This is an optimization exercise on Yosys and OpenROAD, whose aim is small area and a short achievable clock period, not a production implementation.
At most, simulation tests tie the RTL to the original design; equivalence was not proved.
Some runs may be left out. An edit can pass the tests and still lose a function that they never use.
For runs 2, 6 and 7, only the layout was checked, not whether the RTL still works.

==> run_1/wires.png <==
(1.5 px per um)
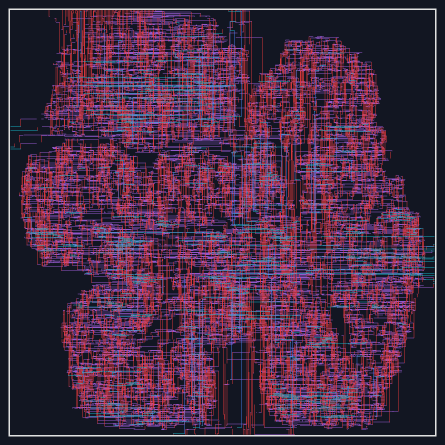
==> run_1/sizes.png <==
(1.5 px per um)
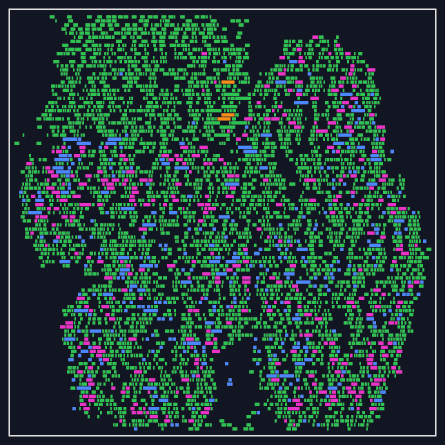
==> run_1/placement.png <==
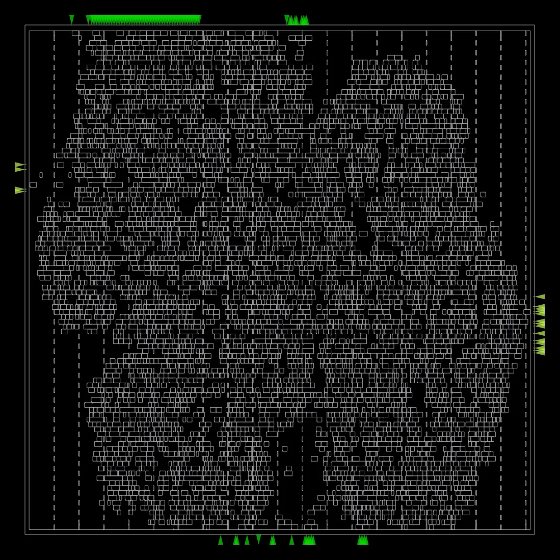
==> run_1/detail.png <==
Window x 61 to 81, y 61 to 81 um. Cells in grey, sequential cells in the stronger grey; small squares are vias.
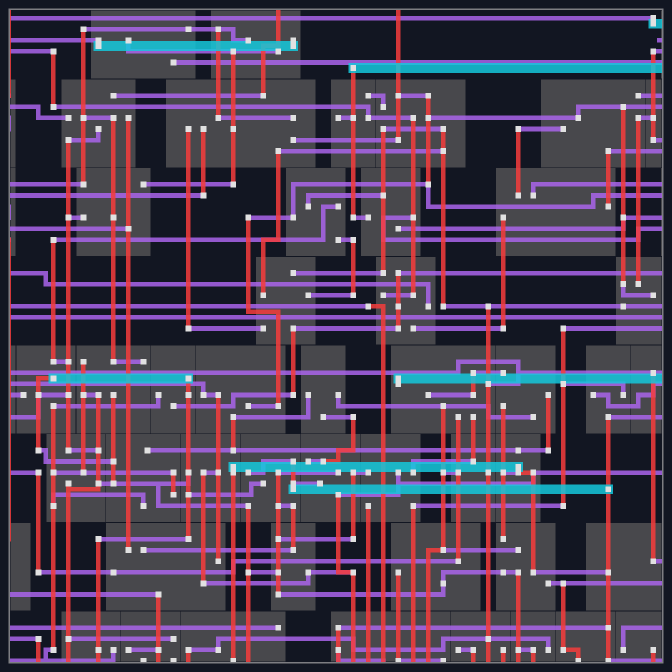
==> flow/design.v <==
module Median_Filter#
  (parameter row = 554, col = 430)
  (input            clk,
  input signed[31:0]pixel,
  input       [7:0] data_in_0, data_in_1, data_in_2,
  input       [7:0] data_in_3, data_in_4, data_in_5,
  input       [7:0] data_in_6, data_in_7, data_in_8,
  output            done,
  output reg  [7:0]data_filtered);
  parameter angle0=0, angle1=1, angle2=2, angle3=3, 
            top_edge=4, bot_edge=5, left_edge=6, right_edge=7, 
            full_area=8;
  reg         [3:0]area;
  function [7:0] filter_3;
    input  [7:0]e_0;
    input  [7:0]e_1;
    input  [7:0]e_2;
    begin
      if(e_0 >= e_2 && e_0 <= e_1)
		    filter_3 = e_0;
		  else if(e_0 >= e_1 && e_0 <= e_2)
		    filter_3 = e_0;
	    else if(e_1 >= e_0 && e_1 <= e_2)
		    filter_3 = e_1;
	    else if(e_1 >= e_2 && e_1 <= e_0)
		    filter_3 = e_1;
	    else if(e_2 >= e_0 && e_2 <= e_1)
		    filter_3 = e_2;
	    else if(e_2 >= e_1 && e_2 <= e_0)
		    filter_3 = e_2;
	    else
		    filter_3 = e_2;  
    end
  endfunction
  function  [7:0] filter_9;
    input	  [7:0] e0_0;
    input	  [7:0] e0_1;
    input	  [7:0] e0_2;
    input	  [7:0] e1_0;
    input	  [7:0] e1_1;
    input	  [7:0] e1_2;
    input	  [7:0] e2_0;
    input	  [7:0] e2_1;
    input	  [7:0] e2_2;
    reg   	 [7:0] median_1;
    reg     [7:0] median_2;
    reg     [7:0] median_3;
    begin
      median_1 = filter_3(e0_0, e0_1, e0_2);
      median_2 = filter_3(e1_0, e1_1, e1_2);
      median_3 = filter_3(e2_0, e2_1, e2_2);
      filter_9 = filter_3(median_1, median_2, median_3);
    end
  endfunction 
  always@(posedge clk)
  begin
    if( pixel==0 ) 
      begin
        area = angle0;
      end
    else begin
      if( pixel==(row-1) )
        begin
          area = angle1;
        end
      else begin
        if( pixel==(row*(col-1)) )
          begin
            area = angle2;
          end
        else begin
          if( pixel==(row*col-1) )
            begin
              area = angle3;
            end
          else begin
            if( (pixel%row)==0 && pixel>0 && pixel<(row*(col-1)) )
              begin
                area = top_edge;
              end
            else begin
              if( ((pixel+1)%row)==0 && pixel>(row-1) && pixel<(row*col-1) )
                begin
                  area = bot_edge;
                end
              else begin
                if( pixel>=1 && pixel<=(row-2) )
                  begin
                   	area = left_edge;
                 	end
                else begin
                  if( pixel>=(row*(col-1)+1) && pixel<=(row*col-2) )
                    begin
                      area = right_edge;
                    end
                  else begin
                      area = full_area;
                    end
                end
              end
            end
          end
        end
      end
    end
    case (area)
      angle0:
      begin
        data_filtered = filter_9(data_in_4, data_in_4, data_in_5,
                                 data_in_4, data_in_4, data_in_5,
                                 data_in_7, data_in_7, data_in_8);
      end
      angle1:
      begin
        data_filtered = filter_9(data_in_1, data_in_1, data_in_2,
                                 data_in_4, data_in_4, data_in_5,
                                 data_in_4, data_in_4, data_in_5);
      end
      angle2:
      begin
        data_filtered = filter_9(data_in_3, data_in_4, data_in_4,
                                 data_in_3, data_in_4, data_in_4,
                                 data_in_6, data_in_7, data_in_7);
      end
      angle3:
      begin
        data_filtered = filter_9(data_in_0, data_in_1, data_in_1,
                                 data_in_3, data_in_4, data_in_4,
                                 data_in_3, data_in_4, data_in_4);
      end
      top_edge:
      begin
        data_filtered = filter_9(data_in_3, data_in_4, data_in_5,
                                 data_in_3, data_in_4, data_in_5,
                                 data_in_6, data_in_7, data_in_8);
      end
      bot_edge:
      begin
        data_filtered = filter_9(data_in_0, data_in_1, data_in_2,
                                 data_in_3, data_in_4, data_in_5,
                                 data_in_3, data_in_4, data_in_5);
      end
      left_edge:
      begin
        data_filtered = filter_9(data_in_1, data_in_1, data_in_2,
                                 data_in_4, data_in_4, data_in_5,
                                 data_in_7, data_in_7, data_in_8);
      end
      right_edge:
      begin
        data_filtered = filter_9(data_in_0, data_in_1, data_in_1,
                                 data_in_3, data_in_4, data_in_4,
                                 data_in_6, data_in_7, data_in_7);
      end
      full_area:
      begin
        data_filtered = filter_9(data_in_0, data_in_1, data_in_2,
                                 data_in_3, data_in_4, data_in_5,
                                 data_in_6, data_in_7, data_in_8);
      end
    endcase 
  end
    assign done = (pixel>=row*col) ? 1 : 0;           
endmodule
==> flow/run.sh <==
#!/bin/bash
# synth_recipe.tcl (not shown) runs the flow's synth.tcl, then flattens the netlist and writes it again
# the make line also repeats each setting of config.mk as NAME=value (left out here)
make -C /OpenROAD-flow-scripts/flow DESIGN_CONFIG=/design/flow/config.mk WORK_HOME=/design/flow/orfs CLKGATE_MAP_FILE= SYNTH_SCRIPT=/design/flow/synth_recipe.tcl finish
==> flow/config.mk <==
export PLATFORM = sky130hd
export DESIGN_NAME = Median_Filter
export DESIGN_NICKNAME = Median_Filter
export VERILOG_FILES = /design/flow/design.v
export SDC_FILE = /design/flow/constraint.sdc
export NUM_CORES = 4
export LEC_CHECK = 0
export CAP_MARGIN = 20
export CORE_MARGIN = 2
export CORE_UTILIZATION = 40
export SLEW_MARGIN = 20
==> flow/constraint.sdc <==
create_clock -name core_clock -period 32.0 [get_ports {clk}]
set_input_delay 6.4000 -clock core_clock [delete_from_list [all_inputs] [get_ports {clk}]]
set_output_delay 6.4000 -clock core_clock [all_outputs]
set_load 0.01 [all_outputs]
==> impl_metrics.ini, run 1 <==
[status]
outcome = no timing/DRC/antenna violations

[cells_and_area]
fillerInstances = 8033
layout_common_cells = nor2_1 (444), nand2_1 (402), a21oi_1 (311), o21ai_0 (247), xnor2_1 (245)
num-nets-final = 5062
largest_register_ffs = 8

[min_path]
worstHoldStart = data_in_4[6]
min_path_cells = 3
hp-class = in2reg

[floorplanning]
boundaryPins = 114
core_sq_mm = 0.0773
initial_core_util = 0.404
die-height_um = 283

[yosys]
avgSynthCellArea_sq_um = 6.66
synth_edf_count = 8
yosysSeqAreaShare = 0.00770
async_flop_share = 0
synth_area_sq_mm = 0.0312
synthFlopType = edfxtp_1
yosysWarnings = 1
syn_inst = 4685

[worst_setup_path]
worstPathArrival_ps = 30720
crit_family = compound AO/OA/AOI/OAI gates
critPathLaunchType = primary input
cpMostUsedCell = buf_4
path_max_fanout = 16
crit_path_top_delay_cell = clkdlybuf4s50_1
required_ps = 31960

[cts]
cts_root_buf = clkbuf_16
cts.path.max_buffers = 2
cts_htree_levels = 1
path_clk_slew_ps = 40
cts_tree = yes
cts.sinks = 8
cts_buffers = 3

[global_routing]
grt_pass1_wl_mm = 176
grt_most_used_layer = met2
antenna_found_initial = 5
grt_use_met3 = 0.0118
grt_max_degree = 53

[sta]
fmax_mhz = 32.5
slew_viol_final = 0
hold_slack_ps = 7260
min_period_over_period = 0.961
finalHoldViolCount = 0
post-route-min-period_ps = 30760
tightest_slew_ps = 1160

[drt]
drt_iter0_drc = 3092
dr.pass1.iters = 6

[placed_design]
port_buffers = 113
gp_congestion = 0.983

[job]
cap_viol_max_count = 0
Notes on wires.png above:
colour	layer	wire length
blue	metal 4	2850 um
cyan	metal 3	6250 um
red	metal 2	50.2 mm
purple	metal 1	51.4 mm
Vias: 37317
WL/cell: 18.9 um
Routed WL: 111 mm
Total GRT Usage: 0.255

Notes on sizes.png above:
colour	size	cells	share
magenta	_2 cells	341	7.1%
orange	_6 and larger	3	0.062%
green	_0 and _1 cells	4133	86%
blue	_3 and _4 cells	324	6.7%
Area Overhead vs Synth: 13.9%
fin area: 0.0356 sq mm
Non-clk bufs: 343
setup ws final: 1240 ps

Notes on placement.png above:
Site Rows: 102
Seq/total area: 0.00676
tap cells: 1040

Notes on detail.png above:
colour	layer
red	metal 2
purple	metal 1
cyan	metal 3
most frequent	a21oi_1 (8), nor2_1 (6), o21ai_0 (6)
sequential cells in the window	0
cells with their middle in the window	41

run 1: routing by layer:
layer  vias up  wire length (um)  part of all wire
met2      1257             50200              0.45
met4         0              2850             0.026
met1     17580             51400              0.46
met5         -                 0                 0
li1      18310                 -                 -
met3       170              6250             0.056
run 1: per-stage QoR:
stage / cell area, sq um / TNS (ps) / worst slack, ps / instances
6_report: 35600 / 0 / 1240 / 5848
4_1_cts: 34100 / 0 / 32.3 / 5795
3_3_place_gp: 34000 / 0 / 13.7 / 5792
3_5_place_dp: 34000 / -1750 / -231 / 5792
5_1_grt: 35500 / -330 / -84.1 / 5843
2_1_floorplan: 31200 / 0 / 3410 / 4692
run 1: area by class of cell:
| cell class | instances | area share |
|---|---|---|
| multi-input cells | 4293 | 0.857 |
| repair buffers | 343 | 0.0807 |
| well taps | 1040 | 0.0366 |
| inverters | 154 | 0.0163 |
| flip-flops and latches | 8 | 0.00676 |
| clock buffers | 3 | 0.00211 |
| diodes | 7 | 0.000493 |
run 1: how the worst max path moves through the flow:
stage	slack, ps	end	cells past startpoint	from
after detailed placement	-230	data_filtered[7]$_DFFE_PP_	86	pixel[0]
final	1240	data_filtered[1]$_DFFE_PP_	88	pixel[1]
after CTS	30	data_filtered[4]$_DFFE_PP_	87	pixel[0]
after floorplan	3410	data_filtered[5]$_DFFE_PP_	89	pixel[20]
after global routing	-80	data_filtered[2]$_DFFE_PP_	89	pixel[4]
after global placement	10	data_filtered[3]$_DFFE_PP_	85	pixel[3]
run 1: tightest hold or removal path, stage by stage:
cell and delay [ps]:
clkdlybuf4s50_1 640, inv_1 190, a32oi_1 80
run 1: cells in the mapped netlist (all sizes together), types with 29 or more instances:
master   number  area (sq um)
clkbuf      150           567
a31oi        88           614
xnor2       270          2450
a21boi       36           285
a21oi       338          1780
nor4         68           503
nand2       406          1530
nor2        464          1770
o21a         52           394
mux2i       144          1470
a2111oi      30           402
o31ai        67           583
or2          57           357
a21o         65           488
a211oi       86           676
o211ai       91           723
xor2         90           818
inv         153           574
o21ai       330          1700
and3         78           498
ha          154          1930
buf          89           508
o2111ai      31           289
mux2         42           484
nor3        201          1050
nand3       182           951
and2         82           521
nand4        94           607
o22ai        56           357
a221oi       29           333
or3          59           384
nor2b        41           257
nand2b       58           363
run 1: cell families after synthesis:
family | count (synthesis) | synth area share
simple gates | 1882 | 0.307
compound gates | 1671 | 0.391
other cells | 1 | 0.000120
flops | 8 | 0.00770
buf+inv | 393 | 0.0529
xor+xnor | 362 | 0.106
fa+ha+maj | 178 | 0.0695
mux | 190 | 0.0654
run 1: what timing repair did:
action                                  CTS  global route
resized for setup                         1           210
pin swaps                                 0            31
gates cloned                              0             2
endpoints found under the setup margin    8             8
buffers inserted                          0            42
==> run_1/clk_routes.png <==
(1.5 px per um)
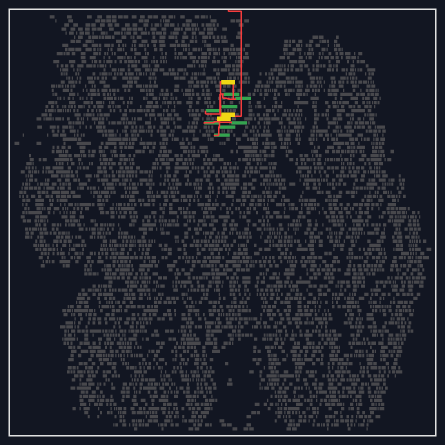

## Run 2: files that changed since run 1, shown whole
removed: flow/run.sh
==> flow/design.v <==
module Median_Filter#
  (parameter row = 554, col = 430)
  (input            clk,
  input signed[31:0]pixel,
  input       [7:0] data_in_0, data_in_1, data_in_2,
  input       [7:0] data_in_3, data_in_4, data_in_5,
  input       [7:0] data_in_6, data_in_7, data_in_8,
  output            done,
  output reg  [7:0]data_filtered);
  function gt8;
    input [7:0] a, b;
    integer i;
    begin
      gt8 = 1'b0;
      for (i = 0; i < 8; i = i + 1)
        gt8 = (a[i] & ~b[i]) | ((a[i] | ~b[i]) & gt8);
    end
  endfunction
  function [7:0] med3;
    input [7:0] a, b, c;
    input       force_b;
    reg gab, gbc, gac;
    begin
      gab = gt8(a, b);
      gbc = gt8(b, c);
      gac = gt8(a, c);
      if ((gab == gbc) || force_b)
        med3 = b;
      else if (gab ^ gac)
        med3 = a;
      else
        med3 = c;
    end
  endfunction
  wire [17:0] p  = pixel[17:0];
  wire [16:0] q  = pixel[17:1];
  wire        p0 = pixel[0];
  wire p_lt_n;
  assign p_lt_n = (~p[17] | (~p[16] | (~p[15] | (~p[14] & (~p[13] | (~p[12] & (~p[11] & (~p[10] & (~p[9] | (~p[8] & (~p[7] | (~p[6] & (~p[5] & (~p[4] & (~p[3] | ~p[2])))))))))))))));
  wire p_lt_r;
  assign p_lt_r = (~p[17] & (~p[16] & (~p[15] & (~p[14] & (~p[13] & (~p[12] & (~p[11] & (~p[10] & (~p[9] | (~p[8] & (~p[7] & (~p[6] & (~p[5] | (~p[4] & (~p[3] | (~p[2] & ~p[1]))))))))))))))));
  wire p_lt_last;
  assign p_lt_last = (~p[17] | (~p[16] | (~p[15] | (~p[14] & (~p[13] | (~p[12] & (~p[11] & (~p[10] & (~p[9] & (~p[8] & (~p[7] & (~p[6] | (~p[5] | (~p[4] & (~p[3] & (~p[2] & ~p[1]))))))))))))))));
  wire hi_zero = ~|pixel[31:18];
  wire in_img  = hi_zero & p_lt_n;
  assign done  = ~pixel[31] & ~in_img;
  wire col_edge = in_img & (p_lt_r | ~p_lt_last);
  wire rw1 = q[14] ^ q[8];
  wire rw2 = q[14] & q[8];
  wire rw3 = q[15] ^ q[9];
  wire rw4 = q[15] & q[9];
  wire rw5 = q[16] ^ q[10];
  wire rw6 = q[9] ^ q[3];
  wire rw7 = q[9] & q[3];
  wire rw8 = q[10] ^ q[4];
  wire rw9 = q[10] & q[4];
  wire rw10 = q[11] ^ q[5] ^ q[0];
  wire rw11 = (q[11] & q[5]) | (q[11] & q[0]) | (q[5] & q[0]);
  wire rw12 = q[9] ^ q[2];
  wire rw13 = q[9] | q[2];
  wire rw14 = q[12] ^ q[6] ^ q[1];
  wire rw15 = (q[12] & q[6]) | (q[12] & q[1]) | (q[6] & q[1]);
  wire rw16 = q[10] ^ q[3];
  wire rw17 = q[10] | q[3];
  wire rw18 = q[13] ^ q[7] ^ q[2];
  wire rw19 = (q[13] & q[7]) | (q[13] & q[2]) | (q[7] & q[2]);
  wire rw20 = q[11] ^ q[4];
  wire rw21 = q[11] | q[4];
  wire rw22 = rw1 ^ q[3] ^ q[0];
  wire rw23 = (rw1 & q[3]) | (rw1 & q[0]) | (q[3] & q[0]);
  wire rw25 = ~p0;
  wire rw26 = q[12] ^ q[5] ^ rw25;
  wire rw27 = (q[12] & q[5]) | (q[12] & rw25) | (q[5] & rw25);
  wire rw28 = rw2 ^ rw3 ^ q[4];
  wire rw29 = (rw2 & rw3) | (rw2 & q[4]) | (rw3 & q[4]);
  wire rw31 = ~q[1];
  wire rw32 = q[13] ^ q[6] ^ rw31;
  wire rw33 = (q[13] & q[6]) | (q[13] & rw31) | (q[6] & rw31);
  wire rw34 = rw4 ^ rw5 ^ q[5];
  wire rw36 = ~q[2];
  wire rw37 = q[14] ^ q[7] ^ rw36;
  wire rw38 = q[6] ^ q[0];
  wire rw39 = q[6] & q[0];
  wire rw40 = q[7] ^ q[1];
  wire rw41 = q[7] & q[1];
  wire rw42 = q[8] ^ q[2];
  wire rw43 = q[8] & q[2];
  wire rw44 = q[7] ^ q[0] ^ p0;
  wire rw45 = (q[7] & q[0]) | (q[7] & p0) | (q[0] & p0);
  wire rw47 = ~q[8];
  wire rw48 = rw7 ^ rw8 ^ rw47;
  wire rw49 = (rw7 & rw8) | (rw7 & rw47) | (rw8 & rw47);
  wire rw50 = rw9 ^ rw10 ^ rw12;
  wire rw51 = (rw9 & rw10) | (rw9 & rw12) | (rw10 & rw12);
  wire rw52 = rw11 ^ rw14 ^ rw16;
  wire rw53 = (rw11 & rw14) | (rw11 & rw16) | (rw14 & rw16);
  wire rw54 = rw15 ^ rw18 ^ rw20;
  wire rw55 = (rw15 & rw18) | (rw15 & rw20) | (rw18 & rw20);
  wire rw57 = ~rw21;
  wire rw58 = rw19 ^ rw22 ^ rw57;
  wire rw59 = (rw19 & rw22) | (rw19 & rw57) | (rw22 & rw57);
  wire rw61 = ~rw27;
  wire rw62 = rw23 ^ rw28 ^ rw61;
  wire rw63 = (rw23 & rw28) | (rw23 & rw61) | (rw28 & rw61);
  wire rw65 = ~rw33;
  wire rw66 = rw29 ^ rw34 ^ rw65;
  wire rw67 = q[0] ^ p0;
  wire rw68 = q[0] | p0;
  wire rw69 = q[3] ^ q[1];
  wire rw70 = q[3] & ~q[1];
  wire rw71 = q[4] ^ q[2];
  wire rw72 = q[4] & ~q[2];
  wire rw73 = q[5] ^ q[3];
  wire rw74 = q[5] & ~q[3];
  wire rw76 = ~q[4];
  wire rw77 = rw38 ^ p0 ^ rw76;
  wire rw78 = (rw38 & p0) | (rw38 & rw76) | (p0 & rw76);
  wire rw80 = ~q[5];
  wire rw81 = rw39 ^ rw40 ^ rw80;
  wire rw82 = (rw39 & rw40) | (rw39 & rw80) | (rw40 & rw80);
  wire rw84 = ~q[6];
  wire rw85 = rw41 ^ rw42 ^ rw84;
  wire rw86 = (rw41 & rw42) | (rw41 & rw84) | (rw42 & rw84);
  wire rw88 = ~rw44;
  wire rw89 = rw43 ^ rw6 ^ rw88;
  wire rw90 = (rw43 & rw6) | (rw43 & rw88) | (rw6 & rw88);
  wire rw92 = ~rw48;
  wire rw93 = rw45 ^ q[1] ^ rw92;
  wire rw94 = (rw45 & q[1]) | (rw45 & rw92) | (q[1] & rw92);
  wire rw95 = rw49 ^ rw50 ^ p0;
  wire rw96 = (rw49 & rw50) | (rw49 & p0) | (rw50 & p0);
  wire rw98 = ~rw13;
  wire rw99 = rw51 ^ rw52 ^ rw98;
  wire rw100 = (rw51 & rw52) | (rw51 & rw98) | (rw52 & rw98);
  wire rw102 = ~rw17;
  wire rw103 = rw53 ^ rw54 ^ rw102;
  wire rw104 = (rw53 & rw54) | (rw53 & rw102) | (rw54 & rw102);
  wire rw106 = ~rw26;
  wire rw107 = rw55 ^ rw58 ^ rw106;
  wire rw108 = (rw55 & rw58) | (rw55 & rw106) | (rw58 & rw106);
  wire rw110 = ~rw32;
  wire rw111 = rw59 ^ rw62 ^ rw110;
  wire rw112 = (rw59 & rw62) | (rw59 & rw110) | (rw62 & rw110);
  wire rw114 = ~rw37;
  wire rw115 = rw63 ^ rw66 ^ rw114;
  wire rw116 = q[0] & p0;
  wire rw117 = q[1] & rw116;
  wire rw118 = (rw67 & q[2]) | (rw67 & rw117) | (q[2] & rw117);
  wire rw119 = (~rw68 & ~rw69) | (~rw68 & rw118) | (~rw69 & rw118);
  wire rw120 = (rw70 & ~rw71) | (rw70 & rw119) | (~rw71 & rw119);
  wire rw121 = (rw72 & ~rw73) | (rw72 & rw120) | (~rw73 & rw120);
  wire rw122 = rw74 ^ rw77 ^ rw121;
  wire rw123 = (rw74 & rw77) | (rw74 & rw121) | (rw77 & rw121);
  wire rw124 = rw78 ^ rw81 ^ rw123;
  wire rw125 = (rw78 & rw81) | (rw78 & rw123) | (rw81 & rw123);
  wire rw126 = rw82 ^ rw85 ^ rw125;
  wire rw127 = (rw82 & rw85) | (rw82 & rw125) | (rw85 & rw125);
  wire rw128 = ((rw86 ^ rw89) ~^ rw127) & ((rw90 ^ ~rw93) ~^ (rw86 | rw89)) & ((~rw94 ^ rw95) ~^ (rw90 | ~rw93)) & ((rw96 ^ rw99) ~^ (~rw94 | rw95)) & ((rw100 ^ rw103) ~^ (rw96 | rw99)) & ((rw104 ^ rw107) ~^ (rw100 | rw103)) & ((rw108 ^ rw111) ~^ (rw104 | rw107)) & ((rw112 ^ rw115) ~^ (rw108 | rw111));
  wire rw129 = rw128 & ~(rw122 & rw124 & rw126);
  wire row_mult_ok = rw129;
  wire row_edge = in_img & row_mult_ok;
  wire [7:0] m0 = med3(data_in_0, data_in_1, data_in_2, col_edge);
  wire [7:0] m1 = med3(data_in_3, data_in_4, data_in_5, col_edge);
  wire [7:0] m2 = med3(data_in_6, data_in_7, data_in_8, col_edge);
  always @(posedge clk)
    data_filtered <= med3(m0, m1, m2, row_edge);
endmodule
==> flow/flow/run.sh <==
#!/bin/bash
set -euo pipefail
W=$(pwd)
export MY_ABC_SCRIPT="$W/flow/area.abc"
export BUFFER_PORTS_ARGS="-buffer_cell sky130_fd_sc_hd__buf_1"
make -C "$FLOW_HOME" DESIGN_CONFIG="$W/config.mk" WORK_HOME="$W/orfs" CLKGATE_MAP_FILE= \
  SYNTH_SCRIPT="$W/flow/synth.tcl" synth > "$W/synth.log" 2>&1
bash "$W/standard.sh" > "$W/layout.log" 2>&1
test -f "$W/out/final.def"
==> flow/flow/area.abc <==
strash
dc2
dch -f
map -a
strash
dch -f
map -a
topo
==> flow/flow/synth.tcl <==
proc synth {args} { yosys synth -nofsm -noshare {*}$args }
# As synth_recipe.tcl, except that cell mapping uses the ABC script in $MY_ABC_SCRIPT.
proc abc {args} {
  set i [lsearch -exact $args -script]
  if { $i >= 0 } { set args [lreplace $args [expr {$i + 1}] [expr {$i + 1}] $::env(MY_ABC_SCRIPT)] }
  yosys abc {*}$args
}
source $::env(SCRIPTS_DIR)/synth.tcl
# left out here: clear keep_hierarchy, flatten, clean up, hide names made inside functions, write 1_2_yosys.v
==> flow/standard.sh <==
#!/bin/bash
# synth_recipe.tcl (not shown) runs the flow's synth.tcl, then flattens the netlist and writes it again
# the make line also repeats each setting of config.mk as NAME=value (left out here)
make -C /OpenROAD-flow-scripts/flow DESIGN_CONFIG=/design/flow/config.mk WORK_HOME=/design/flow/orfs CLKGATE_MAP_FILE= SYNTH_SCRIPT=/design/flow/synth_recipe.tcl "${@:-finish}"
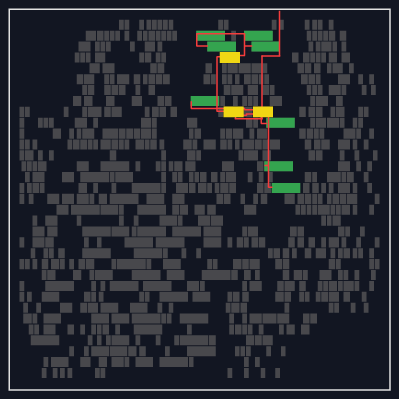
(run_2/clk_routes.png)
(4 px per um)
[yellow] clock drivers | count: 3
[red] clock wires | length: 139 um
[green] flip-flops | count: 8
routed clock nets	4

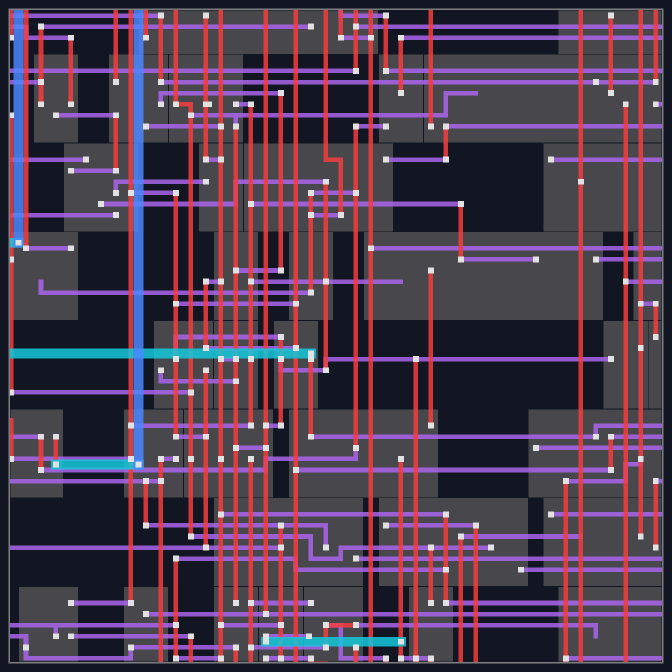
(run_2/detail.png)
Window x 14 to 34, y 14 to 34 um. Cells in grey, sequential cells in the stronger grey; small squares are vias.
colour	layer
blue	metal 4
purple	metal 1
cyan	metal 3
red	metal 2
sequential cells in the window	0
most frequent	clkinv_1 (8), ha_1 (5)
cells with their middle in the window	28

==> run 2 against run 1 <==
  * Still clean
  * Critical path depth shrank 81
  * Clock-buffer cell count stayed put
  * Synthesized cell count decreased by 89%
  * Utilization rose by 2.2 points
  * Sequential share of layout area grew 3.4 points
==> impl_metrics.ini, run 2 <==
[cts]
cts.path.max_buffers = 2
cts_resized = 0
cts.sinks = 8
path_clk_slew_ps = 40
postCtsSetupBuffers = 0
cts_tree = yes

[yosys]
yosys.area.top_type_share = 0.164
synth_area_leaders = fa_1 (16%), clkinv_1 (14%), o21ai_0 (9.4%)
yosys.area.top_type = fa_1
yosysWarnings = 1
yosysMostFrequentCell = clkinv_1
synth_common_cells = clkinv_1 (125), nand2_1 (63), o21ai_0 (62)
async_flop_share = 0

[drt]
drt-wirelength-per-cell_um = 13.4
drt_iter0_drc = 124
dr.pass1.iters = 5
drt_wl_total_mm = 9.75

[global_routing]
antenna_found_initial = 0
grt_use_total = 0.221
grt_pass1_wl_mm = 16.3

[sta]
finalHoldViolCount = 0
hold_slack_ps = 6680
fmax_mhz = 70.9
tightest_slew_ps = 671
post-route-min-period_ps = 14110

[worst_setup_path]
cpMostUsedCell = buf_1
worstPathArrival_ps = 7710
crit_path_top_delay_cell = clkinv_1
path_max_fanout = 5
required_ps = 25600

[min_path]
min_path_cells = 3
hp-class = in2reg

[status]
outcome = no timing/DRC/antenna violations

[cells_and_area]
layout_common_cells = clkinv_1 (125), buf_1 (113), nand2_1 (63), o21ai_0 (62), a21oi_1 (50)
area_growth_pct = 18.1

[floorplanning]
core_sq_mm = 0.00809
boundaryPins = 114
die-height_um = 94.8
initial_core_util = 0.408
run 2: logic make-up (layout without fill, tap and decap cells):
kind of cell,after synthesis,after routing,synth area share
AOI/OAI and AO/OA,206,206,0.388
adders and majority gates,50,50,0.250
xor gates and xnor gates,13,13,0.0345
DFF,8,8,0.0485
buffers and inverters,125,241,0.142
and+or+nand+nor,105,105,0.137
run 2: metal layers:
layer  routed length, um  up-vias  part of all wire
met5                   0        -                 0
li1                    -     2028                 -
met3                 568       10             0.058
met1                4430     1824              0.45
met2                4650      147              0.48
met4                  97        0             0.010
run 2: path summary, 6_finish.rpt:
check | slack [ps] | from | end
worst max-delay path | 17890 | pixel[6] | done
worst min-delay path | 6680 | data_in_4[1] | data_filtered[1]$_DFF_P_
run 2: cell type report:
class | count | area [sq um] | share of cell area
tap | 105 | 131 | 0.0337
timing repair buffer | 113 | 424 | 0.109
clock buffer | 3 | 41.3 | 0.0106
sequential | 8 | 160 | 0.0411
multi-input combinational | 374 | 2670 | 0.685
inverter | 125 | 469 | 0.120
run 2: metrics by stage:
step | instances | cell area (sq um) | worst slack, ps
floorplan | 507 | 3300 | 18410
global placement | 725 | 3850 | 17940
detailed placement | 725 | 3850 | 17870
CTS | 728 | 3900 | 17860
global route | 728 | 3900 | 17730
finish | 728 | 3900 | 17890
run 2: worst min-delay path, stage by stage:
cell	delay, ps
buf_1	140
a21oi_1	140
a22oi_1	170
==> run_2/sizes.png <==
(4 px per um)
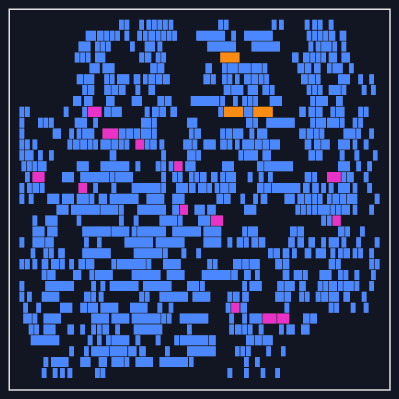

==> run 3: a larger rewrite; changed files in full <==
removed: flow/flow/run.sh
removed: flow/flow/area.abc
removed: flow/flow/synth.tcl
removed: flow/standard.sh
==> flow/design.v <==
module Median_Filter#
  (parameter row = 554, col = 430)
  (input            clk,
  input signed[31:0]pixel,
  input       [7:0] data_in_0, data_in_1, data_in_2,
  input       [7:0] data_in_3, data_in_4, data_in_5,
  input       [7:0] data_in_6, data_in_7, data_in_8,
  output            done,
  output reg  [7:0]data_filtered);
  function gt8;
    input [7:0] a, b;
    integer i;
    begin
      gt8 = 1'b0;
      for (i = 0; i < 8; i = i + 1)
        gt8 = (a[i] & ~b[i]) | ((a[i] | ~b[i]) & gt8);
    end
  endfunction
  function [7:0] med3;
    input [7:0] a, b, c;
    input       force_b;
    reg gab, gbc, gac;
    begin
      gab = gt8(a, b);
      gbc = gt8(b, c);
      gac = gt8(a, c);
      if ((gab == gbc) || force_b)
        med3 = b;
      else if (gab ^ gac)
        med3 = a;
      else
        med3 = c;
    end
  endfunction
  wire [17:0] p  = pixel[17:0];
  wire [16:0] q  = pixel[17:1];
  wire        p0 = pixel[0];
  wire p_lt_n;
  assign p_lt_n = (~p[17] | (~p[16] | (~p[15] | (~p[14] & (~p[13] | (~p[12] & (~p[11] & (~p[10] & (~p[9] | (~p[8] & (~p[7] | (~p[6] & (~p[5] & (~p[4] & (~p[3] | ~p[2])))))))))))))));
  wire p_lt_r;
  assign p_lt_r = (~p[17] & (~p[16] & (~p[15] & (~p[14] & (~p[13] & (~p[12] & (~p[11] & (~p[10] & (~p[9] | (~p[8] & (~p[7] & (~p[6] & (~p[5] | (~p[4] & (~p[3] | (~p[2] & ~p[1]))))))))))))))));
  wire p_lt_last;
  assign p_lt_last = (~p[17] | (~p[16] | (~p[15] | (~p[14] & (~p[13] | (~p[12] & (~p[11] & (~p[10] & (~p[9] & (~p[8] & (~p[7] & (~p[6] | (~p[5] | (~p[4] & (~p[3] & (~p[2] & ~p[1]))))))))))))))));
  wire hi_zero = ~|pixel[31:18];
  wire in_img  = hi_zero & p_lt_n;
  assign done  = ~pixel[31] & ~in_img;
  wire col_edge = in_img & (p_lt_r | ~p_lt_last);
  wire rw1 = q[0] & p0;
  wire rw2 = q[1] & rw1;
  wire rw3 = q[2] ^ ~q[0] ^ ~p0;
  wire rw4 = (q[2] & ~q[0]) | (q[2] & ~p0) | (~q[0] & ~p0);
  wire rw5 = rw2 & rw3;
  wire rw6 = q[3] ^ ~q[1] ^ rw4;
  wire rw7 = (q[3] & ~q[1]) | (q[3] & rw4) | (~q[1] & rw4);
  wire rw8 = rw5 & rw6;
  wire rw9 = q[4] ^ ~q[2] ^ rw7;
  wire rw10 = (q[4] & ~q[2]) | (q[4] & rw7) | (~q[2] & rw7);
  wire rw11 = rw8 & rw9;
  wire rw12 = q[5] ^ ~q[3] ^ rw10;
  wire rw13 = (q[5] & ~q[3]) | (q[5] & rw10) | (~q[3] & rw10);
  wire rw14 = rw11 & rw12;
  wire rw15 = q[6] ^ ~q[4] ^ q[0];
  wire rw16 = (q[6] & ~q[4]) | (q[6] & q[0]) | (~q[4] & q[0]);
  wire rw17 = p0 ^ rw13 ^ rw14;
  wire rw18 = (p0 & rw13) | (p0 & rw14) | (rw13 & rw14);
  wire rw19 = rw15 ^ rw17;
  wire rw20 = rw15 & rw17;
  wire rw21 = q[7] ^ ~q[5] ^ q[1];
  wire rw22 = (q[7] & ~q[5]) | (q[7] & q[1]) | (~q[5] & q[1]);
  wire rw23 = rw16 ^ rw18 ^ rw20;
  wire rw24 = (rw16 & rw18) | (rw16 & rw20) | (rw18 & rw20);
  wire rw25 = rw21 ^ rw23;
  wire rw26 = rw21 & rw23;
  wire rw27 = q[8] ^ ~q[6] ^ q[2];
  wire rw28 = (q[8] & ~q[6]) | (q[8] & q[2]) | (~q[6] & q[2]);
  wire rw29 = rw22 ^ rw24 ^ rw26;
  wire rw30 = (rw22 & rw24) | (rw22 & rw26) | (rw24 & rw26);
  wire rw31 = rw27 ^ rw29;
  wire rw32 = rw27 & rw29;
  wire rw33 = q[9] ^ ~q[7] ^ q[3];
  wire rw34 = (q[9] & ~q[7]) | (q[9] & q[3]) | (~q[7] & q[3]);
  wire rw35 = ~q[0] ^ ~p0 ^ rw28;
  wire rw36 = (~q[0] & ~p0) | (~q[0] & rw28) | (~p0 & rw28);
  wire rw37 = rw30 ^ rw32 ^ rw33;
  wire rw38 = (rw30 & rw32) | (rw30 & rw33) | (rw32 & rw33);
  wire rw39 = rw35 ^ rw37;
  wire rw40 = rw35 & rw37;
  wire rw41 = q[10] ^ ~q[8] ^ q[4];
  wire rw42 = (q[10] & ~q[8]) | (q[10] & q[4]) | (~q[8] & q[4]);
  wire rw43 = ~q[1] ^ rw34 ^ rw36;
  wire rw44 = (~q[1] & rw34) | (~q[1] & rw36) | (rw34 & rw36);
  wire rw45 = rw38 ^ rw40 ^ rw41;
  wire rw46 = (rw38 & rw40) | (rw38 & rw41) | (rw40 & rw41);
  wire rw47 = rw43 ^ rw45;
  wire rw48 = rw43 & rw45;
  wire rw49 = q[11] ^ ~q[9] ^ q[5];
  wire rw50 = (q[11] & ~q[9]) | (q[11] & q[5]) | (~q[9] & q[5]);
  wire rw51 = ~q[2] ^ q[0] ^ p0;
  wire rw52 = (~q[2] & q[0]) | (~q[2] & p0) | (q[0] & p0);
  wire rw53 = rw42 ^ rw44 ^ rw46;
  wire rw54 = (rw42 & rw44) | (rw42 & rw46) | (rw44 & rw46);
  wire rw55 = rw48 ^ rw49 ^ rw51;
  wire rw56 = (rw48 & rw49) | (rw48 & rw51) | (rw49 & rw51);
  wire rw57 = rw53 ^ rw55;
  wire rw58 = rw53 & rw55;
  wire rw59 = q[12] ^ ~q[10] ^ q[6];
  wire rw60 = (q[12] & ~q[10]) | (q[12] & q[6]) | (~q[10] & q[6]);
  wire rw61 = ~q[3] ^ q[1] ^ rw50;
  wire rw62 = (~q[3] & q[1]) | (~q[3] & rw50) | (q[1] & rw50);
  wire rw63 = rw52 ^ rw54 ^ rw56;
  wire rw64 = (rw52 & rw54) | (rw52 & rw56) | (rw54 & rw56);
  wire rw65 = rw58 ^ rw59 ^ rw61;
  wire rw66 = (rw58 & rw59) | (rw58 & rw61) | (rw59 & rw61);
  wire rw67 = rw63 ^ rw65;
  wire rw68 = rw63 & rw65;
  wire rw69 = q[13] ^ ~q[11] ^ q[7];
  wire rw70 = (q[13] & ~q[11]) | (q[13] & q[7]) | (~q[11] & q[7]);
  wire rw71 = ~q[4] ^ q[2] ^ rw60;
  wire rw72 = (~q[4] & q[2]) | (~q[4] & rw60) | (q[2] & rw60);
  wire rw73 = rw62 ^ rw64 ^ rw66;
  wire rw74 = (rw62 & rw64) | (rw62 & rw66) | (rw64 & rw66);
  wire rw75 = rw68 ^ rw69 ^ rw71;
  wire rw76 = (rw68 & rw69) | (rw68 & rw71) | (rw69 & rw71);
  wire rw77 = rw73 ^ rw75;
  wire rw78 = rw73 & rw75;
  wire rw79 = q[14] ^ ~q[12] ^ q[8];
  wire rw80 = (q[14] & ~q[12]) | (q[14] & q[8]) | (~q[12] & q[8]);
  wire rw81 = ~q[5] ^ q[3] ^ q[0];
  wire rw82 = (~q[5] & q[3]) | (~q[5] & q[0]) | (q[3] & q[0]);
  wire rw83 = p0 ^ rw70 ^ rw72;
  wire rw84 = (p0 & rw70) | (p0 & rw72) | (rw70 & rw72);
  wire rw85 = rw74 ^ rw76 ^ rw78;
  wire rw86 = (rw74 & rw76) | (rw74 & rw78) | (rw76 & rw78);
  wire rw87 = rw79 ^ rw81 ^ rw83;
  wire rw88 = (rw79 & rw81) | (rw79 & rw83) | (rw81 & rw83);
  wire rw89 = rw85 ^ rw87;
  wire rw90 = rw85 & rw87;
  wire rw91 = q[15] ^ ~q[13] ^ q[9];
  wire rw92 = (q[15] & ~q[13]) | (q[15] & q[9]) | (~q[13] & q[9]);
  wire rw93 = ~q[6] ^ q[4] ^ q[1];
  wire rw94 = (~q[6] & q[4]) | (~q[6] & q[1]) | (q[4] & q[1]);
  wire rw95 = rw80 ^ rw82 ^ rw84;
  wire rw96 = (rw80 & rw82) | (rw80 & rw84) | (rw82 & rw84);
  wire rw97 = rw86 ^ rw88 ^ rw90;
  wire rw98 = (rw86 & rw88) | (rw86 & rw90) | (rw88 & rw90);
  wire rw99 = rw91 ^ rw93 ^ rw95;
  wire rw100 = (rw91 & rw93) | (rw91 & rw95) | (rw93 & rw95);
  wire rw101 = rw97 ^ rw99;
  wire rw102 = rw97 & rw99;
  wire rw103 = q[16] ^ ~q[14] ^ q[10];
  wire rw104 = ~q[7] ^ q[5] ^ q[2];
  wire rw105 = rw92 ^ rw94 ^ rw96;
  wire rw106 = rw98 ^ rw100 ^ rw102;
  wire rw107 = rw103 ^ rw104 ^ rw105;
  wire rw108 = rw106 ^ rw107;
  wire rx6 = rw19;
  wire rx7 = rw25;
  wire rx8 = rw31;
  wire rx9 = rw39;
  wire rx10 = rw47;
  wire rx11 = rw57;
  wire rx12 = rw67;
  wire rx13 = rw77;
  wire rx14 = rw89;
  wire rx15 = rw101;
  wire rx16 = rw108;
  wire row_mult_ok = ~(rx9 | rx10 | rx11 | rx12 | rx13 | rx14 | rx15 | rx16) & ~(rx8 & rx7 & rx6);
  wire row_edge = in_img & row_mult_ok;
  wire [7:0] m0 = med3(data_in_0, data_in_1, data_in_2, col_edge);
  wire [7:0] m1 = med3(data_in_3, data_in_4, data_in_5, col_edge);
  wire [7:0] m2 = med3(data_in_6, data_in_7, data_in_8, col_edge);
  always @(posedge clk)
    data_filtered <= med3(m0, m1, m2, row_edge);
endmodule
==> flow/run.sh <==
#!/bin/bash
# synth_recipe.tcl (not shown) runs the flow's synth.tcl, then flattens the netlist and writes it again
# the make line also repeats each setting of config.mk as NAME=value (left out here)
make -C /OpenROAD-flow-scripts/flow DESIGN_CONFIG=/design/flow/config.mk WORK_HOME=/design/flow/orfs CLKGATE_MAP_FILE= SYNTH_SCRIPT=/design/flow/synth_recipe.tcl finish
==> flow/config.mk <==
export PLATFORM = sky130hd
export DESIGN_NAME = Median_Filter
export DESIGN_NICKNAME = Median_Filter
export VERILOG_FILES = /design/flow/design.v
export SDC_FILE = /design/flow/constraint.sdc
export NUM_CORES = 4
export LEC_CHECK = 0
export ABC_AREA = 1
export CAP_MARGIN = 20
export CORE_MARGIN = 2
export CORE_UTILIZATION = 40
export SLEW_MARGIN = 20
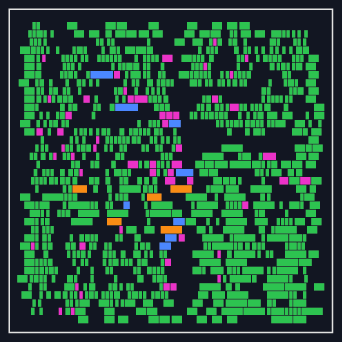
(run_3/sizes.png)
(3 px per um)
fin area: 0.00558 sq mm
setup ws final: 15140 ps
Area Overhead vs Synth: 30.8%
Non-clk bufs: 113

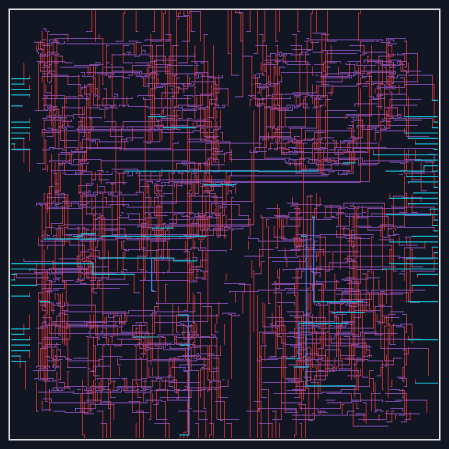
(run_3/wires.png)
(4 px per um)
colour	layer	wire length
blue	metal 4	105 um
red	metal 2	5830 um
cyan	metal 3	545 um
purple	metal 1	5440 um
Total GRT Usage: 0.211
Routed WL: 11.9 mm
WL/cell: 11.7 um
Vias: 4861

==> run 3 against run 2 <==
  * Worst setup slack worse by 2700 ps
  * Critical endpoint is now data_filtered[7]$_DFF_P_
  * First-iteration DRC count is 42% higher
  * Area after synthesis is 29% higher
  * Utilization is 5.9 points higher
  * Still clean on timing, DRC and antenna
  * Wire length is 22% higher
  * Global-route usage is 0.95 points lower
  * Non-clock buffer count stayed put
  * Critical path depth is 40 higher
==> impl_metrics.ini, run 3 <==
[status]
outcome = no timing/DRC/antenna violations

[placed_design]
dp.cells = 1013
dp_slack_ps = 14870
dp_hpwl_mm = 10.6

[yosys]
synth_top_family_by_area = simple AND/OR/NAND/NOR gates
synth_area_leaders = nand2_1 (26%), fa_1 (17%), inv_1 (14%)
yosys.area.top_type_share = 0.263
yosys.area.top_type = nand2_1
synth_common_cells = nand2_1 (299), inv_1 (162), nand3_1 (79)
synth-compound-area-share = 0.106
synth-xor-area-share = 0.0185
async_flop_share = 0
yosysWarnings = 1
synthMuxAreaShare = 0
yosysMostFrequentCell = nand2_1
synth_simple_gate_area_frac = 0.459

[global_routing]
antenna_found_initial = 0
grt_pass1_wl_mm = 20.5
grt_pass1_vias = 4741

[sta]
finalHoldViolCount = 0
rsz0062_at_grt = no
tightest_slew_ps = 488
hold_slack_ps = 6910
post-route-min-period_ps = 16860
fmax_mhz = 59.3

[cts]
cts.sinks = 8
cts.path.max_buffers = 2
cts_tree = yes
postCtsSetupBuffers = 0
path_clk_slew_ps = 40

[min_path]
min_path_cells = 5
worstHoldStart = data_in_4[0]

[worst_setup_path]
crit_path_top_delay_cell = clkdlybuf4s50_1
required_ps = 32170
path_max_fanout = 9
worstSetupStartpoint = pixel[0]
cpMostUsedCell = fa_1

[drt]
dr.pass1.iters = 4
drt_iter0_drc = 176
met1_length_mm = 5.44
wl_met2_mm = 5.83
wl_met3_um = 544

[cells_and_area]
final_cells = 1016
layout_common_cells = nand2_1 (299), inv_1 (162), clkdlybuf4s50_1 (113), nand3_1 (79), fa_1 (37)

[floorplanning]
boundaryPins = 114
rows = 37
core_sq_mm = 0.0103
die-height_um = 107
[run 3: cell count changes after synthesis, moves of 23 or more]
cell and delta:
a21oi_1 -45, nand2_1 +236, a22oi_1 -23, clkinv_1 -124
inv_1 +162, o21ai_0 -48, nand3_1 +74
[run 3: final cells by class]
class                      count  area (sq um)  share of cell area
clock buffer                   3          41.3             0.00740
inverter                     185           697               0.125
multi-input combinational    571          3380               0.606
sequential                     8           160              0.0287
tap                          136           170              0.0305
timing repair buffer         113          1130               0.203
[run 3: kinds of logic (layout without fill, tap and decap cells)]
group,Yosys count,after routing
xor gates and xnor gates,9,9
adders and majority gates,49,49
AOI/OAI and AO/OA,70,70
and+or+nand+nor,443,443
DFF,8,8
buffers and inverters,188,301
[run 3: worst min-delay path, delay by kind of cell]
kind | cells | cell delay (ps)
buffers and inverters | 1 | 420
and+or+nand+nor | 4 | 270
[run 3: per-stage QoR]
stage          area (sq um)  utilization
6_report               5580        0.540
5_1_grt                5580        0.540
3_3_place_gp           5540        0.536
3_5_place_dp           5540        0.536
4_1_cts                5580        0.540
2_1_floorplan          4260            -
[run 3: path summary, 6_finish.rpt]
kind                  endpoint  slack, ps
max   data_filtered[7]$_DFF_P_      15140
min   data_filtered[0]$_DFF_P_       6910
[run 3: layer usage]
layer,vias up,global-route usage
li1,2571,-
met2,102,0.395
met1,2178,0.272
met3,10,0.0194
met4,0,0.0204
met5,-,0
==> run_3/placement.png <==
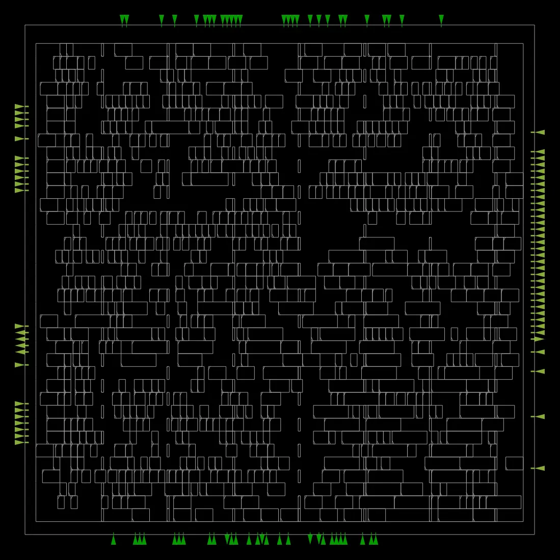

## Run 4: files that changed since run 3, shown whole
removed: flow/run.sh
==> flow/design.v <==
module Median_Filter#
  (parameter row = 554, col = 430)
  (input            clk,
  input signed[31:0]pixel,
  input       [7:0] data_in_0, data_in_1, data_in_2,
  input       [7:0] data_in_3, data_in_4, data_in_5,
  input       [7:0] data_in_6, data_in_7, data_in_8,
  output            done,
  output reg  [7:0]data_filtered);
  function gt8;
    input [7:0] a, b;
    integer i;
    begin
      gt8 = 1'b0;
      for (i = 0; i < 8; i = i + 1)
        gt8 = (a[i] & ~b[i]) | ((a[i] | ~b[i]) & gt8);
    end
  endfunction
  wire [17:0] p  = pixel[17:0];
  wire [16:0] q  = pixel[17:1];
  wire        p0 = pixel[0];
  wire p_lt_n;
  assign p_lt_n = (~p[17] | (~p[16] | (~p[15] | (~p[14] & (~p[13] | (~p[12] & (~p[11] & (~p[10] & (~p[9] | (~p[8] & (~p[7] | (~p[6] & (~p[5] & (~p[4] & (~p[3] | ~p[2])))))))))))))));
  wire p_lt_r;
  assign p_lt_r = (~p[17] & (~p[16] & (~p[15] & (~p[14] & (~p[13] & (~p[12] & (~p[11] & (~p[10] & (~p[9] | (~p[8] & (~p[7] & (~p[6] & (~p[5] | (~p[4] & (~p[3] | (~p[2] & ~p[1]))))))))))))))));
  wire p_lt_last;
  assign p_lt_last = (~p[17] | (~p[16] | (~p[15] | (~p[14] & (~p[13] | (~p[12] & (~p[11] & (~p[10] & (~p[9] & (~p[8] & (~p[7] & (~p[6] | (~p[5] | (~p[4] & (~p[3] & (~p[2] & ~p[1]))))))))))))))));
  wire hi_zero = ~|pixel[31:18];
  wire in_img  = hi_zero & p_lt_n;
  assign done  = ~pixel[31] & ~in_img;
  wire col_edge = in_img & (p_lt_r | ~p_lt_last);
  wire [14:0] nq = ~q[14:0];
  wire rw1 = ~p0;
  wire rw2 = q[14] ^ nq[12];
  wire rw3 = q[14] & nq[12];
  wire rw4 = q[15] ^ nq[13];
  wire rw5 = q[15] & nq[13];
  wire rw6 = q[16] ^ nq[14];
  wire rw7 = q[9] ^ nq[7];
  wire rw8 = q[9] & nq[7];
  wire rw9 = q[10] ^ nq[8];
  wire rw10 = q[10] & nq[8];
  wire rw11 = q[11] ^ nq[9] ^ q[5];
  wire rw12 = (q[11] & nq[9]) | (q[11] & q[5]) | (nq[9] & q[5]);
  wire rw13 = nq[2] ^ q[0];
  wire rw14 = nq[2] & q[0];
  wire rw15 = q[12] ^ nq[10] ^ q[6];
  wire rw16 = (q[12] & nq[10]) | (q[12] & q[6]) | (nq[10] & q[6]);
  wire rw17 = nq[3] ^ q[1];
  wire rw18 = nq[3] & q[1];
  wire rw19 = q[13] ^ nq[11] ^ q[7];
  wire rw20 = (q[13] & nq[11]) | (q[13] & q[7]) | (nq[11] & q[7]);
  wire rw21 = nq[4] ^ q[2];
  wire rw22 = nq[4] & q[2];
  wire rw23 = rw2 ^ q[8] ^ nq[5];
  wire rw24 = (rw2 & q[8]) | (rw2 & nq[5]) | (q[8] & nq[5]);
  wire rw25 = q[3] ^ q[0] ^ p0;
  wire rw26 = (q[3] & q[0]) | (q[3] & p0) | (q[0] & p0);
  wire rw27 = rw3 ^ rw4 ^ q[9];
  wire rw28 = (rw3 & rw4) | (rw3 & q[9]) | (rw4 & q[9]);
  wire rw29 = nq[6] ^ q[4] ^ q[1];
  wire rw30 = (nq[6] & q[4]) | (nq[6] & q[1]) | (q[4] & q[1]);
  wire rw31 = rw5 ^ rw6 ^ q[10];
  wire rw32 = nq[7] ^ q[5] ^ q[2];
  wire rw33 = q[6] ^ nq[4];
  wire rw34 = q[6] & nq[4];
  wire rw35 = q[7] ^ nq[5];
  wire rw36 = q[7] & nq[5];
  wire rw37 = q[8] ^ nq[6];
  wire rw38 = q[8] & nq[6];
  wire rw39 = rw7 ^ q[3] ^ nq[0];
  wire rw40 = (rw7 & q[3]) | (rw7 & nq[0]) | (q[3] & nq[0]);
  wire rw41 = rw8 ^ rw9 ^ q[4];
  wire rw42 = (rw8 & rw9) | (rw8 & q[4]) | (rw9 & q[4]);
  wire rw43 = rw10 ^ rw11 ^ rw13;
  wire rw44 = (rw10 & rw11) | (rw10 & rw13) | (rw11 & rw13);
  wire rw45 = rw12 ^ rw14 ^ rw15;
  wire rw46 = (rw12 & rw14) | (rw12 & rw15) | (rw14 & rw15);
  wire rw47 = rw16 ^ rw18 ^ rw19;
  wire rw48 = (rw16 & rw18) | (rw16 & rw19) | (rw18 & rw19);
  wire rw49 = rw20 ^ rw22 ^ rw23;
  wire rw50 = (rw20 & rw22) | (rw20 & rw23) | (rw22 & rw23);
  wire rw51 = rw24 ^ rw26 ^ rw27;
  wire rw52 = (rw24 & rw26) | (rw24 & rw27) | (rw26 & rw27);
  wire rw53 = rw28 ^ rw30 ^ rw31;
  wire rw54 = q[2] ^ nq[0];
  wire rw55 = q[2] & nq[0];
  wire rw56 = q[3] ^ nq[1];
  wire rw57 = q[3] & nq[1];
  wire rw58 = q[4] ^ nq[2];
  wire rw59 = q[4] & nq[2];
  wire rw60 = q[5] ^ nq[3];
  wire rw61 = q[5] & nq[3];
  wire rw62 = rw33 ^ q[0] ^ p0;
  wire rw63 = (rw33 & q[0]) | (rw33 & p0) | (q[0] & p0);
  wire rw64 = rw34 ^ rw35 ^ q[1];
  wire rw65 = (rw34 & rw35) | (rw34 & q[1]) | (rw35 & q[1]);
  wire rw66 = rw36 ^ rw37 ^ q[2];
  wire rw67 = (rw36 & rw37) | (rw36 & q[2]) | (rw37 & q[2]);
  wire rw68 = rw38 ^ rw39 ^ rw1;
  wire rw69 = (rw38 & rw39) | (rw38 & rw1) | (rw39 & rw1);
  wire rw70 = rw40 ^ rw41 ^ nq[1];
  wire rw71 = (rw40 & rw41) | (rw40 & nq[1]) | (rw41 & nq[1]);
  wire rw72 = rw42 ^ rw43 ^ p0;
  wire rw73 = (rw42 & rw43) | (rw42 & p0) | (rw43 & p0);
  wire rw74 = rw44 ^ rw45 ^ rw17;
  wire rw75 = (rw44 & rw45) | (rw44 & rw17) | (rw45 & rw17);
  wire rw76 = rw46 ^ rw47 ^ rw21;
  wire rw77 = (rw46 & rw47) | (rw46 & rw21) | (rw47 & rw21);
  wire rw78 = rw48 ^ rw49 ^ rw25;
  wire rw79 = (rw48 & rw49) | (rw48 & rw25) | (rw49 & rw25);
  wire rw80 = rw50 ^ rw51 ^ rw29;
  wire rw81 = (rw50 & rw51) | (rw50 & rw29) | (rw51 & rw29);
  wire rw82 = rw52 ^ rw53 ^ rw32;
  wire rw83 = q[0] & p0;
  wire rw84 = q[1] & rw83;
  wire rw85 = (rw54 & rw1) | (rw54 & rw84) | (rw1 & rw84);
  wire rw86 = (rw55 & rw56) | (rw55 & rw85) | (rw56 & rw85);
  wire rw87 = (rw57 & rw58) | (rw57 & rw86) | (rw58 & rw86);
  wire rw88 = (rw59 & rw60) | (rw59 & rw87) | (rw60 & rw87);
  wire rw89 = rw61 ^ rw62 ^ rw88;
  wire rw90 = (rw61 & rw62) | (rw61 & rw88) | (rw62 & rw88);
  wire rw91 = rw63 ^ rw64 ^ rw90;
  wire rw92 = (rw63 & rw64) | (rw63 & rw90) | (rw64 & rw90);
  wire rw93 = rw65 ^ rw66 ^ rw92;
  wire rw94 = (rw65 & rw66) | (rw65 & rw92) | (rw66 & rw92);
  wire rw95 = rw67 ^ rw68 ^ rw94;
  wire rw96 = (rw67 & rw68) | (rw67 & rw94) | (rw68 & rw94);
  wire rw97 = rw69 ^ rw70 ^ rw96;
  wire rw98 = (rw69 & rw70) | (rw69 & rw96) | (rw70 & rw96);
  wire rw99 = rw71 ^ rw72 ^ rw98;
  wire rw100 = (rw71 & rw72) | (rw71 & rw98) | (rw72 & rw98);
  wire rw101 = rw73 ^ rw74 ^ rw100;
  wire rw102 = (rw73 & rw74) | (rw73 & rw100) | (rw74 & rw100);
  wire rw103 = rw75 ^ rw76 ^ rw102;
  wire rw104 = (rw75 & rw76) | (rw75 & rw102) | (rw76 & rw102);
  wire rw105 = rw77 ^ rw78 ^ rw104;
  wire rw106 = (rw77 & rw78) | (rw77 & rw104) | (rw78 & rw104);
  wire rw107 = rw79 ^ rw80 ^ rw106;
  wire rw108 = (rw79 & rw80) | (rw79 & rw106) | (rw80 & rw106);
  wire rw109 = rw81 ^ rw82 ^ rw108;
  wire rw110 = ~(rw95 | rw97 | rw99 | rw101 | rw103 | rw105 | rw107 | rw109);
  wire rw111 = rw110 & ~(rw89 & rw91 & rw93);
  wire row_mult_ok = rw111;
  wire row_edge = in_img & row_mult_ok;
  wire [7:0] m0n, m1n, m2n, res;
  mf_med3n u_m0 (.a(data_in_0), .b(data_in_1), .c(data_in_2), .force_b(col_edge), .yn(m0n));
  mf_med3n u_m1 (.a(data_in_3), .b(data_in_4), .c(data_in_5), .force_b(col_edge), .yn(m1n));
  mf_med3n u_m2 (.a(data_in_6), .b(data_in_7), .c(data_in_8), .force_b(col_edge), .yn(m2n));
  mf_med3n u_mf (.a(m0n), .b(m1n), .c(m2n), .force_b(row_edge), .yn(res));
  always @(posedge clk)
    data_filtered <= res;
endmodule
module mf_med3n
  (input  [7:0] a, b, c,
   input        force_b,
   output [7:0] yn);
  function gt8;
    input [7:0] a, b;
    integer i;
    begin
      gt8 = 1'b0;
      for (i = 0; i < 8; i = i + 1)
        gt8 = (a[i] & ~b[i]) | ((a[i] | ~b[i]) & gt8);
    end
  endfunction
  wire gab = gt8(a, b);
  wire gbc = gt8(b, c);
  wire gac = gt8(a, c);
  wire sb = ~(gab ^ gbc) | force_b;
  wire sa = ~sb & (gab ^ gac);
  wire sc = ~sb & ~(gab ^ gac);
  genvar i;
  generate
    for (i = 0; i < 8; i = i + 1) begin : g_sel
      mf_aoi222 u_sel (.a1(sa), .a2(a[i]), .b1(sb), .b2(b[i]), .c1(sc), .c2(c[i]), .y(yn[i]));
    end
  endgenerate
endmodule
module mf_aoi222
  (input a1, a2, b1, b2, c1, c2,
   output y);
  assign y = ~((a1 & a2) | (b1 & b2) | (c1 & c2));
endmodule
==> flow/flow/run.sh <==
#!/bin/bash
# Own layout flow: the standard ORFS flow with these changes:
#  2. ports are buffered with sky130_fd_sc_hd__buf_1.
# Each tool's output goes to a log file in the work folder.
set -euo pipefail
W=$(pwd)
export MF_FLOW="$W/flow"
export BUFFER_PORTS_ARGS="-buffer_cell sky130_fd_sc_hd__buf_1"
make -C "$FLOW_HOME" DESIGN_CONFIG="$W/config.mk" WORK_HOME="$W/orfs" CLKGATE_MAP_FILE= \
  SYNTH_SCRIPT="$W/flow/synth.tcl" synth > "$W/synth.log" 2>&1
bash "$W/standard.sh" > "$W/layout.log" 2>&1
test -f "$W/out/final.def"
==> flow/flow/area.abc <==
strash
dc2
dch -f
map -a
strash
dch -f
map -a
topo
==> flow/flow/cells_map.v <==
// Hand mapping of the design's leaf modules onto library cells.
module mf_aoi222 (input a1, a2, b1, b2, c1, c2, output y);
  sky130_fd_sc_hd__a222oi_1 _TECHMAP_REPLACE_ (.A1(a1), .A2(a2), .B1(b1), .B2(b2), .C1(c1), .C2(c2), .Y(y));
endmodule
==> flow/flow/synth.tcl <==
proc synth {args} { yosys synth -nofsm -noshare {*}$args }
# As synth_recipe.tcl, except:
#  - after the first hierarchy pass, the design's leaf modules listed in
#    flow/cells_map.v are mapped onto the library cells given there;
#  - the logic cone of the output `done` is mapped with ORFS's speed script,
#    the rest with the area-oriented script flow/area.abc.
set ::mf_mapped 0
proc hierarchy {args} {
  yosys hierarchy {*}$args
  if { !$::mf_mapped } {
    set ::mf_mapped 1
    yosys techmap -map $::env(MF_FLOW)/cells_map.v
    yosys hierarchy {*}$args
  }
}
proc abc {args} {
  set i [lsearch -exact $args -script]
  set speed [lreplace $args [expr {$i + 1}] [expr {$i + 1}] $::env(SCRIPTS_DIR)/abc_speed.script]
  set area [lreplace $args [expr {$i + 1}] [expr {$i + 1}] $::env(MF_FLOW)/area.abc]
  yosys select -set mf_done_cone w:done %ci*
  yosys abc {*}$speed @mf_done_cone
  yosys abc {*}$area
}
source $::env(SCRIPTS_DIR)/synth.tcl
# left out here: clear keep_hierarchy, flatten, clean up, hide names made inside functions, write 1_2_yosys.v
==> flow/standard.sh <==
#!/bin/bash
# synth_recipe.tcl (not shown) runs the flow's synth.tcl, then flattens the netlist and writes it again
# the make line also repeats each setting of config.mk as NAME=value (left out here)
make -C /OpenROAD-flow-scripts/flow DESIGN_CONFIG=/design/flow/config.mk WORK_HOME=/design/flow/orfs CLKGATE_MAP_FILE= SYNTH_SCRIPT=/design/flow/synth_recipe.tcl "${@:-finish}"
==> flow/config.mk <==
export PLATFORM = sky130hd
export DESIGN_NAME = Median_Filter
export DESIGN_NICKNAME = Median_Filter
export VERILOG_FILES = /design/flow/design.v
export SDC_FILE = /design/flow/constraint.sdc
export NUM_CORES = 4
export LEC_CHECK = 0
export CAP_MARGIN = 20
export CORE_MARGIN = 2
export CORE_UTILIZATION = 40
export SLEW_MARGIN = 20
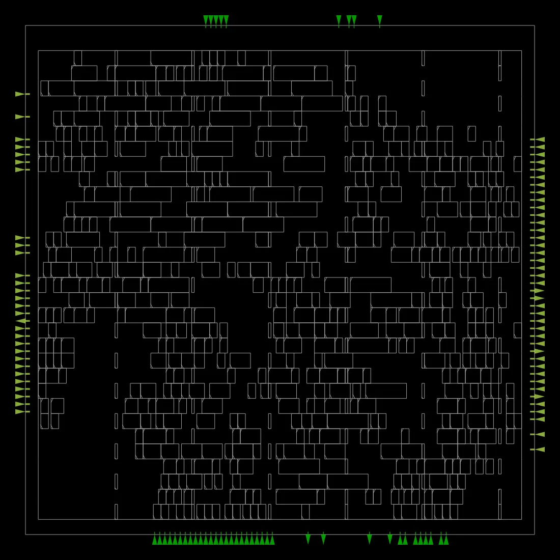
(run_4/placement.png)
FILL cells: 751
core area: 0.00733 sq mm
Layout Cells excl Fill: 626
tap cells: 99
Seq cells: 8

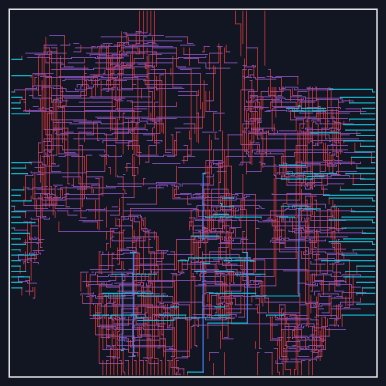
(run_4/wires.png)
(4 px per um)
colour	layer	wire length
blue	metal 4	128 um
red	metal 2	4020 um
purple	metal 1	4100 um
cyan	metal 3	637 um

==> run 4 against run 3 <==
  * First-iteration DRC count grew 97%
  * Sequential share of layout area up 1.5 points
  * Still clean
  * Global-route usage shrank 0.46 points
  * Area after synthesis is 28% lower
  * Critical endpoint is now done
==> impl_metrics.ini, run 4 <==
[status]
outcome = no timing/DRC/antenna violations

[cells_and_area]
layout_common_cells = buf_1 (113), clkinv_1 (104), fa_1 (34), a222oi_1 (32), nand2_1 (26)
area_growth_pct = 19.2

[sta]
fin_ws_ps = 18130
finalHoldViolCount = 0
post-route-min-period_ps = 13870
fmax_mhz = 72.1

[global_routing]
grt_use_total = 0.207
antenna_found_initial = 0
grt_pass1_vias = 3262

[yosys]
async_flop_share = 0
synth_area_leaders = fa_1 (22%), clkinv_1 (13%), a222oi_1 (10%)
synth_common_cells = clkinv_1 (104), fa_1 (34), a222oi_1 (32)
yosysWarnings = 2
yosys.area.top_type_share = 0.222
yosys.area.top_type = fa_1

[cts]
path_clk_slew_ps = 40
cts_tree = yes
postCtsSetupBuffers = 0
cts.sinks = 8
cts.path.max_buffers = 2

[drt]
dr.pass1.iters = 8
vias = 3591

[floorplanning]
boundaryPins = 114
rows = 31

[placed_design]
dp_hpwl_mm = 7.75

[min_path]
worstHoldStart = data_in_8[1]

[worst_setup_path]
path_max_fanout = 6
worstSetupStartpoint = pixel[8]
-- run 4: routing by layer --
metal / global-route usage / vias to the layer above / wire length, um
li1: - / 1780 / -
met1: 0.300 / 1640 / 4100
met2: 0.332 / 159 / 4020
met3: 0.0149 / 12 / 636
met4: 0.0518 / 0 / 127
met5: 0 / - / 0
-- run 4: cells by family (layout without fill, tap and decap cells) --
family	Yosys count	count (layout)	synth area share
DFF	8	8	0.0522
and+or+nand+nor	66	66	0.0943
buffers and inverters	110	226	0.135
xor gates and xnor gates	15	15	0.0428
AOI/OAI and AO/OA	163	163	0.394
adders and majority gates	49	49	0.282
-- run 4: path summary, 6_finish.rpt --
path                        to  slack [ps]  depth (start not counted)
max                       done       18130                          6
min   data_filtered[1]$_DFF_P_        6710                          3
-- run 4: critical path, cell delays in order --
cell     delay, ps
buf_1          160
nor4_1         290
a21oi_1        130
o41ai_2        250
a21oi_1        100
buf_1          140
-- run 4: final cells by class --
class / count / area [sq um] / area share
sequential: 8 / 160 / 0.0438
timing repair buffer: 113 / 424 / 0.116
multi-input combinational: 293 / 2490 / 0.682
tap: 99 / 124 / 0.0339
clock buffer: 3 / 41.3 / 0.0113
inverter: 110 / 413 / 0.113
-- run 4: stage by stage --
stage               utilization  cell area (sq um)  hold WS (ps)
finish                    0.499               3660          6710
global route              0.499               3660          6790
CTS                       0.499               3660          6700
detailed placement        0.493               3610          6790
global placement          0.493               3610          6790
floorplan                     -               3070          6700
==> run_4/detail.png <==
Window x 13 to 33, y 13 to 33 um. Cells in grey, sequential cells in the stronger grey; small squares are vias.
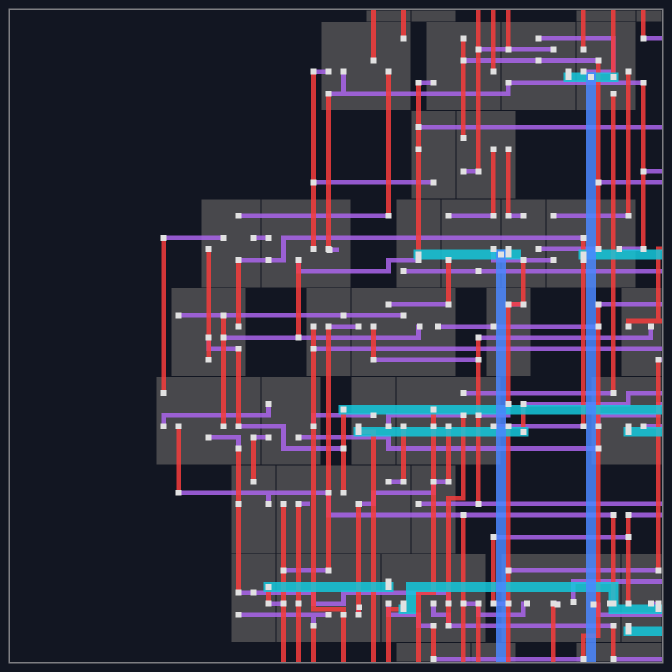

==> run 5: a larger rewrite; changed files in full <==
==> flow/design.v <==
module Median_Filter#
  (parameter row = 554, col = 430)
  (input            clk,
  input signed[31:0]pixel,
  input       [7:0] data_in_0, data_in_1, data_in_2,
  input       [7:0] data_in_3, data_in_4, data_in_5,
  input       [7:0] data_in_6, data_in_7, data_in_8,
  output            done,
  output reg  [7:0]data_filtered);
  function gt8;
    input [7:0] a, b;
    integer i;
    begin
      gt8 = 1'b0;
      for (i = 0; i < 8; i = i + 1)
        gt8 = (a[i] & ~b[i]) | ((a[i] | ~b[i]) & gt8);
    end
  endfunction
  wire [17:0] p  = pixel[17:0];
  wire [16:0] q  = pixel[17:1];
  wire        p0 = pixel[0];
  wire p_lt_n;
  assign p_lt_n = (~p[17] | (~p[16] | (~p[15] | (~p[14] & (~p[13] | (~p[12] & (~p[11] & (~p[10] & (~p[9] | (~p[8] & (~p[7] | (~p[6] & (~p[5] & (~p[4] & (~p[3] | ~p[2])))))))))))))));
  wire p_lt_r;
  assign p_lt_r = (~p[17] & (~p[16] & (~p[15] & (~p[14] & (~p[13] & (~p[12] & (~p[11] & (~p[10] & (~p[9] | (~p[8] & (~p[7] & (~p[6] & (~p[5] | (~p[4] & (~p[3] | (~p[2] & ~p[1]))))))))))))))));
  wire p_lt_last;
  assign p_lt_last = (~p[17] | (~p[16] | (~p[15] | (~p[14] & (~p[13] | (~p[12] & (~p[11] & (~p[10] & (~p[9] & (~p[8] & (~p[7] & (~p[6] | (~p[5] | (~p[4] & (~p[3] & (~p[2] & ~p[1]))))))))))))))));
  wire hi_zero = ~|pixel[31:18];
  wire in_img  = hi_zero & p_lt_n;
  assign done  = ~pixel[31] & ~in_img;
  wire col_edge = in_img & (p_lt_r | ~p_lt_last);
  wire [14:0] nq = ~q[14:0];
  wire rw1 = ~p0;
  wire rs2, rc2;
  mf_ha u_ha2 (.a(q[14]), .b(nq[12]), .s(rs2), .co(rc2));
  wire rs3, rc3;
  mf_ha u_ha3 (.a(q[15]), .b(nq[13]), .s(rs3), .co(rc3));
  wire rw4 = q[16] ^ nq[14];
  wire rs5, rc5;
  mf_ha u_ha5 (.a(q[9]), .b(nq[7]), .s(rs5), .co(rc5));
  wire rs6, rc6;
  mf_ha u_ha6 (.a(q[10]), .b(nq[8]), .s(rs6), .co(rc6));
  wire rs7, rc7;
  mf_fa u_fa7 (.a(q[11]), .b(nq[9]), .c(q[5]), .s(rs7), .co(rc7));
  wire rs8, rc8;
  mf_ha u_ha8 (.a(nq[2]), .b(q[0]), .s(rs8), .co(rc8));
  wire rs9, rc9;
  mf_fa u_fa9 (.a(q[12]), .b(nq[10]), .c(q[6]), .s(rs9), .co(rc9));
  wire rs10, rc10;
  mf_ha u_ha10 (.a(nq[3]), .b(q[1]), .s(rs10), .co(rc10));
  wire rs11, rc11;
  mf_fa u_fa11 (.a(q[13]), .b(nq[11]), .c(q[7]), .s(rs11), .co(rc11));
  wire rs12, rc12;
  mf_ha u_ha12 (.a(nq[4]), .b(q[2]), .s(rs12), .co(rc12));
  wire rs13, rc13;
  mf_fa u_fa13 (.a(rs2), .b(q[8]), .c(nq[5]), .s(rs13), .co(rc13));
  wire rs14, rc14;
  mf_fa u_fa14 (.a(q[3]), .b(q[0]), .c(p0), .s(rs14), .co(rc14));
  wire rs15, rc15;
  mf_fa u_fa15 (.a(rc2), .b(rs3), .c(q[9]), .s(rs15), .co(rc15));
  wire rs16, rc16;
  mf_fa u_fa16 (.a(nq[6]), .b(q[4]), .c(q[1]), .s(rs16), .co(rc16));
  wire rw17 = rc3 ^ rw4 ^ q[10];
  wire rw18 = nq[7] ^ q[5] ^ q[2];
  wire rs19, rc19;
  mf_ha u_ha19 (.a(q[6]), .b(nq[4]), .s(rs19), .co(rc19));
  wire rs20, rc20;
  mf_ha u_ha20 (.a(q[7]), .b(nq[5]), .s(rs20), .co(rc20));
  wire rs21, rc21;
  mf_ha u_ha21 (.a(q[8]), .b(nq[6]), .s(rs21), .co(rc21));
  wire rs22, rc22;
  mf_fa u_fa22 (.a(rs5), .b(q[3]), .c(nq[0]), .s(rs22), .co(rc22));
  wire rs23, rc23;
  mf_fa u_fa23 (.a(rc5), .b(rs6), .c(q[4]), .s(rs23), .co(rc23));
  wire rs24, rc24;
  mf_fa u_fa24 (.a(rc6), .b(rs7), .c(rs8), .s(rs24), .co(rc24));
  wire rs25, rc25;
  mf_fa u_fa25 (.a(rc7), .b(rc8), .c(rs9), .s(rs25), .co(rc25));
  wire rs26, rc26;
  mf_fa u_fa26 (.a(rc9), .b(rc10), .c(rs11), .s(rs26), .co(rc26));
  wire rs27, rc27;
  mf_fa u_fa27 (.a(rc11), .b(rc12), .c(rs13), .s(rs27), .co(rc27));
  wire rs28, rc28;
  mf_fa u_fa28 (.a(rc13), .b(rc14), .c(rs15), .s(rs28), .co(rc28));
  wire rw29 = rc15 ^ rc16 ^ rw17;
  wire rs30, rc30;
  mf_ha u_ha30 (.a(q[2]), .b(nq[0]), .s(rs30), .co(rc30));
  wire rs31, rc31;
  mf_ha u_ha31 (.a(q[3]), .b(nq[1]), .s(rs31), .co(rc31));
  wire rs32, rc32;
  mf_ha u_ha32 (.a(q[4]), .b(nq[2]), .s(rs32), .co(rc32));
  wire rs33, rc33;
  mf_ha u_ha33 (.a(q[5]), .b(nq[3]), .s(rs33), .co(rc33));
  wire rs34, rc34;
  mf_fa u_fa34 (.a(rs19), .b(q[0]), .c(p0), .s(rs34), .co(rc34));
  wire rs35, rc35;
  mf_fa u_fa35 (.a(rc19), .b(rs20), .c(q[1]), .s(rs35), .co(rc35));
  wire rs36, rc36;
  mf_fa u_fa36 (.a(rc20), .b(rs21), .c(q[2]), .s(rs36), .co(rc36));
  wire rs37, rc37;
  mf_fa u_fa37 (.a(rc21), .b(rs22), .c(rw1), .s(rs37), .co(rc37));
  wire rs38, rc38;
  mf_fa u_fa38 (.a(rc22), .b(rs23), .c(nq[1]), .s(rs38), .co(rc38));
  wire rs39, rc39;
  mf_fa u_fa39 (.a(rc23), .b(rs24), .c(p0), .s(rs39), .co(rc39));
  wire rs40, rc40;
  mf_fa u_fa40 (.a(rc24), .b(rs25), .c(rs10), .s(rs40), .co(rc40));
  wire rs41, rc41;
  mf_fa u_fa41 (.a(rc25), .b(rs26), .c(rs12), .s(rs41), .co(rc41));
  wire rs42, rc42;
  mf_fa u_fa42 (.a(rc26), .b(rs27), .c(rs14), .s(rs42), .co(rc42));
  wire rs43, rc43;
  mf_fa u_fa43 (.a(rc27), .b(rs28), .c(rs16), .s(rs43), .co(rc43));
  wire rw44 = rc28 ^ rw29 ^ rw18;
  wire rw45 = q[0] & p0;
  wire rw46 = q[1] & rw45;
  wire rm47;
  mf_maj u_mj47 (.a(rs30), .b(rw1), .c(rw46), .y(rm47));
  wire rm48;
  mf_maj u_mj48 (.a(rc30), .b(rs31), .c(rm47), .y(rm48));
  wire rm49;
  mf_maj u_mj49 (.a(rc31), .b(rs32), .c(rm48), .y(rm49));
  wire rm50;
  mf_maj u_mj50 (.a(rc32), .b(rs33), .c(rm49), .y(rm50));
  wire rs51, rc51;
  mf_fa u_fa51 (.a(rc33), .b(rs34), .c(rm50), .s(rs51), .co(rc51));
  wire rs52, rc52;
  mf_fa u_fa52 (.a(rc34), .b(rs35), .c(rc51), .s(rs52), .co(rc52));
  wire rs53, rc53;
  mf_fa u_fa53 (.a(rc35), .b(rs36), .c(rc52), .s(rs53), .co(rc53));
  wire rs54, rc54;
  mf_fa u_fa54 (.a(rc36), .b(rs37), .c(rc53), .s(rs54), .co(rc54));
  wire rs55, rc55;
  mf_fa u_fa55 (.a(rc37), .b(rs38), .c(rc54), .s(rs55), .co(rc55));
  wire rs56, rc56;
  mf_fa u_fa56 (.a(rc38), .b(rs39), .c(rc55), .s(rs56), .co(rc56));
  wire rs57, rc57;
  mf_fa u_fa57 (.a(rc39), .b(rs40), .c(rc56), .s(rs57), .co(rc57));
  wire rs58, rc58;
  mf_fa u_fa58 (.a(rc40), .b(rs41), .c(rc57), .s(rs58), .co(rc58));
  wire rs59, rc59;
  mf_fa u_fa59 (.a(rc41), .b(rs42), .c(rc58), .s(rs59), .co(rc59));
  wire rs60, rc60;
  mf_fa u_fa60 (.a(rc42), .b(rs43), .c(rc59), .s(rs60), .co(rc60));
  wire rw61 = rc43 ^ rw44 ^ rc60;
  wire rw62 = ~(rs54 | rs55 | rs56 | rs57 | rs58 | rs59 | rs60 | rw61);
  wire rw63 = rw62 & ~(rs51 & rs52 & rs53);
  wire row_mult_ok = rw63;
  wire row_edge = in_img & row_mult_ok;
  wire [7:0] m0n, m1n, m2n, res;
  mf_med3n u_m0 (.a(data_in_0), .b(data_in_1), .c(data_in_2), .force_b(col_edge), .yn(m0n));
  mf_med3n u_m1 (.a(data_in_3), .b(data_in_4), .c(data_in_5), .force_b(col_edge), .yn(m1n));
  mf_med3n u_m2 (.a(data_in_6), .b(data_in_7), .c(data_in_8), .force_b(col_edge), .yn(m2n));
  mf_med3n u_mf (.a(m0n), .b(m1n), .c(m2n), .force_b(row_edge), .yn(res));
  always @(posedge clk)
    data_filtered <= res;
endmodule
module mf_med3n
  (input  [7:0] a, b, c,
   input        force_b,
   output [7:0] yn);
  function gt8;
    input [7:0] a, b;
    integer i;
    begin
      gt8 = 1'b0;
      for (i = 0; i < 8; i = i + 1)
        gt8 = (a[i] & ~b[i]) | ((a[i] | ~b[i]) & gt8);
    end
  endfunction
  wire gab = gt8(a, b);
  wire gbc = gt8(b, c);
  wire gac = gt8(a, c);
  wire sb = ~(gab ^ gbc) | force_b;
  wire sa = ~sb & (gab ^ gac);
  wire sc = ~sb & ~(gab ^ gac);
  genvar i;
  generate
    for (i = 0; i < 8; i = i + 1) begin : g_sel
      mf_aoi222 u_sel (.a1(sa), .a2(a[i]), .b1(sb), .b2(b[i]), .c1(sc), .c2(c[i]), .y(yn[i]));
    end
  endgenerate
endmodule
module mf_fa (input a, b, c, output s, co);
  assign s  = a ^ b ^ c;
  assign co = (a & b) | (a & c) | (b & c);
endmodule
module mf_ha (input a, b, output s, co);
  assign s  = a ^ b;
  assign co = a & b;
endmodule
module mf_maj (input a, b, c, output y);
  assign y = (a & b) | (a & c) | (b & c);
endmodule
module mf_aoi222
  (input a1, a2, b1, b2, c1, c2,
   output y);
  assign y = ~((a1 & a2) | (b1 & b2) | (c1 & c2));
endmodule
==> flow/flow/cells_map.v <==
// Hand mapping of the design's leaf modules onto library cells.
module mf_aoi222 (input a1, a2, b1, b2, c1, c2, output y);
  sky130_fd_sc_hd__a222oi_1 _TECHMAP_REPLACE_ (.A1(a1), .A2(a2), .B1(b1), .B2(b2), .C1(c1), .C2(c2), .Y(y));
endmodule
module mf_fa (input a, b, c, output s, co);
  sky130_fd_sc_hd__fa_1 _TECHMAP_REPLACE_ (.A(a), .B(b), .CIN(c), .SUM(s), .COUT(co));
endmodule
module mf_ha (input a, b, output s, co);
  sky130_fd_sc_hd__ha_1 _TECHMAP_REPLACE_ (.A(a), .B(b), .SUM(s), .COUT(co));
endmodule
module mf_maj (input a, b, c, output y);
  sky130_fd_sc_hd__maj3_1 _TECHMAP_REPLACE_ (.A(a), .B(b), .C(c), .X(y));
endmodule
==> flow/config.mk <==
export PLATFORM = sky130hd
export DESIGN_NAME = Median_Filter
export DESIGN_NICKNAME = Median_Filter
export VERILOG_FILES = /design/flow/design.v
export SDC_FILE = /design/flow/constraint.sdc
export NUM_CORES = 4
export LEC_CHECK = 0
export CAP_MARGIN = 20
export CORE_MARGIN = 2
export CORE_UTILIZATION = 40
export CTS_BUF_LIST = sky130_fd_sc_hd__clkbuf_2
export SLEW_MARGIN = 20
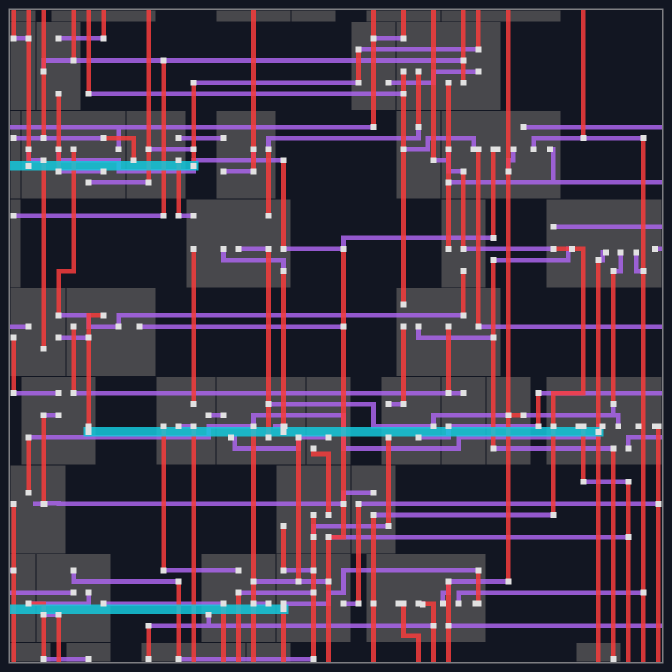
(run_5/detail.png)
Window x 13 to 33, y 13 to 33 um. Cells in grey, sequential cells in the stronger grey; small squares are vias.
colour	layer
red	metal 2
purple	metal 1
cyan	metal 3
sequential cells in the window	0
most frequent	clkinv_1 (8), o22ai_1 (5), a222oi_1 (4)
cells with their middle in the window	31

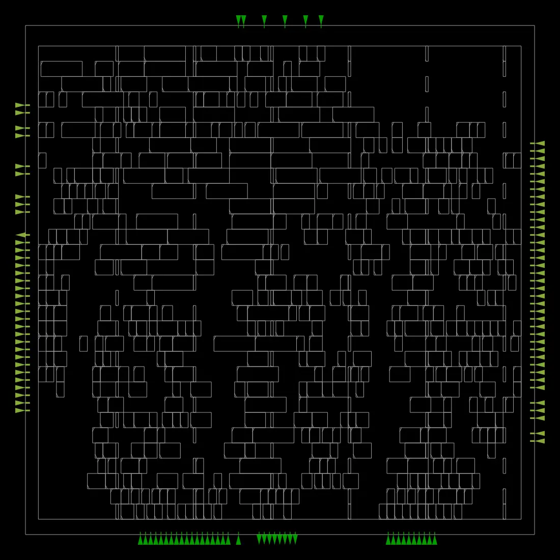
(run_5/placement.png)
Layout Cells excl Fill: 614
Site Rows: 31

==> run 5 against run 4 <==
  * Flip-flop and latch count unchanged
  * Wire length increased by 4.2%
  * Global-route usage increased by 0.99 points
  * Highest routed layer unchanged
==> impl_metrics.ini, run 5 <==
[status]
outcome = no timing/DRC/antenna violations

[yosys]
synth-compound-area-share = 0.389
synth_top_family_by_area = compound AO/OA/AOI/OAI gates
synth_area_leaders = fa_1 (23%), a222oi_1 (11%), clkinv_1 (9.6%)
yosys.area.top_type = fa_1
synthAdderAreaFrac = 0.298
synth_seq_cells = 8
synthMuxAreaShare = 0
yosysSeqAreaShare = 0.0533
async_flop_share = 0
yosysWarnings = 2
yosysMostFrequentCell = clkinv_1
synth-xor-area-share = 0.0437
yosys.area.top_type_share = 0.226
synth_common_cells = clkinv_1 (77), fa_1 (34), a222oi_1 (32)
synth_simple_gate_area_frac = 0.100

[cells_and_area]
utilization = 0.492
multi_input_area_sq_mm = 0.00250
area_growth_pct = 18.7
mostFrequentLayoutCell = buf_1
fillerInstances = 776
layout_common_cells = buf_1 (113), clkinv_1 (77), fa_1 (34), a222oi_1 (32)
seq_area_sq_um = 160
largest_register_ffs = 8

[floorplanning]
core_sq_mm = 0.00725
boundaryPins = 114

[cts]
cts.sinks = 8
postCtsHoldBufs = 0
cts.path.max_buffers = 2
cts_tree = yes
cts_resized = 0
postCtsSetupBuffers = 0
path_clk_slew_ps = 70

[drt]
vias = 3549
drt_wl_total_mm = 9.25
antenna_left = 0
dr.pass1.iters = 8
drt-wirelength-per-cell_um = 15.1

[sta]
rsz0062_at_grt = no
fmax_mhz = 70.0
post-route-min-period_ps = 14290
min_period_over_period = 0.447
finalHoldViolCount = 0

[worst_setup_path]
critPathLaunchType = primary input
end_kind = flop
critPathCapture = data_filtered[0]$_DFF_P_
worstSetupStartpoint = pixel[1]
path_max_fanout = 10

[global_routing]
grt_use_total = 0.217
antenna_found_initial = 0
grt_pass1_vias = 3279

[placed_design]
gp_congestion = 0.876
dp_hpwl_mm = 8.14

[min_path]
hp-class = in2reg
[run 5: cell count changes after synthesis, sizes merged, moves of 4 or more]
cell	delta
inv	+10
clkinv	-27
a21oi	+4
o22ai	+6
o221ai	+4
[run 5: kinds of logic after synthesis]
group	Yosys count
DFF	8
buffers and inverters	93
xor gates and xnor gates	15
and+or+nand+nor	69
AOI/OAI and AO/OA	162
adders and majority gates	52
[run 5: metrics by stage]
stage                     std cells  area (sq um)  setup WS, ps  hold slack (ps)
final                           614          3570         17710             6790
after detailed placement        611          3550         17510             6790
after global routing            614          3570         17330             6820
after global placement          611          3550         17870             6790
after CTS                       614          3570         17720             6760
after floorplan                 399          3010         18490             6700
[run 5: routing by layer]
| layer | GRT usage | part of all wire |
|---|---|---|
| met5 | 0 | 0 |
| met2 | 0.351 | 0.45 |
| met1 | 0.321 | 0.48 |
| met4 | 0.0385 | 0.0056 |
| met3 | 0.0134 | 0.061 |
[run 5: layout make-up]
class | instances | area share
clock buffer | 3 | 0.00421
timing repair buffer | 113 | 0.119
inverter | 93 | 0.0978
multi-input combinational | 298 | 0.700
tap | 99 | 0.0347
sequential | 8 | 0.0449
[run 5: worst min path at each step]
stage	startpoint	slack, ps	cells after the start	end
after floorplan	data_filtered[0]$_DFF_P_	6700	0	data_filtered[0]
final	data_in_8[5]	6790	3	data_filtered[5]$_DFF_P_
after detailed placement	data_filtered[1]$_DFF_P_	6790	1	data_filtered[1]
after global routing	data_in_5[5]	6820	3	data_filtered[5]$_DFF_P_
after global placement	data_filtered[0]$_DFF_P_	6790	1	data_filtered[0]
after CTS	data_in_8[2]	6760	3	data_filtered[2]$_DFF_P_
[run 5: worst max-delay path, stage by stage]
cell	delay, ps
buf_1	270
inv_1	140
ha_1	290
maj3_1	360
maj3_1	370
maj3_1	360
maj3_1	370
fa_1	390
fa_1	390
fa_1	400
fa_1	400
fa_1	390
fa_1	400
fa_1	410
fa_1	390
fa_1	390
fa_1	430
nor4_1	210
nand3_1	100
a31oi_1	150
nand2_1	70
o21a_1	160
o21ai_0	360
nor2_1	340
a222oi_1	440
==> run_5/wires.png <==
(4 px per um)
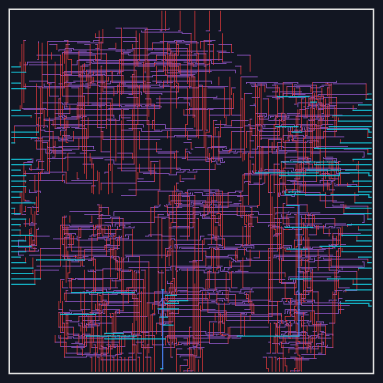

## Run 6: what changed since run 5
--- a/flow/design.v
+++ b/flow/design.v
@@ -28,5 +28,8 @@
   wire hi_zero = ~|pixel[31:18];
   wire in_img  = hi_zero & p_lt_n;
-  assign done  = ~pixel[31] & ~in_img;
+  wire p_ge_n = p[17] & p[16] & p[15] &
+                (p[14] | p[13] & (p[12] | p[11] | p[10] |
+                                  p[9] & (p[8] | p[7] & (p[6] | p[5] | p[4] | p[3] & p[2]))));
+  assign done  = ~pixel[31] & ((|pixel[30:18]) | p_ge_n);
   wire col_edge = in_img & (p_lt_r | ~p_lt_last);
   wire [14:0] nq = ~q[14:0];
@@ -130,21 +133,28 @@
   mf_fa u_fa53 (.a(rc35), .b(rs36), .c(rc52), .s(rs53), .co(rc53));
   wire rs54, rc54;
-  mf_fa u_fa54 (.a(rc36), .b(rs37), .c(rc53), .s(rs54), .co(rc54));
-  wire rs55, rc55;
-  mf_fa u_fa55 (.a(rc37), .b(rs38), .c(rc54), .s(rs55), .co(rc55));
+  mf_ha u_ha54 (.a(rc36), .b(rs37), .s(rs54), .co(rc54));
+  wire rw55 = rs54 | rc54;
   wire rs56, rc56;
-  mf_fa u_fa56 (.a(rc38), .b(rs39), .c(rc55), .s(rs56), .co(rc56));
-  wire rs57, rc57;
-  mf_fa u_fa57 (.a(rc39), .b(rs40), .c(rc56), .s(rs57), .co(rc57));
+  mf_ha u_ha56 (.a(rc37), .b(rs38), .s(rs56), .co(rc56));
+  wire rw57 = rs56 | rc56;
   wire rs58, rc58;
-  mf_fa u_fa58 (.a(rc40), .b(rs41), .c(rc57), .s(rs58), .co(rc58));
-  wire rs59, rc59;
-  mf_fa u_fa59 (.a(rc41), .b(rs42), .c(rc58), .s(rs59), .co(rc59));
+  mf_ha u_ha58 (.a(rc38), .b(rs39), .s(rs58), .co(rc58));
+  wire rw59 = rs58 | rc58;
   wire rs60, rc60;
-  mf_fa u_fa60 (.a(rc42), .b(rs43), .c(rc59), .s(rs60), .co(rc60));
-  wire rw61 = rc43 ^ rw44 ^ rc60;
-  wire rw62 = ~(rs54 | rs55 | rs56 | rs57 | rs58 | rs59 | rs60 | rw61);
-  wire rw63 = rw62 & ~(rs51 & rs52 & rs53);
-  wire row_mult_ok = rw63;
+  mf_ha u_ha60 (.a(rc39), .b(rs40), .s(rs60), .co(rc60));
+  wire rw61 = rs60 | rc60;
+  wire rs62, rc62;
+  mf_ha u_ha62 (.a(rc40), .b(rs41), .s(rs62), .co(rc62));
+  wire rw63 = rs62 | rc62;
+  wire rs64, rc64;
+  mf_ha u_ha64 (.a(rc41), .b(rs42), .s(rs64), .co(rc64));
+  wire rw65 = rs64 | rc64;
+  wire rs66, rc66;
+  mf_ha u_ha66 (.a(rc42), .b(rs43), .s(rs66), .co(rc66));
+  wire rw67 = rs66 | rc66;
+  wire rw68 = rc43 ^ rw44;
+  wire rw69 = (rs54 ~^ rc53) & (rs56 ~^ rw55) & (rs58 ~^ rw57) & (rs60 ~^ rw59) & (rs62 ~^ rw61) & (rs64 ~^ rw63) & (rs66 ~^ rw65) & (rw68 ~^ rw67);
+  wire rw70 = rw69 & ~(rs51 & rs52 & rs53);
+  wire row_mult_ok = rw70;
   wire row_edge = in_img & row_mult_ok;
   wire [7:0] m0n, m1n, m2n, res;
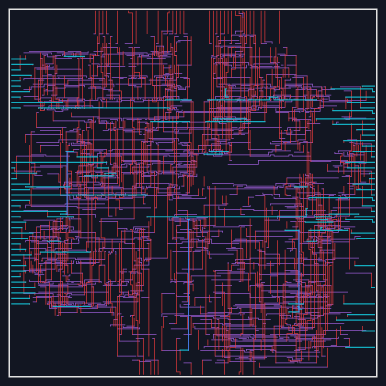
(run_6/wires.png)
(4 px per um)
WL/cell: 14.7 um
Routed WL: 9.16 mm
Vias: 3628

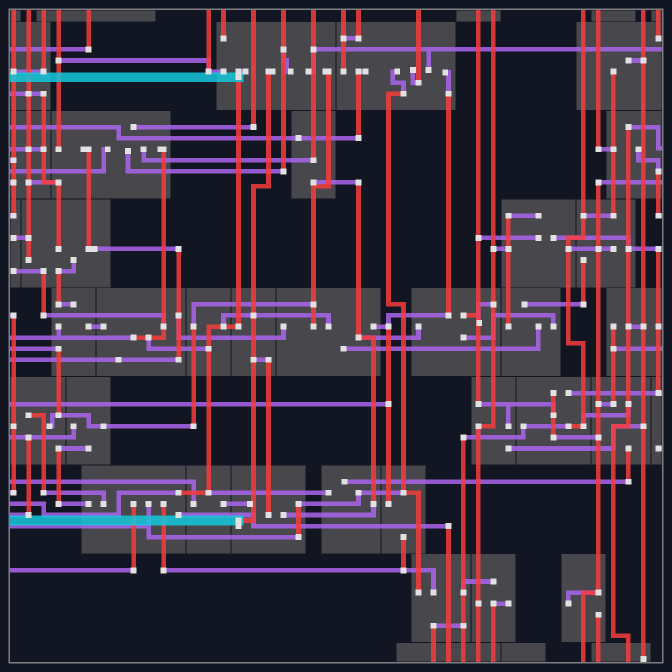
(run_6/detail.png)
Window x 13 to 33, y 13 to 33 um. Cells in grey, sequential cells in the stronger grey; small squares are vias.
colour	layer
red	metal 2
purple	metal 1
cyan	metal 3
most frequent	clkinv_1 (6), a21oi_1 (5), o22ai_1 (4)
cells with their middle in the window	31
sequential cells in the window	0

==> run 6 against run 5 <==
  * Still clean
  * Flip-flop and latch count unchanged
  * Sequential share of layout area is 0.076 points lower
  * Synthesized cell count up 2.5%
  * Wire length fell by 1.0%
  * Critical endpoint is now done
  * Highest routed layer unchanged
==> impl_metrics.ini, run 6 <==
[cells_and_area]
largest_register_ffs = 8
mostFrequentLayoutCell = buf_1
area_growth_pct = 18.6
utilization = 0.495

[worst_setup_path]
crit_path_top_delay_cell = nor4_1
crit_family = compound AO/OA/AOI/OAI gates
path_max_fanout = 7
worstPathCellList = buf_1, nor4_1, a221oi_1, o41ai_1, o221ai_1, buf_1
cpPeakStageDelay_ps = 320
cp_num_buf_inv = 2
critPathLaunchType = primary input
cpMostUsedCell = buf_1

[global_routing]
grt_use_total = 0.215
antenna_found_initial = 0
grt_pass1_vias = 3350

[floorplanning]
rows = 31
core_sq_mm = 0.00733
boundaryPins = 114

[drt]
dr.pass1.iters = 9
antenna_left = 0

[status]
outcome = no timing/DRC/antenna violations

[yosys]
yosysSeqAreaShare = 0.0523
yosys.area.top_type_share = 0.177
synth_common_cells = clkinv_1 (75), a222oi_1 (32), o22ai_1 (30)
synth_seq_cells = 8
synth_area_leaders = fa_1 (18%), a222oi_1 (10%), clkinv_1 (9.2%)
yosysMostFrequentCell = clkinv_1

[cts]
postCtsHoldBufs = 0
cts_tree = yes
cts_resized = 0
cts.path.max_buffers = 2

[sta]
rsz0062_at_grt = no
finalHoldViolCount = 0
min_period_over_period = 0.439
post-route-min-period_ps = 14060

[placed_design]
dp_hpwl_mm = 7.92

[min_path]
hp-class = in2reg

[job]
cap_viol_max_count = 0
[run 6: cell count changes after synthesis, moves of 3 or more]
cell,previous run,this run
ha_1,14,21
fa_1,34,27
a221oi_1,9,14
o221ai_1,12,9
xnor2_1,10,14
o21ai_0,24,17
nor2_1,21,29
o211ai_1,1,5
a21oi_1,28,25
nand2_1,29,25
[run 6: through the flow]
stage | area (sq um) | hold WS (ps) | std cells | setup slack (ps)
floorplan | 3060 | 6700 | 409 | 18240
global placement | 3620 | 6790 | 622 | 17980
detailed placement | 3620 | 6790 | 622 | 17930
CTS | 3630 | 6700 | 625 | 17930
global route | 3630 | 6730 | 625 | 17820
finish | 3630 | 6690 | 625 | 17940
[run 6: layer usage]
metal  global-route usage  routed length (um)
met5                    0                   0
met1                0.307                4190
met2                0.350                4230
met4               0.0290                  68
met3               0.0315                 671
[run 6: final cells by class]
cell class              instances  area (sq um)
flip-flops and latches          8           160
repair buffers                114           432
well taps                      99           124
clock buffers                   3          15.0
fillers                       769          3700
inverters                      90           338
multi-input cells             311          2560
[run 6: cells by family after synthesis]
kind of cell,Yosys count,share of synthesized area
flip-flops,8,0.0523
buffers and inverters,90,0.110
adder cells (fa/ha/maj),53,0.279
AND/OR/NAND/NOR,78,0.117
XOR/XNOR,21,0.0601
AO/OA/AOI/OAI,159,0.381
[run 6: worst paths after layout]
check | startpoint | to | slack [ps] | cells after the start
worst max-delay path | pixel[5] | done | 17940 | 6
worst min-delay path | data_in_8[0] | data_filtered[0]$_DFF_P_ | 6690 | 3
[run 6: tightest hold or removal path, stage by stage]
cell and delay (ps):
buf_1 110, a222oi_1 100, a222oi_1 240
==> run_6/placement.png <==
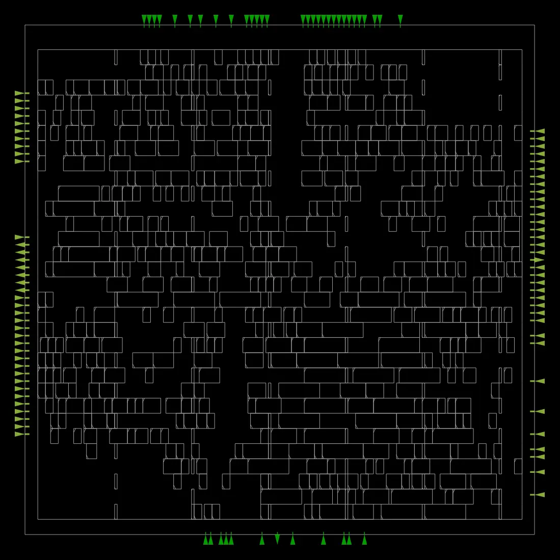

## Run 7: what changed since run 6
==> flow/flow/run.sh (replaced) <==
#!/bin/bash
# Own layout flow: the standard ORFS flow with these changes:
#  2. ports are buffered with sky130_fd_sc_hd__buf_1;
#  3. timing repair aims at a setup slack of 18.7 ns (a 13.3 ns period) instead
#     of 0, so that it speeds up the short combinational path to `done`.
# Each tool's output goes to a log file in the work folder.
set -euo pipefail
W=$(pwd)
export MF_FLOW="$W/flow"
export BUFFER_PORTS_ARGS="-buffer_cell sky130_fd_sc_hd__buf_1"
export SETUP_SLACK_MARGIN=18.7
make -C "$FLOW_HOME" DESIGN_CONFIG="$W/config.mk" WORK_HOME="$W/orfs" CLKGATE_MAP_FILE= \
  SYNTH_SCRIPT="$W/flow/synth.tcl" synth > "$W/synth.log" 2>&1
bash "$W/standard.sh" > "$W/layout.log" 2>&1
test -f "$W/out/final.def"
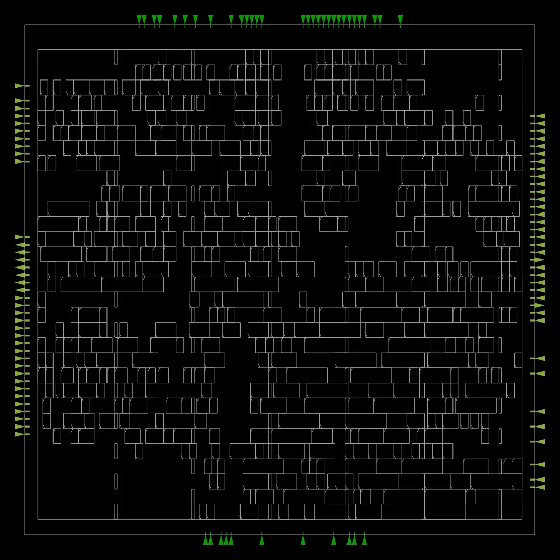
(run_7/placement.png)
FILL cells: 758
Seq/total area: 0.0435
Layout Cells excl Fill: 625

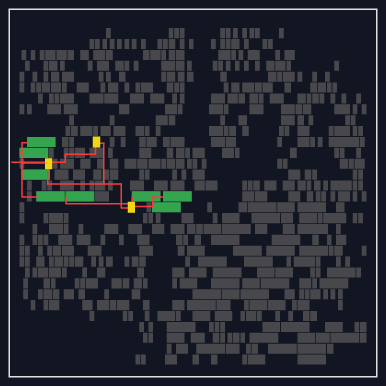
(run_7/clk_routes.png)
(4 px per um)
[green] flip-flops | count: 8
[red] clock wires | length: 125 um
[yellow] clock drivers | count: 3
routed clock nets	4
flops lie	left middle

==> run 7 against run 6 <==
  * Still clean
  * Worst hold slack got worse by 7.4 ps
  * Non-clock buffer count did not move
  * Cell count did not move
  * Worst setup slack improved by 110 ps
  * Global-route usage rose by 0.24 points
  * Sequential share of layout area fell by 0.064 points
  * First-iteration DRC count fell by 14%
  * Highest routed layer unchanged
==> impl_metrics.ini, run 7 <==
[placed_design]
dp.cells = 622
dp_hpwl_mm = 7.99

[worst_setup_path]
worstPathCellList = buf_1, or4_4, nor4_4, o221ai_2, buf_1
path_max_fanout = 2
critPathLaunchType = primary input

[cells_and_area]
area_growth_pct = 20.4
mostFrequentLayoutCell = buf_1
largest_register_ffs = 8

[global_routing]
antenna_found_initial = 0
grt_pass1_vias = 3403

[yosys]
yosysSeqAreaShare = 0.0523
synth_area_leaders = fa_1 (18%), a222oi_1 (10%), clkinv_1 (9.2%)
yosys.area.top_type_share = 0.177

[cts]
cts_tree = yes
cts.path.max_buffers = 2

[drt]
drt-wirelength-per-cell_um = 14.9
drt_wl_total_mm = 9.32
antenna_left = 0
vias = 3687

[floorplanning]
core_sq_mm = 0.00733

[status]
outcome = no timing/DRC/antenna violations

[sta]
rsz0062_at_grt = yes
hold_slack_ps = 6690
finalHoldViolCount = 0

[job]
cap_viol_max_count = 0

[min_path]
hp-class = in2reg
[run 7: metal layers]
layer / wire [um] / part of all wire / GRT usage / up-vias
met1: 4320 / 0.46 / 0.309 / 1708
met2: 4280 / 0.46 / 0.357 / 154
met3: 622 / 0.067 / 0.0249 / 10
met4: 101 / 0.011 / 0.0366 / 0
met5: 0 / 0 / 0 / -
li1: - / - / - / 1815
[run 7: kinds of logic after synthesis]
| family | synth area share |
|---|---|
| AO/OA/AOI/OAI | 0.381 |
| AND/OR/NAND/NOR | 0.117 |
| XOR/XNOR | 0.0601 |
| flip-flops | 0.0523 |
| buffers and inverters | 0.110 |
| adder cells (fa/ha/maj) | 0.279 |
[run 7: timing repair]
item,4_1_cts,5_1_grt
gates resized for setup,9,0
hold endpoints to repair,0,0
endpoints found under the setup margin,1,1
hold buffers,0,0
pin swaps,2,1
[run 7: worst paths after layout]
path | depth (start not counted) | start | to
worst max-delay path | 5 | pixel[23] | done
worst min-delay path | 3 | data_in_8[5] | data_filtered[5]$_DFF_P_
[run 7: cell type report]
cell class / count / area [sq um] / area share
multi-input cells: 311 / 2610 / 0.708
inverters: 90 / 338 / 0.0917
clock buffers: 3 / 15.0 / 0.00407
flip-flops and latches: 8 / 160 / 0.0435
repair buffers: 114 / 438 / 0.119
well taps: 99 / 124 / 0.0336
[run 7: per-stage QoR]
stage                     instance area (sq um)  setup WS, ps   util
after floorplan                            3080         18260      -
after global placement                     3630         17950  0.496
after detailed placement                   3630         17910  0.496
after CTS                                  3680         18040  0.503
after global routing                       3680         17980  0.503
final                                      3680         18060  0.503
==> run_7/wires.png <==
(4 px per um)
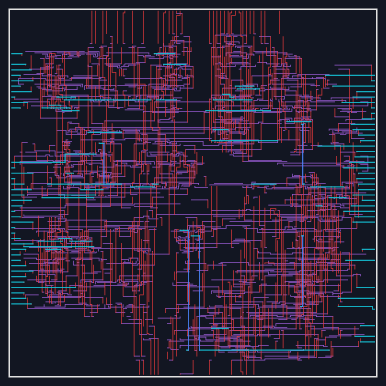

## Run 8: what changed since run 7
--- a/flow/design.v
+++ b/flow/design.v
@@ -28,8 +28,5 @@
   wire hi_zero = ~|pixel[31:18];
   wire in_img  = hi_zero & p_lt_n;
-  wire p_ge_n = p[17] & p[16] & p[15] &
-                (p[14] | p[13] & (p[12] | p[11] | p[10] |
-                                  p[9] & (p[8] | p[7] & (p[6] | p[5] | p[4] | p[3] & p[2]))));
-  assign done  = ~pixel[31] & ((|pixel[30:18]) | p_ge_n);
+  assign done  = ~pixel[31] & ~in_img;
   wire col_edge = in_img & (p_lt_r | ~p_lt_last);
   wire [14:0] nq = ~q[14:0];
==> flow/flow/run.sh (replaced) <==
#!/bin/bash
# Own layout flow: the standard ORFS flow with these changes:
#  2. ports are buffered with sky130_fd_sc_hd__buf_1.
# Each tool's output goes to a log file in the work folder.
set -euo pipefail
W=$(pwd)
export MF_FLOW="$W/flow"
export BUFFER_PORTS_ARGS="-buffer_cell sky130_fd_sc_hd__buf_1"
make -C "$FLOW_HOME" DESIGN_CONFIG="$W/config.mk" WORK_HOME="$W/orfs" CLKGATE_MAP_FILE= \
  SYNTH_SCRIPT="$W/flow/synth.tcl" synth > "$W/synth.log" 2>&1
bash "$W/standard.sh" > "$W/layout.log" 2>&1
test -f "$W/out/final.def"
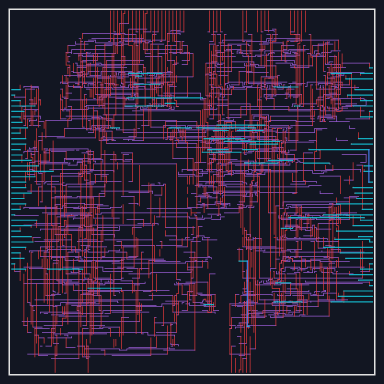
(run_8/wires.png)
(4 px per um)
colour	layer	wire length
blue	metal 4	24.5 um
purple	metal 1	4310 um
cyan	metal 3	543 um
red	metal 2	4240 um

==> run 8 against run 7 <==
  * Still clean on timing, DRC and antenna
  * Clock-buffer cell count stayed put
  * Global-route usage is 0.83 points lower
  * Die area is 1.1% lower
  * Cell count is 0.48% lower
  * Maximum frequency is 0.40% lower
  * Utilization is 1.0 points lower
==> impl_metrics.ini, run 8 <==
[status]
outcome = no timing/DRC/antenna violations

[yosys]
synth-xor-area-share = 0.0550
synthAdderAreaFrac = 0.285
yosysSeqAreaShare = 0.0529
synth_simple_gate_area_frac = 0.104
synthMuxAreaShare = 0
synth_area_leaders = fa_1 (18%), a222oi_1 (11%), clkinv_1 (9.1%)
synth_top_family_by_area = compound AO/OA/AOI/OAI gates
avgSynthCellArea_sq_um = 7.44
synth-compound-area-share = 0.392
synthFlopType = dfxtp_1
yosys.area.top_type_share = 0.179

[placed_design]
dpl-instance-area_sq_mm = 0.00357
dp_hpwl_mm = 7.83
dp.cells = 619

[sta]
rsz0062_at_grt = no
tns_ps = 0
setup_viol = 0
finalHoldViolCount = 0

[floorplanning]
rows = 31
core_sq_mm = 0.00729
boundaryPins = 114

[drt]
vias = 3593
vias_per_cell = 5.78
drt_wl_total_mm = 9.12
drt_iter0_drc = 261
antenna_left = 0
drt-wirelength-per-cell_um = 14.7

[cells_and_area]
utilization = 0.492
fin_area_sq_mm = 0.00359
area_growth_pct = 18.6
final_cells = 622
largest_register_ffs = 8
mostFrequentLayoutCell = buf_1

[global_routing]
grt_pass1_vias = 3230
antenna_found_initial = 0
grt_use_total = 0.209

[cts]
cts.sinks = 8
cts.path.max_buffers = 2
cts_resized = 0
postCtsHoldBufs = 0
cts_htree_levels = 1
cts_tree = yes

[worst_setup_path]
critPathLaunchType = primary input
path_max_fanout = 6

[job]
cap_viol_max_count = 0
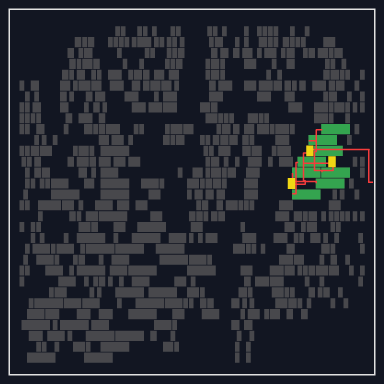
(run_8/clk_routes.png)
(4 px per um)
[green] flip-flops | count: 8
[yellow] clock drivers | count: 3
[red] clock wires | length: 83.4 um
routed clock nets	4

==> run 8: changes by cell type after synthesis, sizes merged, moves of 3 or more <==
| cell | change |
|---|---|
| o221ai | -3 |
| o22ai | +5 |
| xnor2 | -4 |
| a22oi | +6 |
| o211ai | -3 |
| a21oi | +3 |
| a221oi | -5 |
| o21ai | +3 |
| or4 | -3 |
| a21boi | +3 |
==> run 8: cell type report <==
| cell class | count | area, sq um | area share |
|---|---|---|---|
| Inverter | 89 | 334 | 0.0931 |
| Sequential cell | 8 | 160 | 0.0446 |
| Clock buffer | 3 | 15.0 | 0.00418 |
| Multi-Input combinational cell | 310 | 2530 | 0.705 |
| Timing Repair Buffer | 113 | 424 | 0.118 |
| Tap cell | 99 | 124 | 0.0345 |
==> run 8: worst paths after layout <==
| kind | to | depth (start not counted) | start | slack (ps) |
|---|---|---|---|---|
| min | data_filtered[7]$_DFF_P_ | 3 | data_in_8[7] | 6800 |
| max | done | 6 | pixel[8] | 18000 |
==> run 8: critical path: cells and delay by family <==
| kind | cells | cell delay (ps) |
|---|---|---|
| AOI/OAI and AO/OA | 3 | 660 |
| buffers and inverters | 3 | 550 |
==> run 8: kinds of logic after synthesis <==
logic type                 count (synthesis)
and+or+nand+nor                           72
buffers and inverters                     89
DFF                                        8
adders and majority gates                 54
AOI/OAI and AO/OA                        165
xor gates and xnor gates                  19
==> run 8: metrics by stage <==
step                      hold WS (ps)  setup WS [ps]
after global routing              6850          17880
after CTS                         6770          17990
after detailed placement          6790          17990
final                             6800          18000
after floorplan                   6700          18490
after global placement            6790          18040
==> run 8: metal layers <==
metal | GRT usage | routed length, um
met1 | 0.300 | 4310
met2 | 0.354 | 4240
met3 | 0.0199 | 542
met4 | 0.0152 | 24
met5 | 0 | 0
==> run_8/placement.png <==
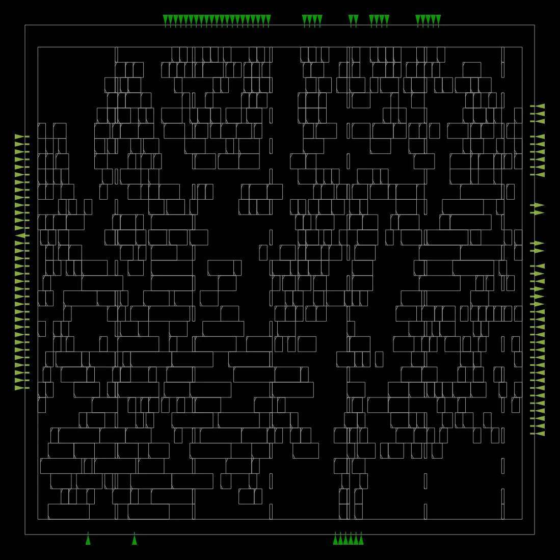

## Run 9: what changed since run 8
--- a/flow/design.v
+++ b/flow/design.v
@@ -20,13 +20,10 @@
   wire [16:0] q  = pixel[17:1];
   wire        p0 = pixel[0];
-  wire p_lt_n;
-  assign p_lt_n = (~p[17] | (~p[16] | (~p[15] | (~p[14] & (~p[13] | (~p[12] & (~p[11] & (~p[10] & (~p[9] | (~p[8] & (~p[7] | (~p[6] & (~p[5] & (~p[4] & (~p[3] | ~p[2])))))))))))))));
   wire p_lt_r;
   assign p_lt_r = (~p[17] & (~p[16] & (~p[15] & (~p[14] & (~p[13] & (~p[12] & (~p[11] & (~p[10] & (~p[9] | (~p[8] & (~p[7] & (~p[6] & (~p[5] | (~p[4] & (~p[3] | (~p[2] & ~p[1]))))))))))))))));
   wire p_lt_last;
   assign p_lt_last = (~p[17] | (~p[16] | (~p[15] | (~p[14] & (~p[13] | (~p[12] & (~p[11] & (~p[10] & (~p[9] & (~p[8] & (~p[7] & (~p[6] | (~p[5] | (~p[4] & (~p[3] & (~p[2] & ~p[1]))))))))))))))));
-  wire hi_zero = ~|pixel[31:18];
-  wire in_img  = hi_zero & p_lt_n;
-  assign done  = ~pixel[31] & ~in_img;
+  wire in_img;
+  mf_bound u_bound (.p(pixel), .done(done), .in_img(in_img));
   wire col_edge = in_img & (p_lt_r | ~p_lt_last);
   wire [14:0] nq = ~q[14:0];
@@ -189,4 +186,9 @@
   endgenerate
 endmodule
+module mf_bound (input [31:0] p, output done, in_img);
+  wire past = (|p[30:18]) | (p[17:0] >= 18'd238220);
+  assign done   = ~p[31] & past;
+  assign in_img = ~p[31] & ~past;
+endmodule
 module mf_fa (input a, b, c, output s, co);
   assign s  = a ^ b ^ c;
--- a/flow/flow/cells_map.v
+++ b/flow/flow/cells_map.v
@@ -12,2 +12,37 @@
   sky130_fd_sc_hd__maj3_1 _TECHMAP_REPLACE_ (.A(a), .B(b), .C(c), .X(y));
 endmodule
+// done = ~p[31] & past, in_img = ~p[31] & ~past, with
+// past = (p[30:18] != 0 | p[17:0] >= 238220), as a shallow gate network:
+// past = o1 | o2 | t1 | t2 | f & h with
+//   o1 | o2 = p[30:18] != 0,  e0 = p17 p16 p15,  t1 = e0 p14,
+//   t2 = e0 p13 (p12 | p11 | p10),  f = e0 p13 p9,
+//   h = p8 | p7 (p6 | p5 | p4 | p3 p2)
+module mf_bound (input [31:0] p, output done, in_img);
+  wire e0n, fn, r3, r2, c32, n1, n2, n3, n4, n5, p8n;
+  wire o1, o2, t1, t2, w, f, k, a1, a2, h, a, g;
+  sky130_fd_sc_hd__nand3_1 g_e0n (.A(p[17]), .B(p[16]), .C(p[15]), .Y(e0n));
+  sky130_fd_sc_hd__nand2_1 g_fn  (.A(p[13]), .B(p[9]), .Y(fn));
+  sky130_fd_sc_hd__nor3_1  g_r3  (.A(p[12]), .B(p[11]), .C(p[10]), .Y(r3));
+  sky130_fd_sc_hd__nor3_1  g_r2  (.A(p[6]), .B(p[5]), .C(p[4]), .Y(r2));
+  sky130_fd_sc_hd__nand2_1 g_c32 (.A(p[3]), .B(p[2]), .Y(c32));
+  sky130_fd_sc_hd__nor3_1  g_n1  (.A(p[18]), .B(p[19]), .C(p[20]), .Y(n1));
+  sky130_fd_sc_hd__nor3_1  g_n2  (.A(p[21]), .B(p[22]), .C(p[23]), .Y(n2));
+  sky130_fd_sc_hd__nor3_1  g_n3  (.A(p[24]), .B(p[25]), .C(p[26]), .Y(n3));
+  sky130_fd_sc_hd__nor2_1  g_n4  (.A(p[27]), .B(p[28]), .Y(n4));
+  sky130_fd_sc_hd__nor2_1  g_n5  (.A(p[29]), .B(p[30]), .Y(n5));
+  sky130_fd_sc_hd__inv_1   g_p8n (.A(p[8]), .Y(p8n));
+  sky130_fd_sc_hd__nand3_1 g_o1  (.A(n1), .B(n2), .C(n3), .Y(o1));
+  sky130_fd_sc_hd__nand2_1 g_o2  (.A(n4), .B(n5), .Y(o2));
+  sky130_fd_sc_hd__nor2b_1 g_t1  (.A(e0n), .B_N(p[14]), .Y(t1));
+  sky130_fd_sc_hd__nor3b_1 g_t2  (.A(e0n), .B(r3), .C_N(p[13]), .Y(t2));
+  sky130_fd_sc_hd__nand2_1 g_w   (.A(r2), .B(c32), .Y(w));
+  sky130_fd_sc_hd__nor2_1  g_f   (.A(e0n), .B(fn), .Y(f));
+  sky130_fd_sc_hd__nand2_1 g_k   (.A(p[7]), .B(w), .Y(k));
+  sky130_fd_sc_hd__nor2_1  g_a1  (.A(o1), .B(o2), .Y(a1));
+  sky130_fd_sc_hd__nor2_1  g_a2  (.A(t1), .B(t2), .Y(a2));
+  sky130_fd_sc_hd__nand2_1 g_h   (.A(p8n), .B(k), .Y(h));
+  sky130_fd_sc_hd__nand2_1 g_a   (.A(a1), .B(a2), .Y(a));
+  sky130_fd_sc_hd__a21oi_1 g_g   (.A1(f), .A2(h), .B1(a), .Y(g));
+  sky130_fd_sc_hd__nor2_1  g_done (.A(p[31]), .B(g), .Y(done));
+  sky130_fd_sc_hd__nor2b_1 g_in  (.A(p[31]), .B_N(g), .Y(in_img));
+endmodule
==> flow/flow/synth.tcl (replaced) <==
proc synth {args} { yosys synth -nofsm -noshare {*}$args }
# As synth_recipe.tcl, except:
#  - after the first hierarchy pass, the design's leaf modules listed in
#    flow/cells_map.v are mapped onto the library cells given there;
#  - cells are mapped with the area-oriented ABC script flow/area.abc.
set ::mf_mapped 0
proc hierarchy {args} {
  yosys hierarchy {*}$args
  if { !$::mf_mapped } {
    set ::mf_mapped 1
    yosys techmap -map $::env(MF_FLOW)/cells_map.v
    yosys hierarchy {*}$args
  }
}
proc abc {args} {
  set i [lsearch -exact $args -script]
  set area [lreplace $args [expr {$i + 1}] [expr {$i + 1}] $::env(MF_FLOW)/area.abc]
  yosys abc {*}$area
}
source $::env(SCRIPTS_DIR)/synth.tcl
# left out here: clear keep_hierarchy, flatten, clean up, hide names made inside functions, write 1_2_yosys.v
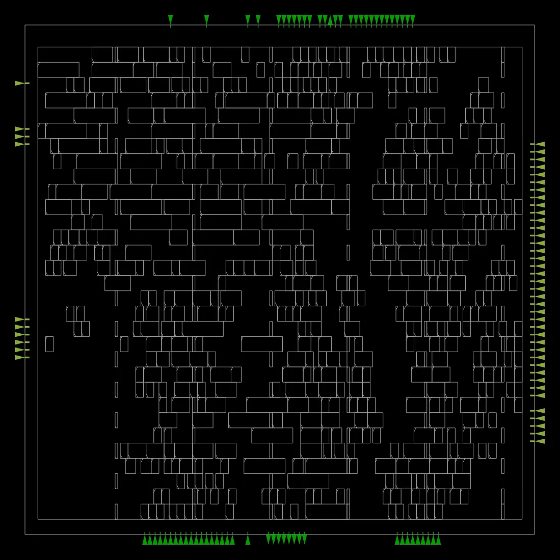
(run_9/placement.png)
Seq/total area: 0.0446
Layout Cells excl Fill: 632

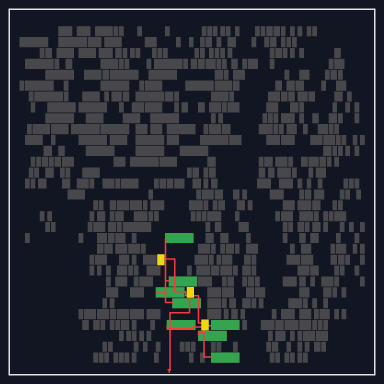
(run_9/clk_routes.png)
(4 px per um)
[yellow] clock drivers | count: 3
[red] clock wires | length: 98.0 um
[green] flip-flops | count: 8
routed clock nets	4

==> run 9 against run 8 <==
  * Still clean on timing, DRC and antenna
  * Worst setup slack better by 240 ps
  * Die area did not move
  * Synthesized cell count is 2.5% higher
  * Global-route usage is 1.5 points higher
  * Clock-buffer cell count unchanged
  * Utilization unchanged
  * First-iteration DRC count is 24% higher
  * Maximum frequency is 1.8% higher
  * Critical endpoint unchanged
  * Largest cell class unchanged
==> impl_metrics.ini, run 9 <==
[worst_setup_path]
path_max_fanout = 5
path_depth = 8
critPathLaunchType = primary input

[drt]
vias = 3621
vias_per_cell = 5.73
antenna_left = 0
drt_iter0_drc = 323
drt-wirelength-per-cell_um = 14.7
drt_wl_total_mm = 9.26

[cells_and_area]
mostFrequentLayoutCell = buf_1
area_growth_pct = 18.6
utilization = 0.492

[global_routing]
grt_use_total = 0.224
antenna_found_initial = 0
grt_pass1_vias = 3467

[min_path]
min_path_cells = 3

[yosys]
yosysSeqAreaShare = 0.0529
synthFlopType = dfxtp_1
avgSynthCellArea_sq_um = 7.26
synth_area_leaders = fa_1 (18%), clkinv_1 (11%), a222oi_1 (11%)

[floorplanning]
boundaryPins = 114
core_sq_mm = 0.00729
rows = 31

[cts]
cts_tree = yes
cts_resized = 0
cts.sinks = 8
postCtsHoldBufs = 0
cts.path.max_buffers = 2

[sta]
tns_ps = 0
setup_viol = 0
finalHoldViolCount = 0

[placed_design]
dp_hpwl_mm = 8.10
dp.cells = 629

[status]
outcome = no timing/DRC/antenna violations
[run 9: cell families (layout without fill, tap and decap cells)]
logic type / after synthesis / count (layout) / synth area share
compound gates: 150 / 150 / 0.364
xor+xnor: 20 / 20 / 0.0579
fa+ha+maj: 52 / 52 / 0.279
buf+inv: 89 / 205 / 0.110
flops: 8 / 8 / 0.0529
simple gates: 98 / 98 / 0.136
[run 9: final cells by class]
type                            count  area [sq um]  share of cell area
Inverter                           89           334              0.0931
Clock buffer                        3          15.0             0.00418
Timing Repair Buffer              113           424               0.118
Tap cell                           99           124              0.0345
Sequential cell                     8           160              0.0446
Multi-Input combinational cell    320          2530               0.705
[run 9: tightest hold or removal path, stage by stage]
cell and delay, ps:
buf_1 110, a222oi_1 100, a222oi_1 290
[run 9: through the flow]
step	hold slack (ps)	setup WS (ps)	instance area, sq um
floorplan	6700	18600	3030
global placement	6790	18280	3570
detailed placement	6790	18230	3570
CTS	6750	18230	3590
global route	6750	18100	3590
finish	6750	18240	3590
[run 9: final timing paths]
| check | from | end | slack [ps] |
|---|---|---|---|
| max | pixel[15] | done | 18240 |
| min | data_in_8[3] | data_filtered[3]$_DFF_P_ | 6750 |
[run 9: layer usage]
layer	track usage	part of all wire	up-vias
li1	-	-	1814
met1	0.315	0.46	1666
met2	0.380	0.47	133
met3	0.0199	0.056	8
met4	0.0354	0.0084	0
met5	0	0	-
==> run_9/wires.png <==
(4 px per um)
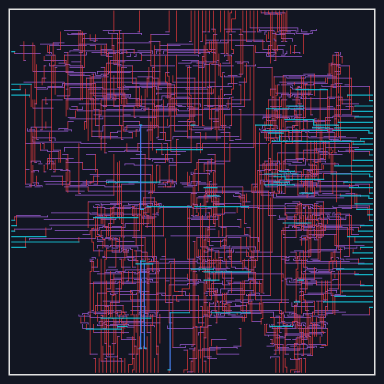

## Run 10: large edit since run 9, in outline
flow/design.v: 208 -> 195 lines; modules unchanged: 6
  Median_Filter: edited, 161 -> 148 lines
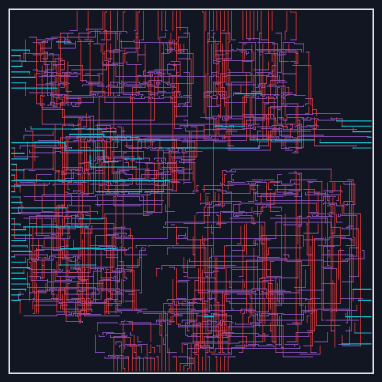
(run_10/wires.png)
(4 px per um)
colour	layer	wire length
purple	metal 1	4260 um
cyan	metal 3	456 um
red	metal 2	4630 um

==> run 10 against run 9 <==
  * Still clean
  * Wire length grew 0.89%
  * Worst hold slack lost 19 ps
==> impl_metrics.ini, run 10 <==
[cells_and_area]
drive_gt1_frac = 0.0148
area_growth_pct = 18.8
layout_common_cells = buf_1 (113), clkinv_1 (87), nand2_1 (38), nor2_1 (32), a222oi_1 (32)
mostFrequentLayoutCell = buf_1

[worst_setup_path]
worstPathArrival_ps = 7360
end_kind = output port
required_ps = 25600
critPathLaunchType = primary input
path_max_fanout = 7

[sta]
finalHoldViolCount = 0
slew_viol_final = 0
relSlewSlack = 0.466
setup_viol = 0
tns_ps = 0
hold_slack_ps = 6730
post-route-min-period_ps = 13760

[drt]
vias_per_cell = 5.68
drt-wirelength-per-cell_um = 14.6
drt_iter0_drc = 232
antenna_left = 0
vias = 3631
drt_wl_total_mm = 9.35

[placed_design]
port_buffers = 113
gp_congestion = 0.881
dp_hpwl_mm = 8.05

[global_routing]
grt_pass1_wl_mm = 15.8
grt_max_degree = 11
grt_pass1_vias = 3472
antenna_found_initial = 0
grt_use_total = 0.226

[yosys]
synthFlopType = dfxtp_1
synth_area_leaders = fa_1 (15%), clkinv_1 (11%), a222oi_1 (11%)
synth_edf_count = 0
async_flop_share = 0
yosysSeqAreaShare = 0.0534
yosysUniqueCellTypes = 34
yosysWarnings = 2
avgSynthCellArea_sq_um = 7.08

[floorplanning]
die_x_um = 90.6
fp.dieArea_sq_mm = 0.00821
boundaryPins = 114
rows = 31

[job]
cap_viol_max_count = 0

[cts]
cts_resized = 0
cts.sinks = 8
path_clk_slew_ps = 70
cts_tree = yes
postCtsHoldBufs = 0
cts_root_buf = clkbuf_2
postCtsSetupBuffers = 0
cts.path.max_buffers = 2

[status]
outcome = no timing/DRC/antenna violations
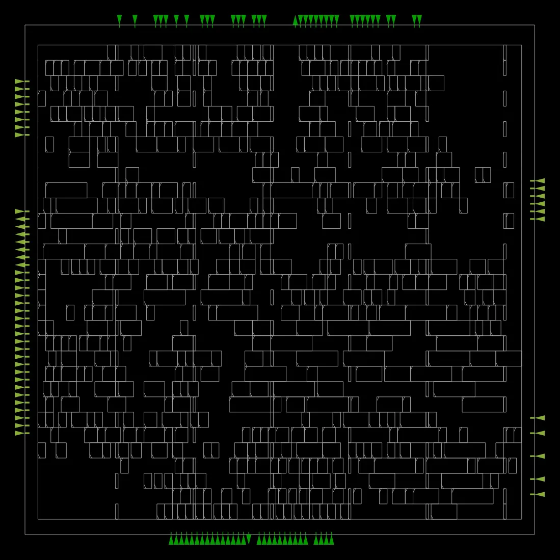
(run_10/placement.png)
final cell utilization of the core: 0.491
FILL cells: 789
core area: 0.00725 sq mm

run 10: cell types whose count changed in the layout (fill, tap and decap cells not counted), moves of 3 or more:
cell      change
o21ai_0       +3
a221oi_1      -5
xnor2_1       -5
a21oi_1       +5
o22ai_1       -3
a31oi_1       +3
a211oi_1      +3
fa_1          -4
o211ai_1      +3
maj3_1        -4
a22oi_1       +6
run 10: kinds of logic after synthesis:
logic type	share of synthesized area
flops	0.0534
xor+xnor	0.0496
buf+inv	0.110
simple gates	0.137
compound gates	0.413
fa+ha+maj	0.237
run 10: layout make-up:
cell class,instances,area [sq um],area share
flip-flops and latches,8,160,0.0449
inverters,88,330,0.0927
multi-input cells,328,2510,0.704
repair buffers,113,424,0.119
clock buffers,3,15.0,0.00421
well taps,99,124,0.0348
run 10: routing by layer:
metal / vias up / wire (um) / GRT usage
met5: - / 0 / 0
met3: 0 / 456 / 0.0250
met4: 0 / 0 / 0.0179
li1: 1869 / - / -
met2: 92 / 4630 / 0.402
met1: 1670 / 4260 / 0.305
run 10: worst paths after layout:
kind,from,to,slack (ps),cells past startpoint
worst min-delay path,data_in_8[0],data_filtered[0]$_DFF_P_,6730,3
worst max-delay path,pixel[6],done,18240,8
run 10: critical path: cells and delay by family:
| family | cells | cell delay (ps) |
|---|---|---|
| compound gates | 1 | 160 |
| simple gates | 5 | 480 |
| buf+inv | 2 | 320 |
run 10: stage by stage:
stage,setup WS (ps),utilization,std cells,cell area [sq um]
after floorplan,18600,-,424,3000
after global placement,18250,0.489,636,3550
after detailed placement,18250,0.489,636,3550
after CTS,18240,0.491,639,3560
after global routing,18090,0.491,639,3560
final,18240,0.491,639,3560

[re-timing with driven ports]
Ports are ideal in the flow. The routed layouts listed here were re-timed in OpenROAD. Step 1, drivers: a clkbuf_16 drives clk and a buf_2 each remaining input, both assumed. Step 2 adds t to the input delays and takes it off the output delays; t is the mean of the earliest and latest rising clock arrival at the registers after step 1. Input paths then give back, and output paths get back, about the clock's delay inside the block. Slacks: ideal ports / drivers / drivers and shift; pairs: ideal ports / drivers.
| run | shift t [ns] | slack for setup (ns) | hold slack, ns | cell pins on the clock port's net |
|---|---|---|---|---|
| run 1 | 0.275 | 1.242 / 1.191 / 0.916 | 7.256 / 7.240 / 7.305 | 1 |
| run 2 | 0.247 | 17.893 / 17.870 / 17.870 | 6.682 / 6.685 / 6.796 | 1 |
| run 3 | 0.252 | 15.145 / 15.147 / 14.895 | 6.911 / 6.908 / 7.160 | 1 |
| run 4 | 0.249 | 18.134 / 18.115 / 18.115 | 6.706 / 6.705 / 6.799 | 1 |
| run 5 | 0.245 | 17.706 / 17.702 / 17.456 | 6.787 / 6.794 / 6.817 | 1 |
| run 6 | 0.247 | 17.945 / 17.923 / 17.923 | 6.694 / 6.697 / 6.820 | 1 |
| run 7 | 0.266 | 18.055 / 18.034 / 18.034 | 6.687 / 6.692 / 6.814 | 1 |
| run 8 | 0.231 | 17.999 / 17.977 / 17.977 | 6.800 / 6.816 / 6.811 | 1 |
| run 9 | 0.238 | 18.243 / 18.216 / 18.216 | 6.753 / 6.762 / 6.819 | 1 |
| run 10 | 0.259 | 18.237 / 18.216 / 18.216 | 6.734 / 6.736 / 6.815 | 1 |
After both steps setup and hold are still met in every run listed. For run 1, which loses most, drivers alone change the setup slack by -0.051 ns; drivers and shift together by -0.326 ns.
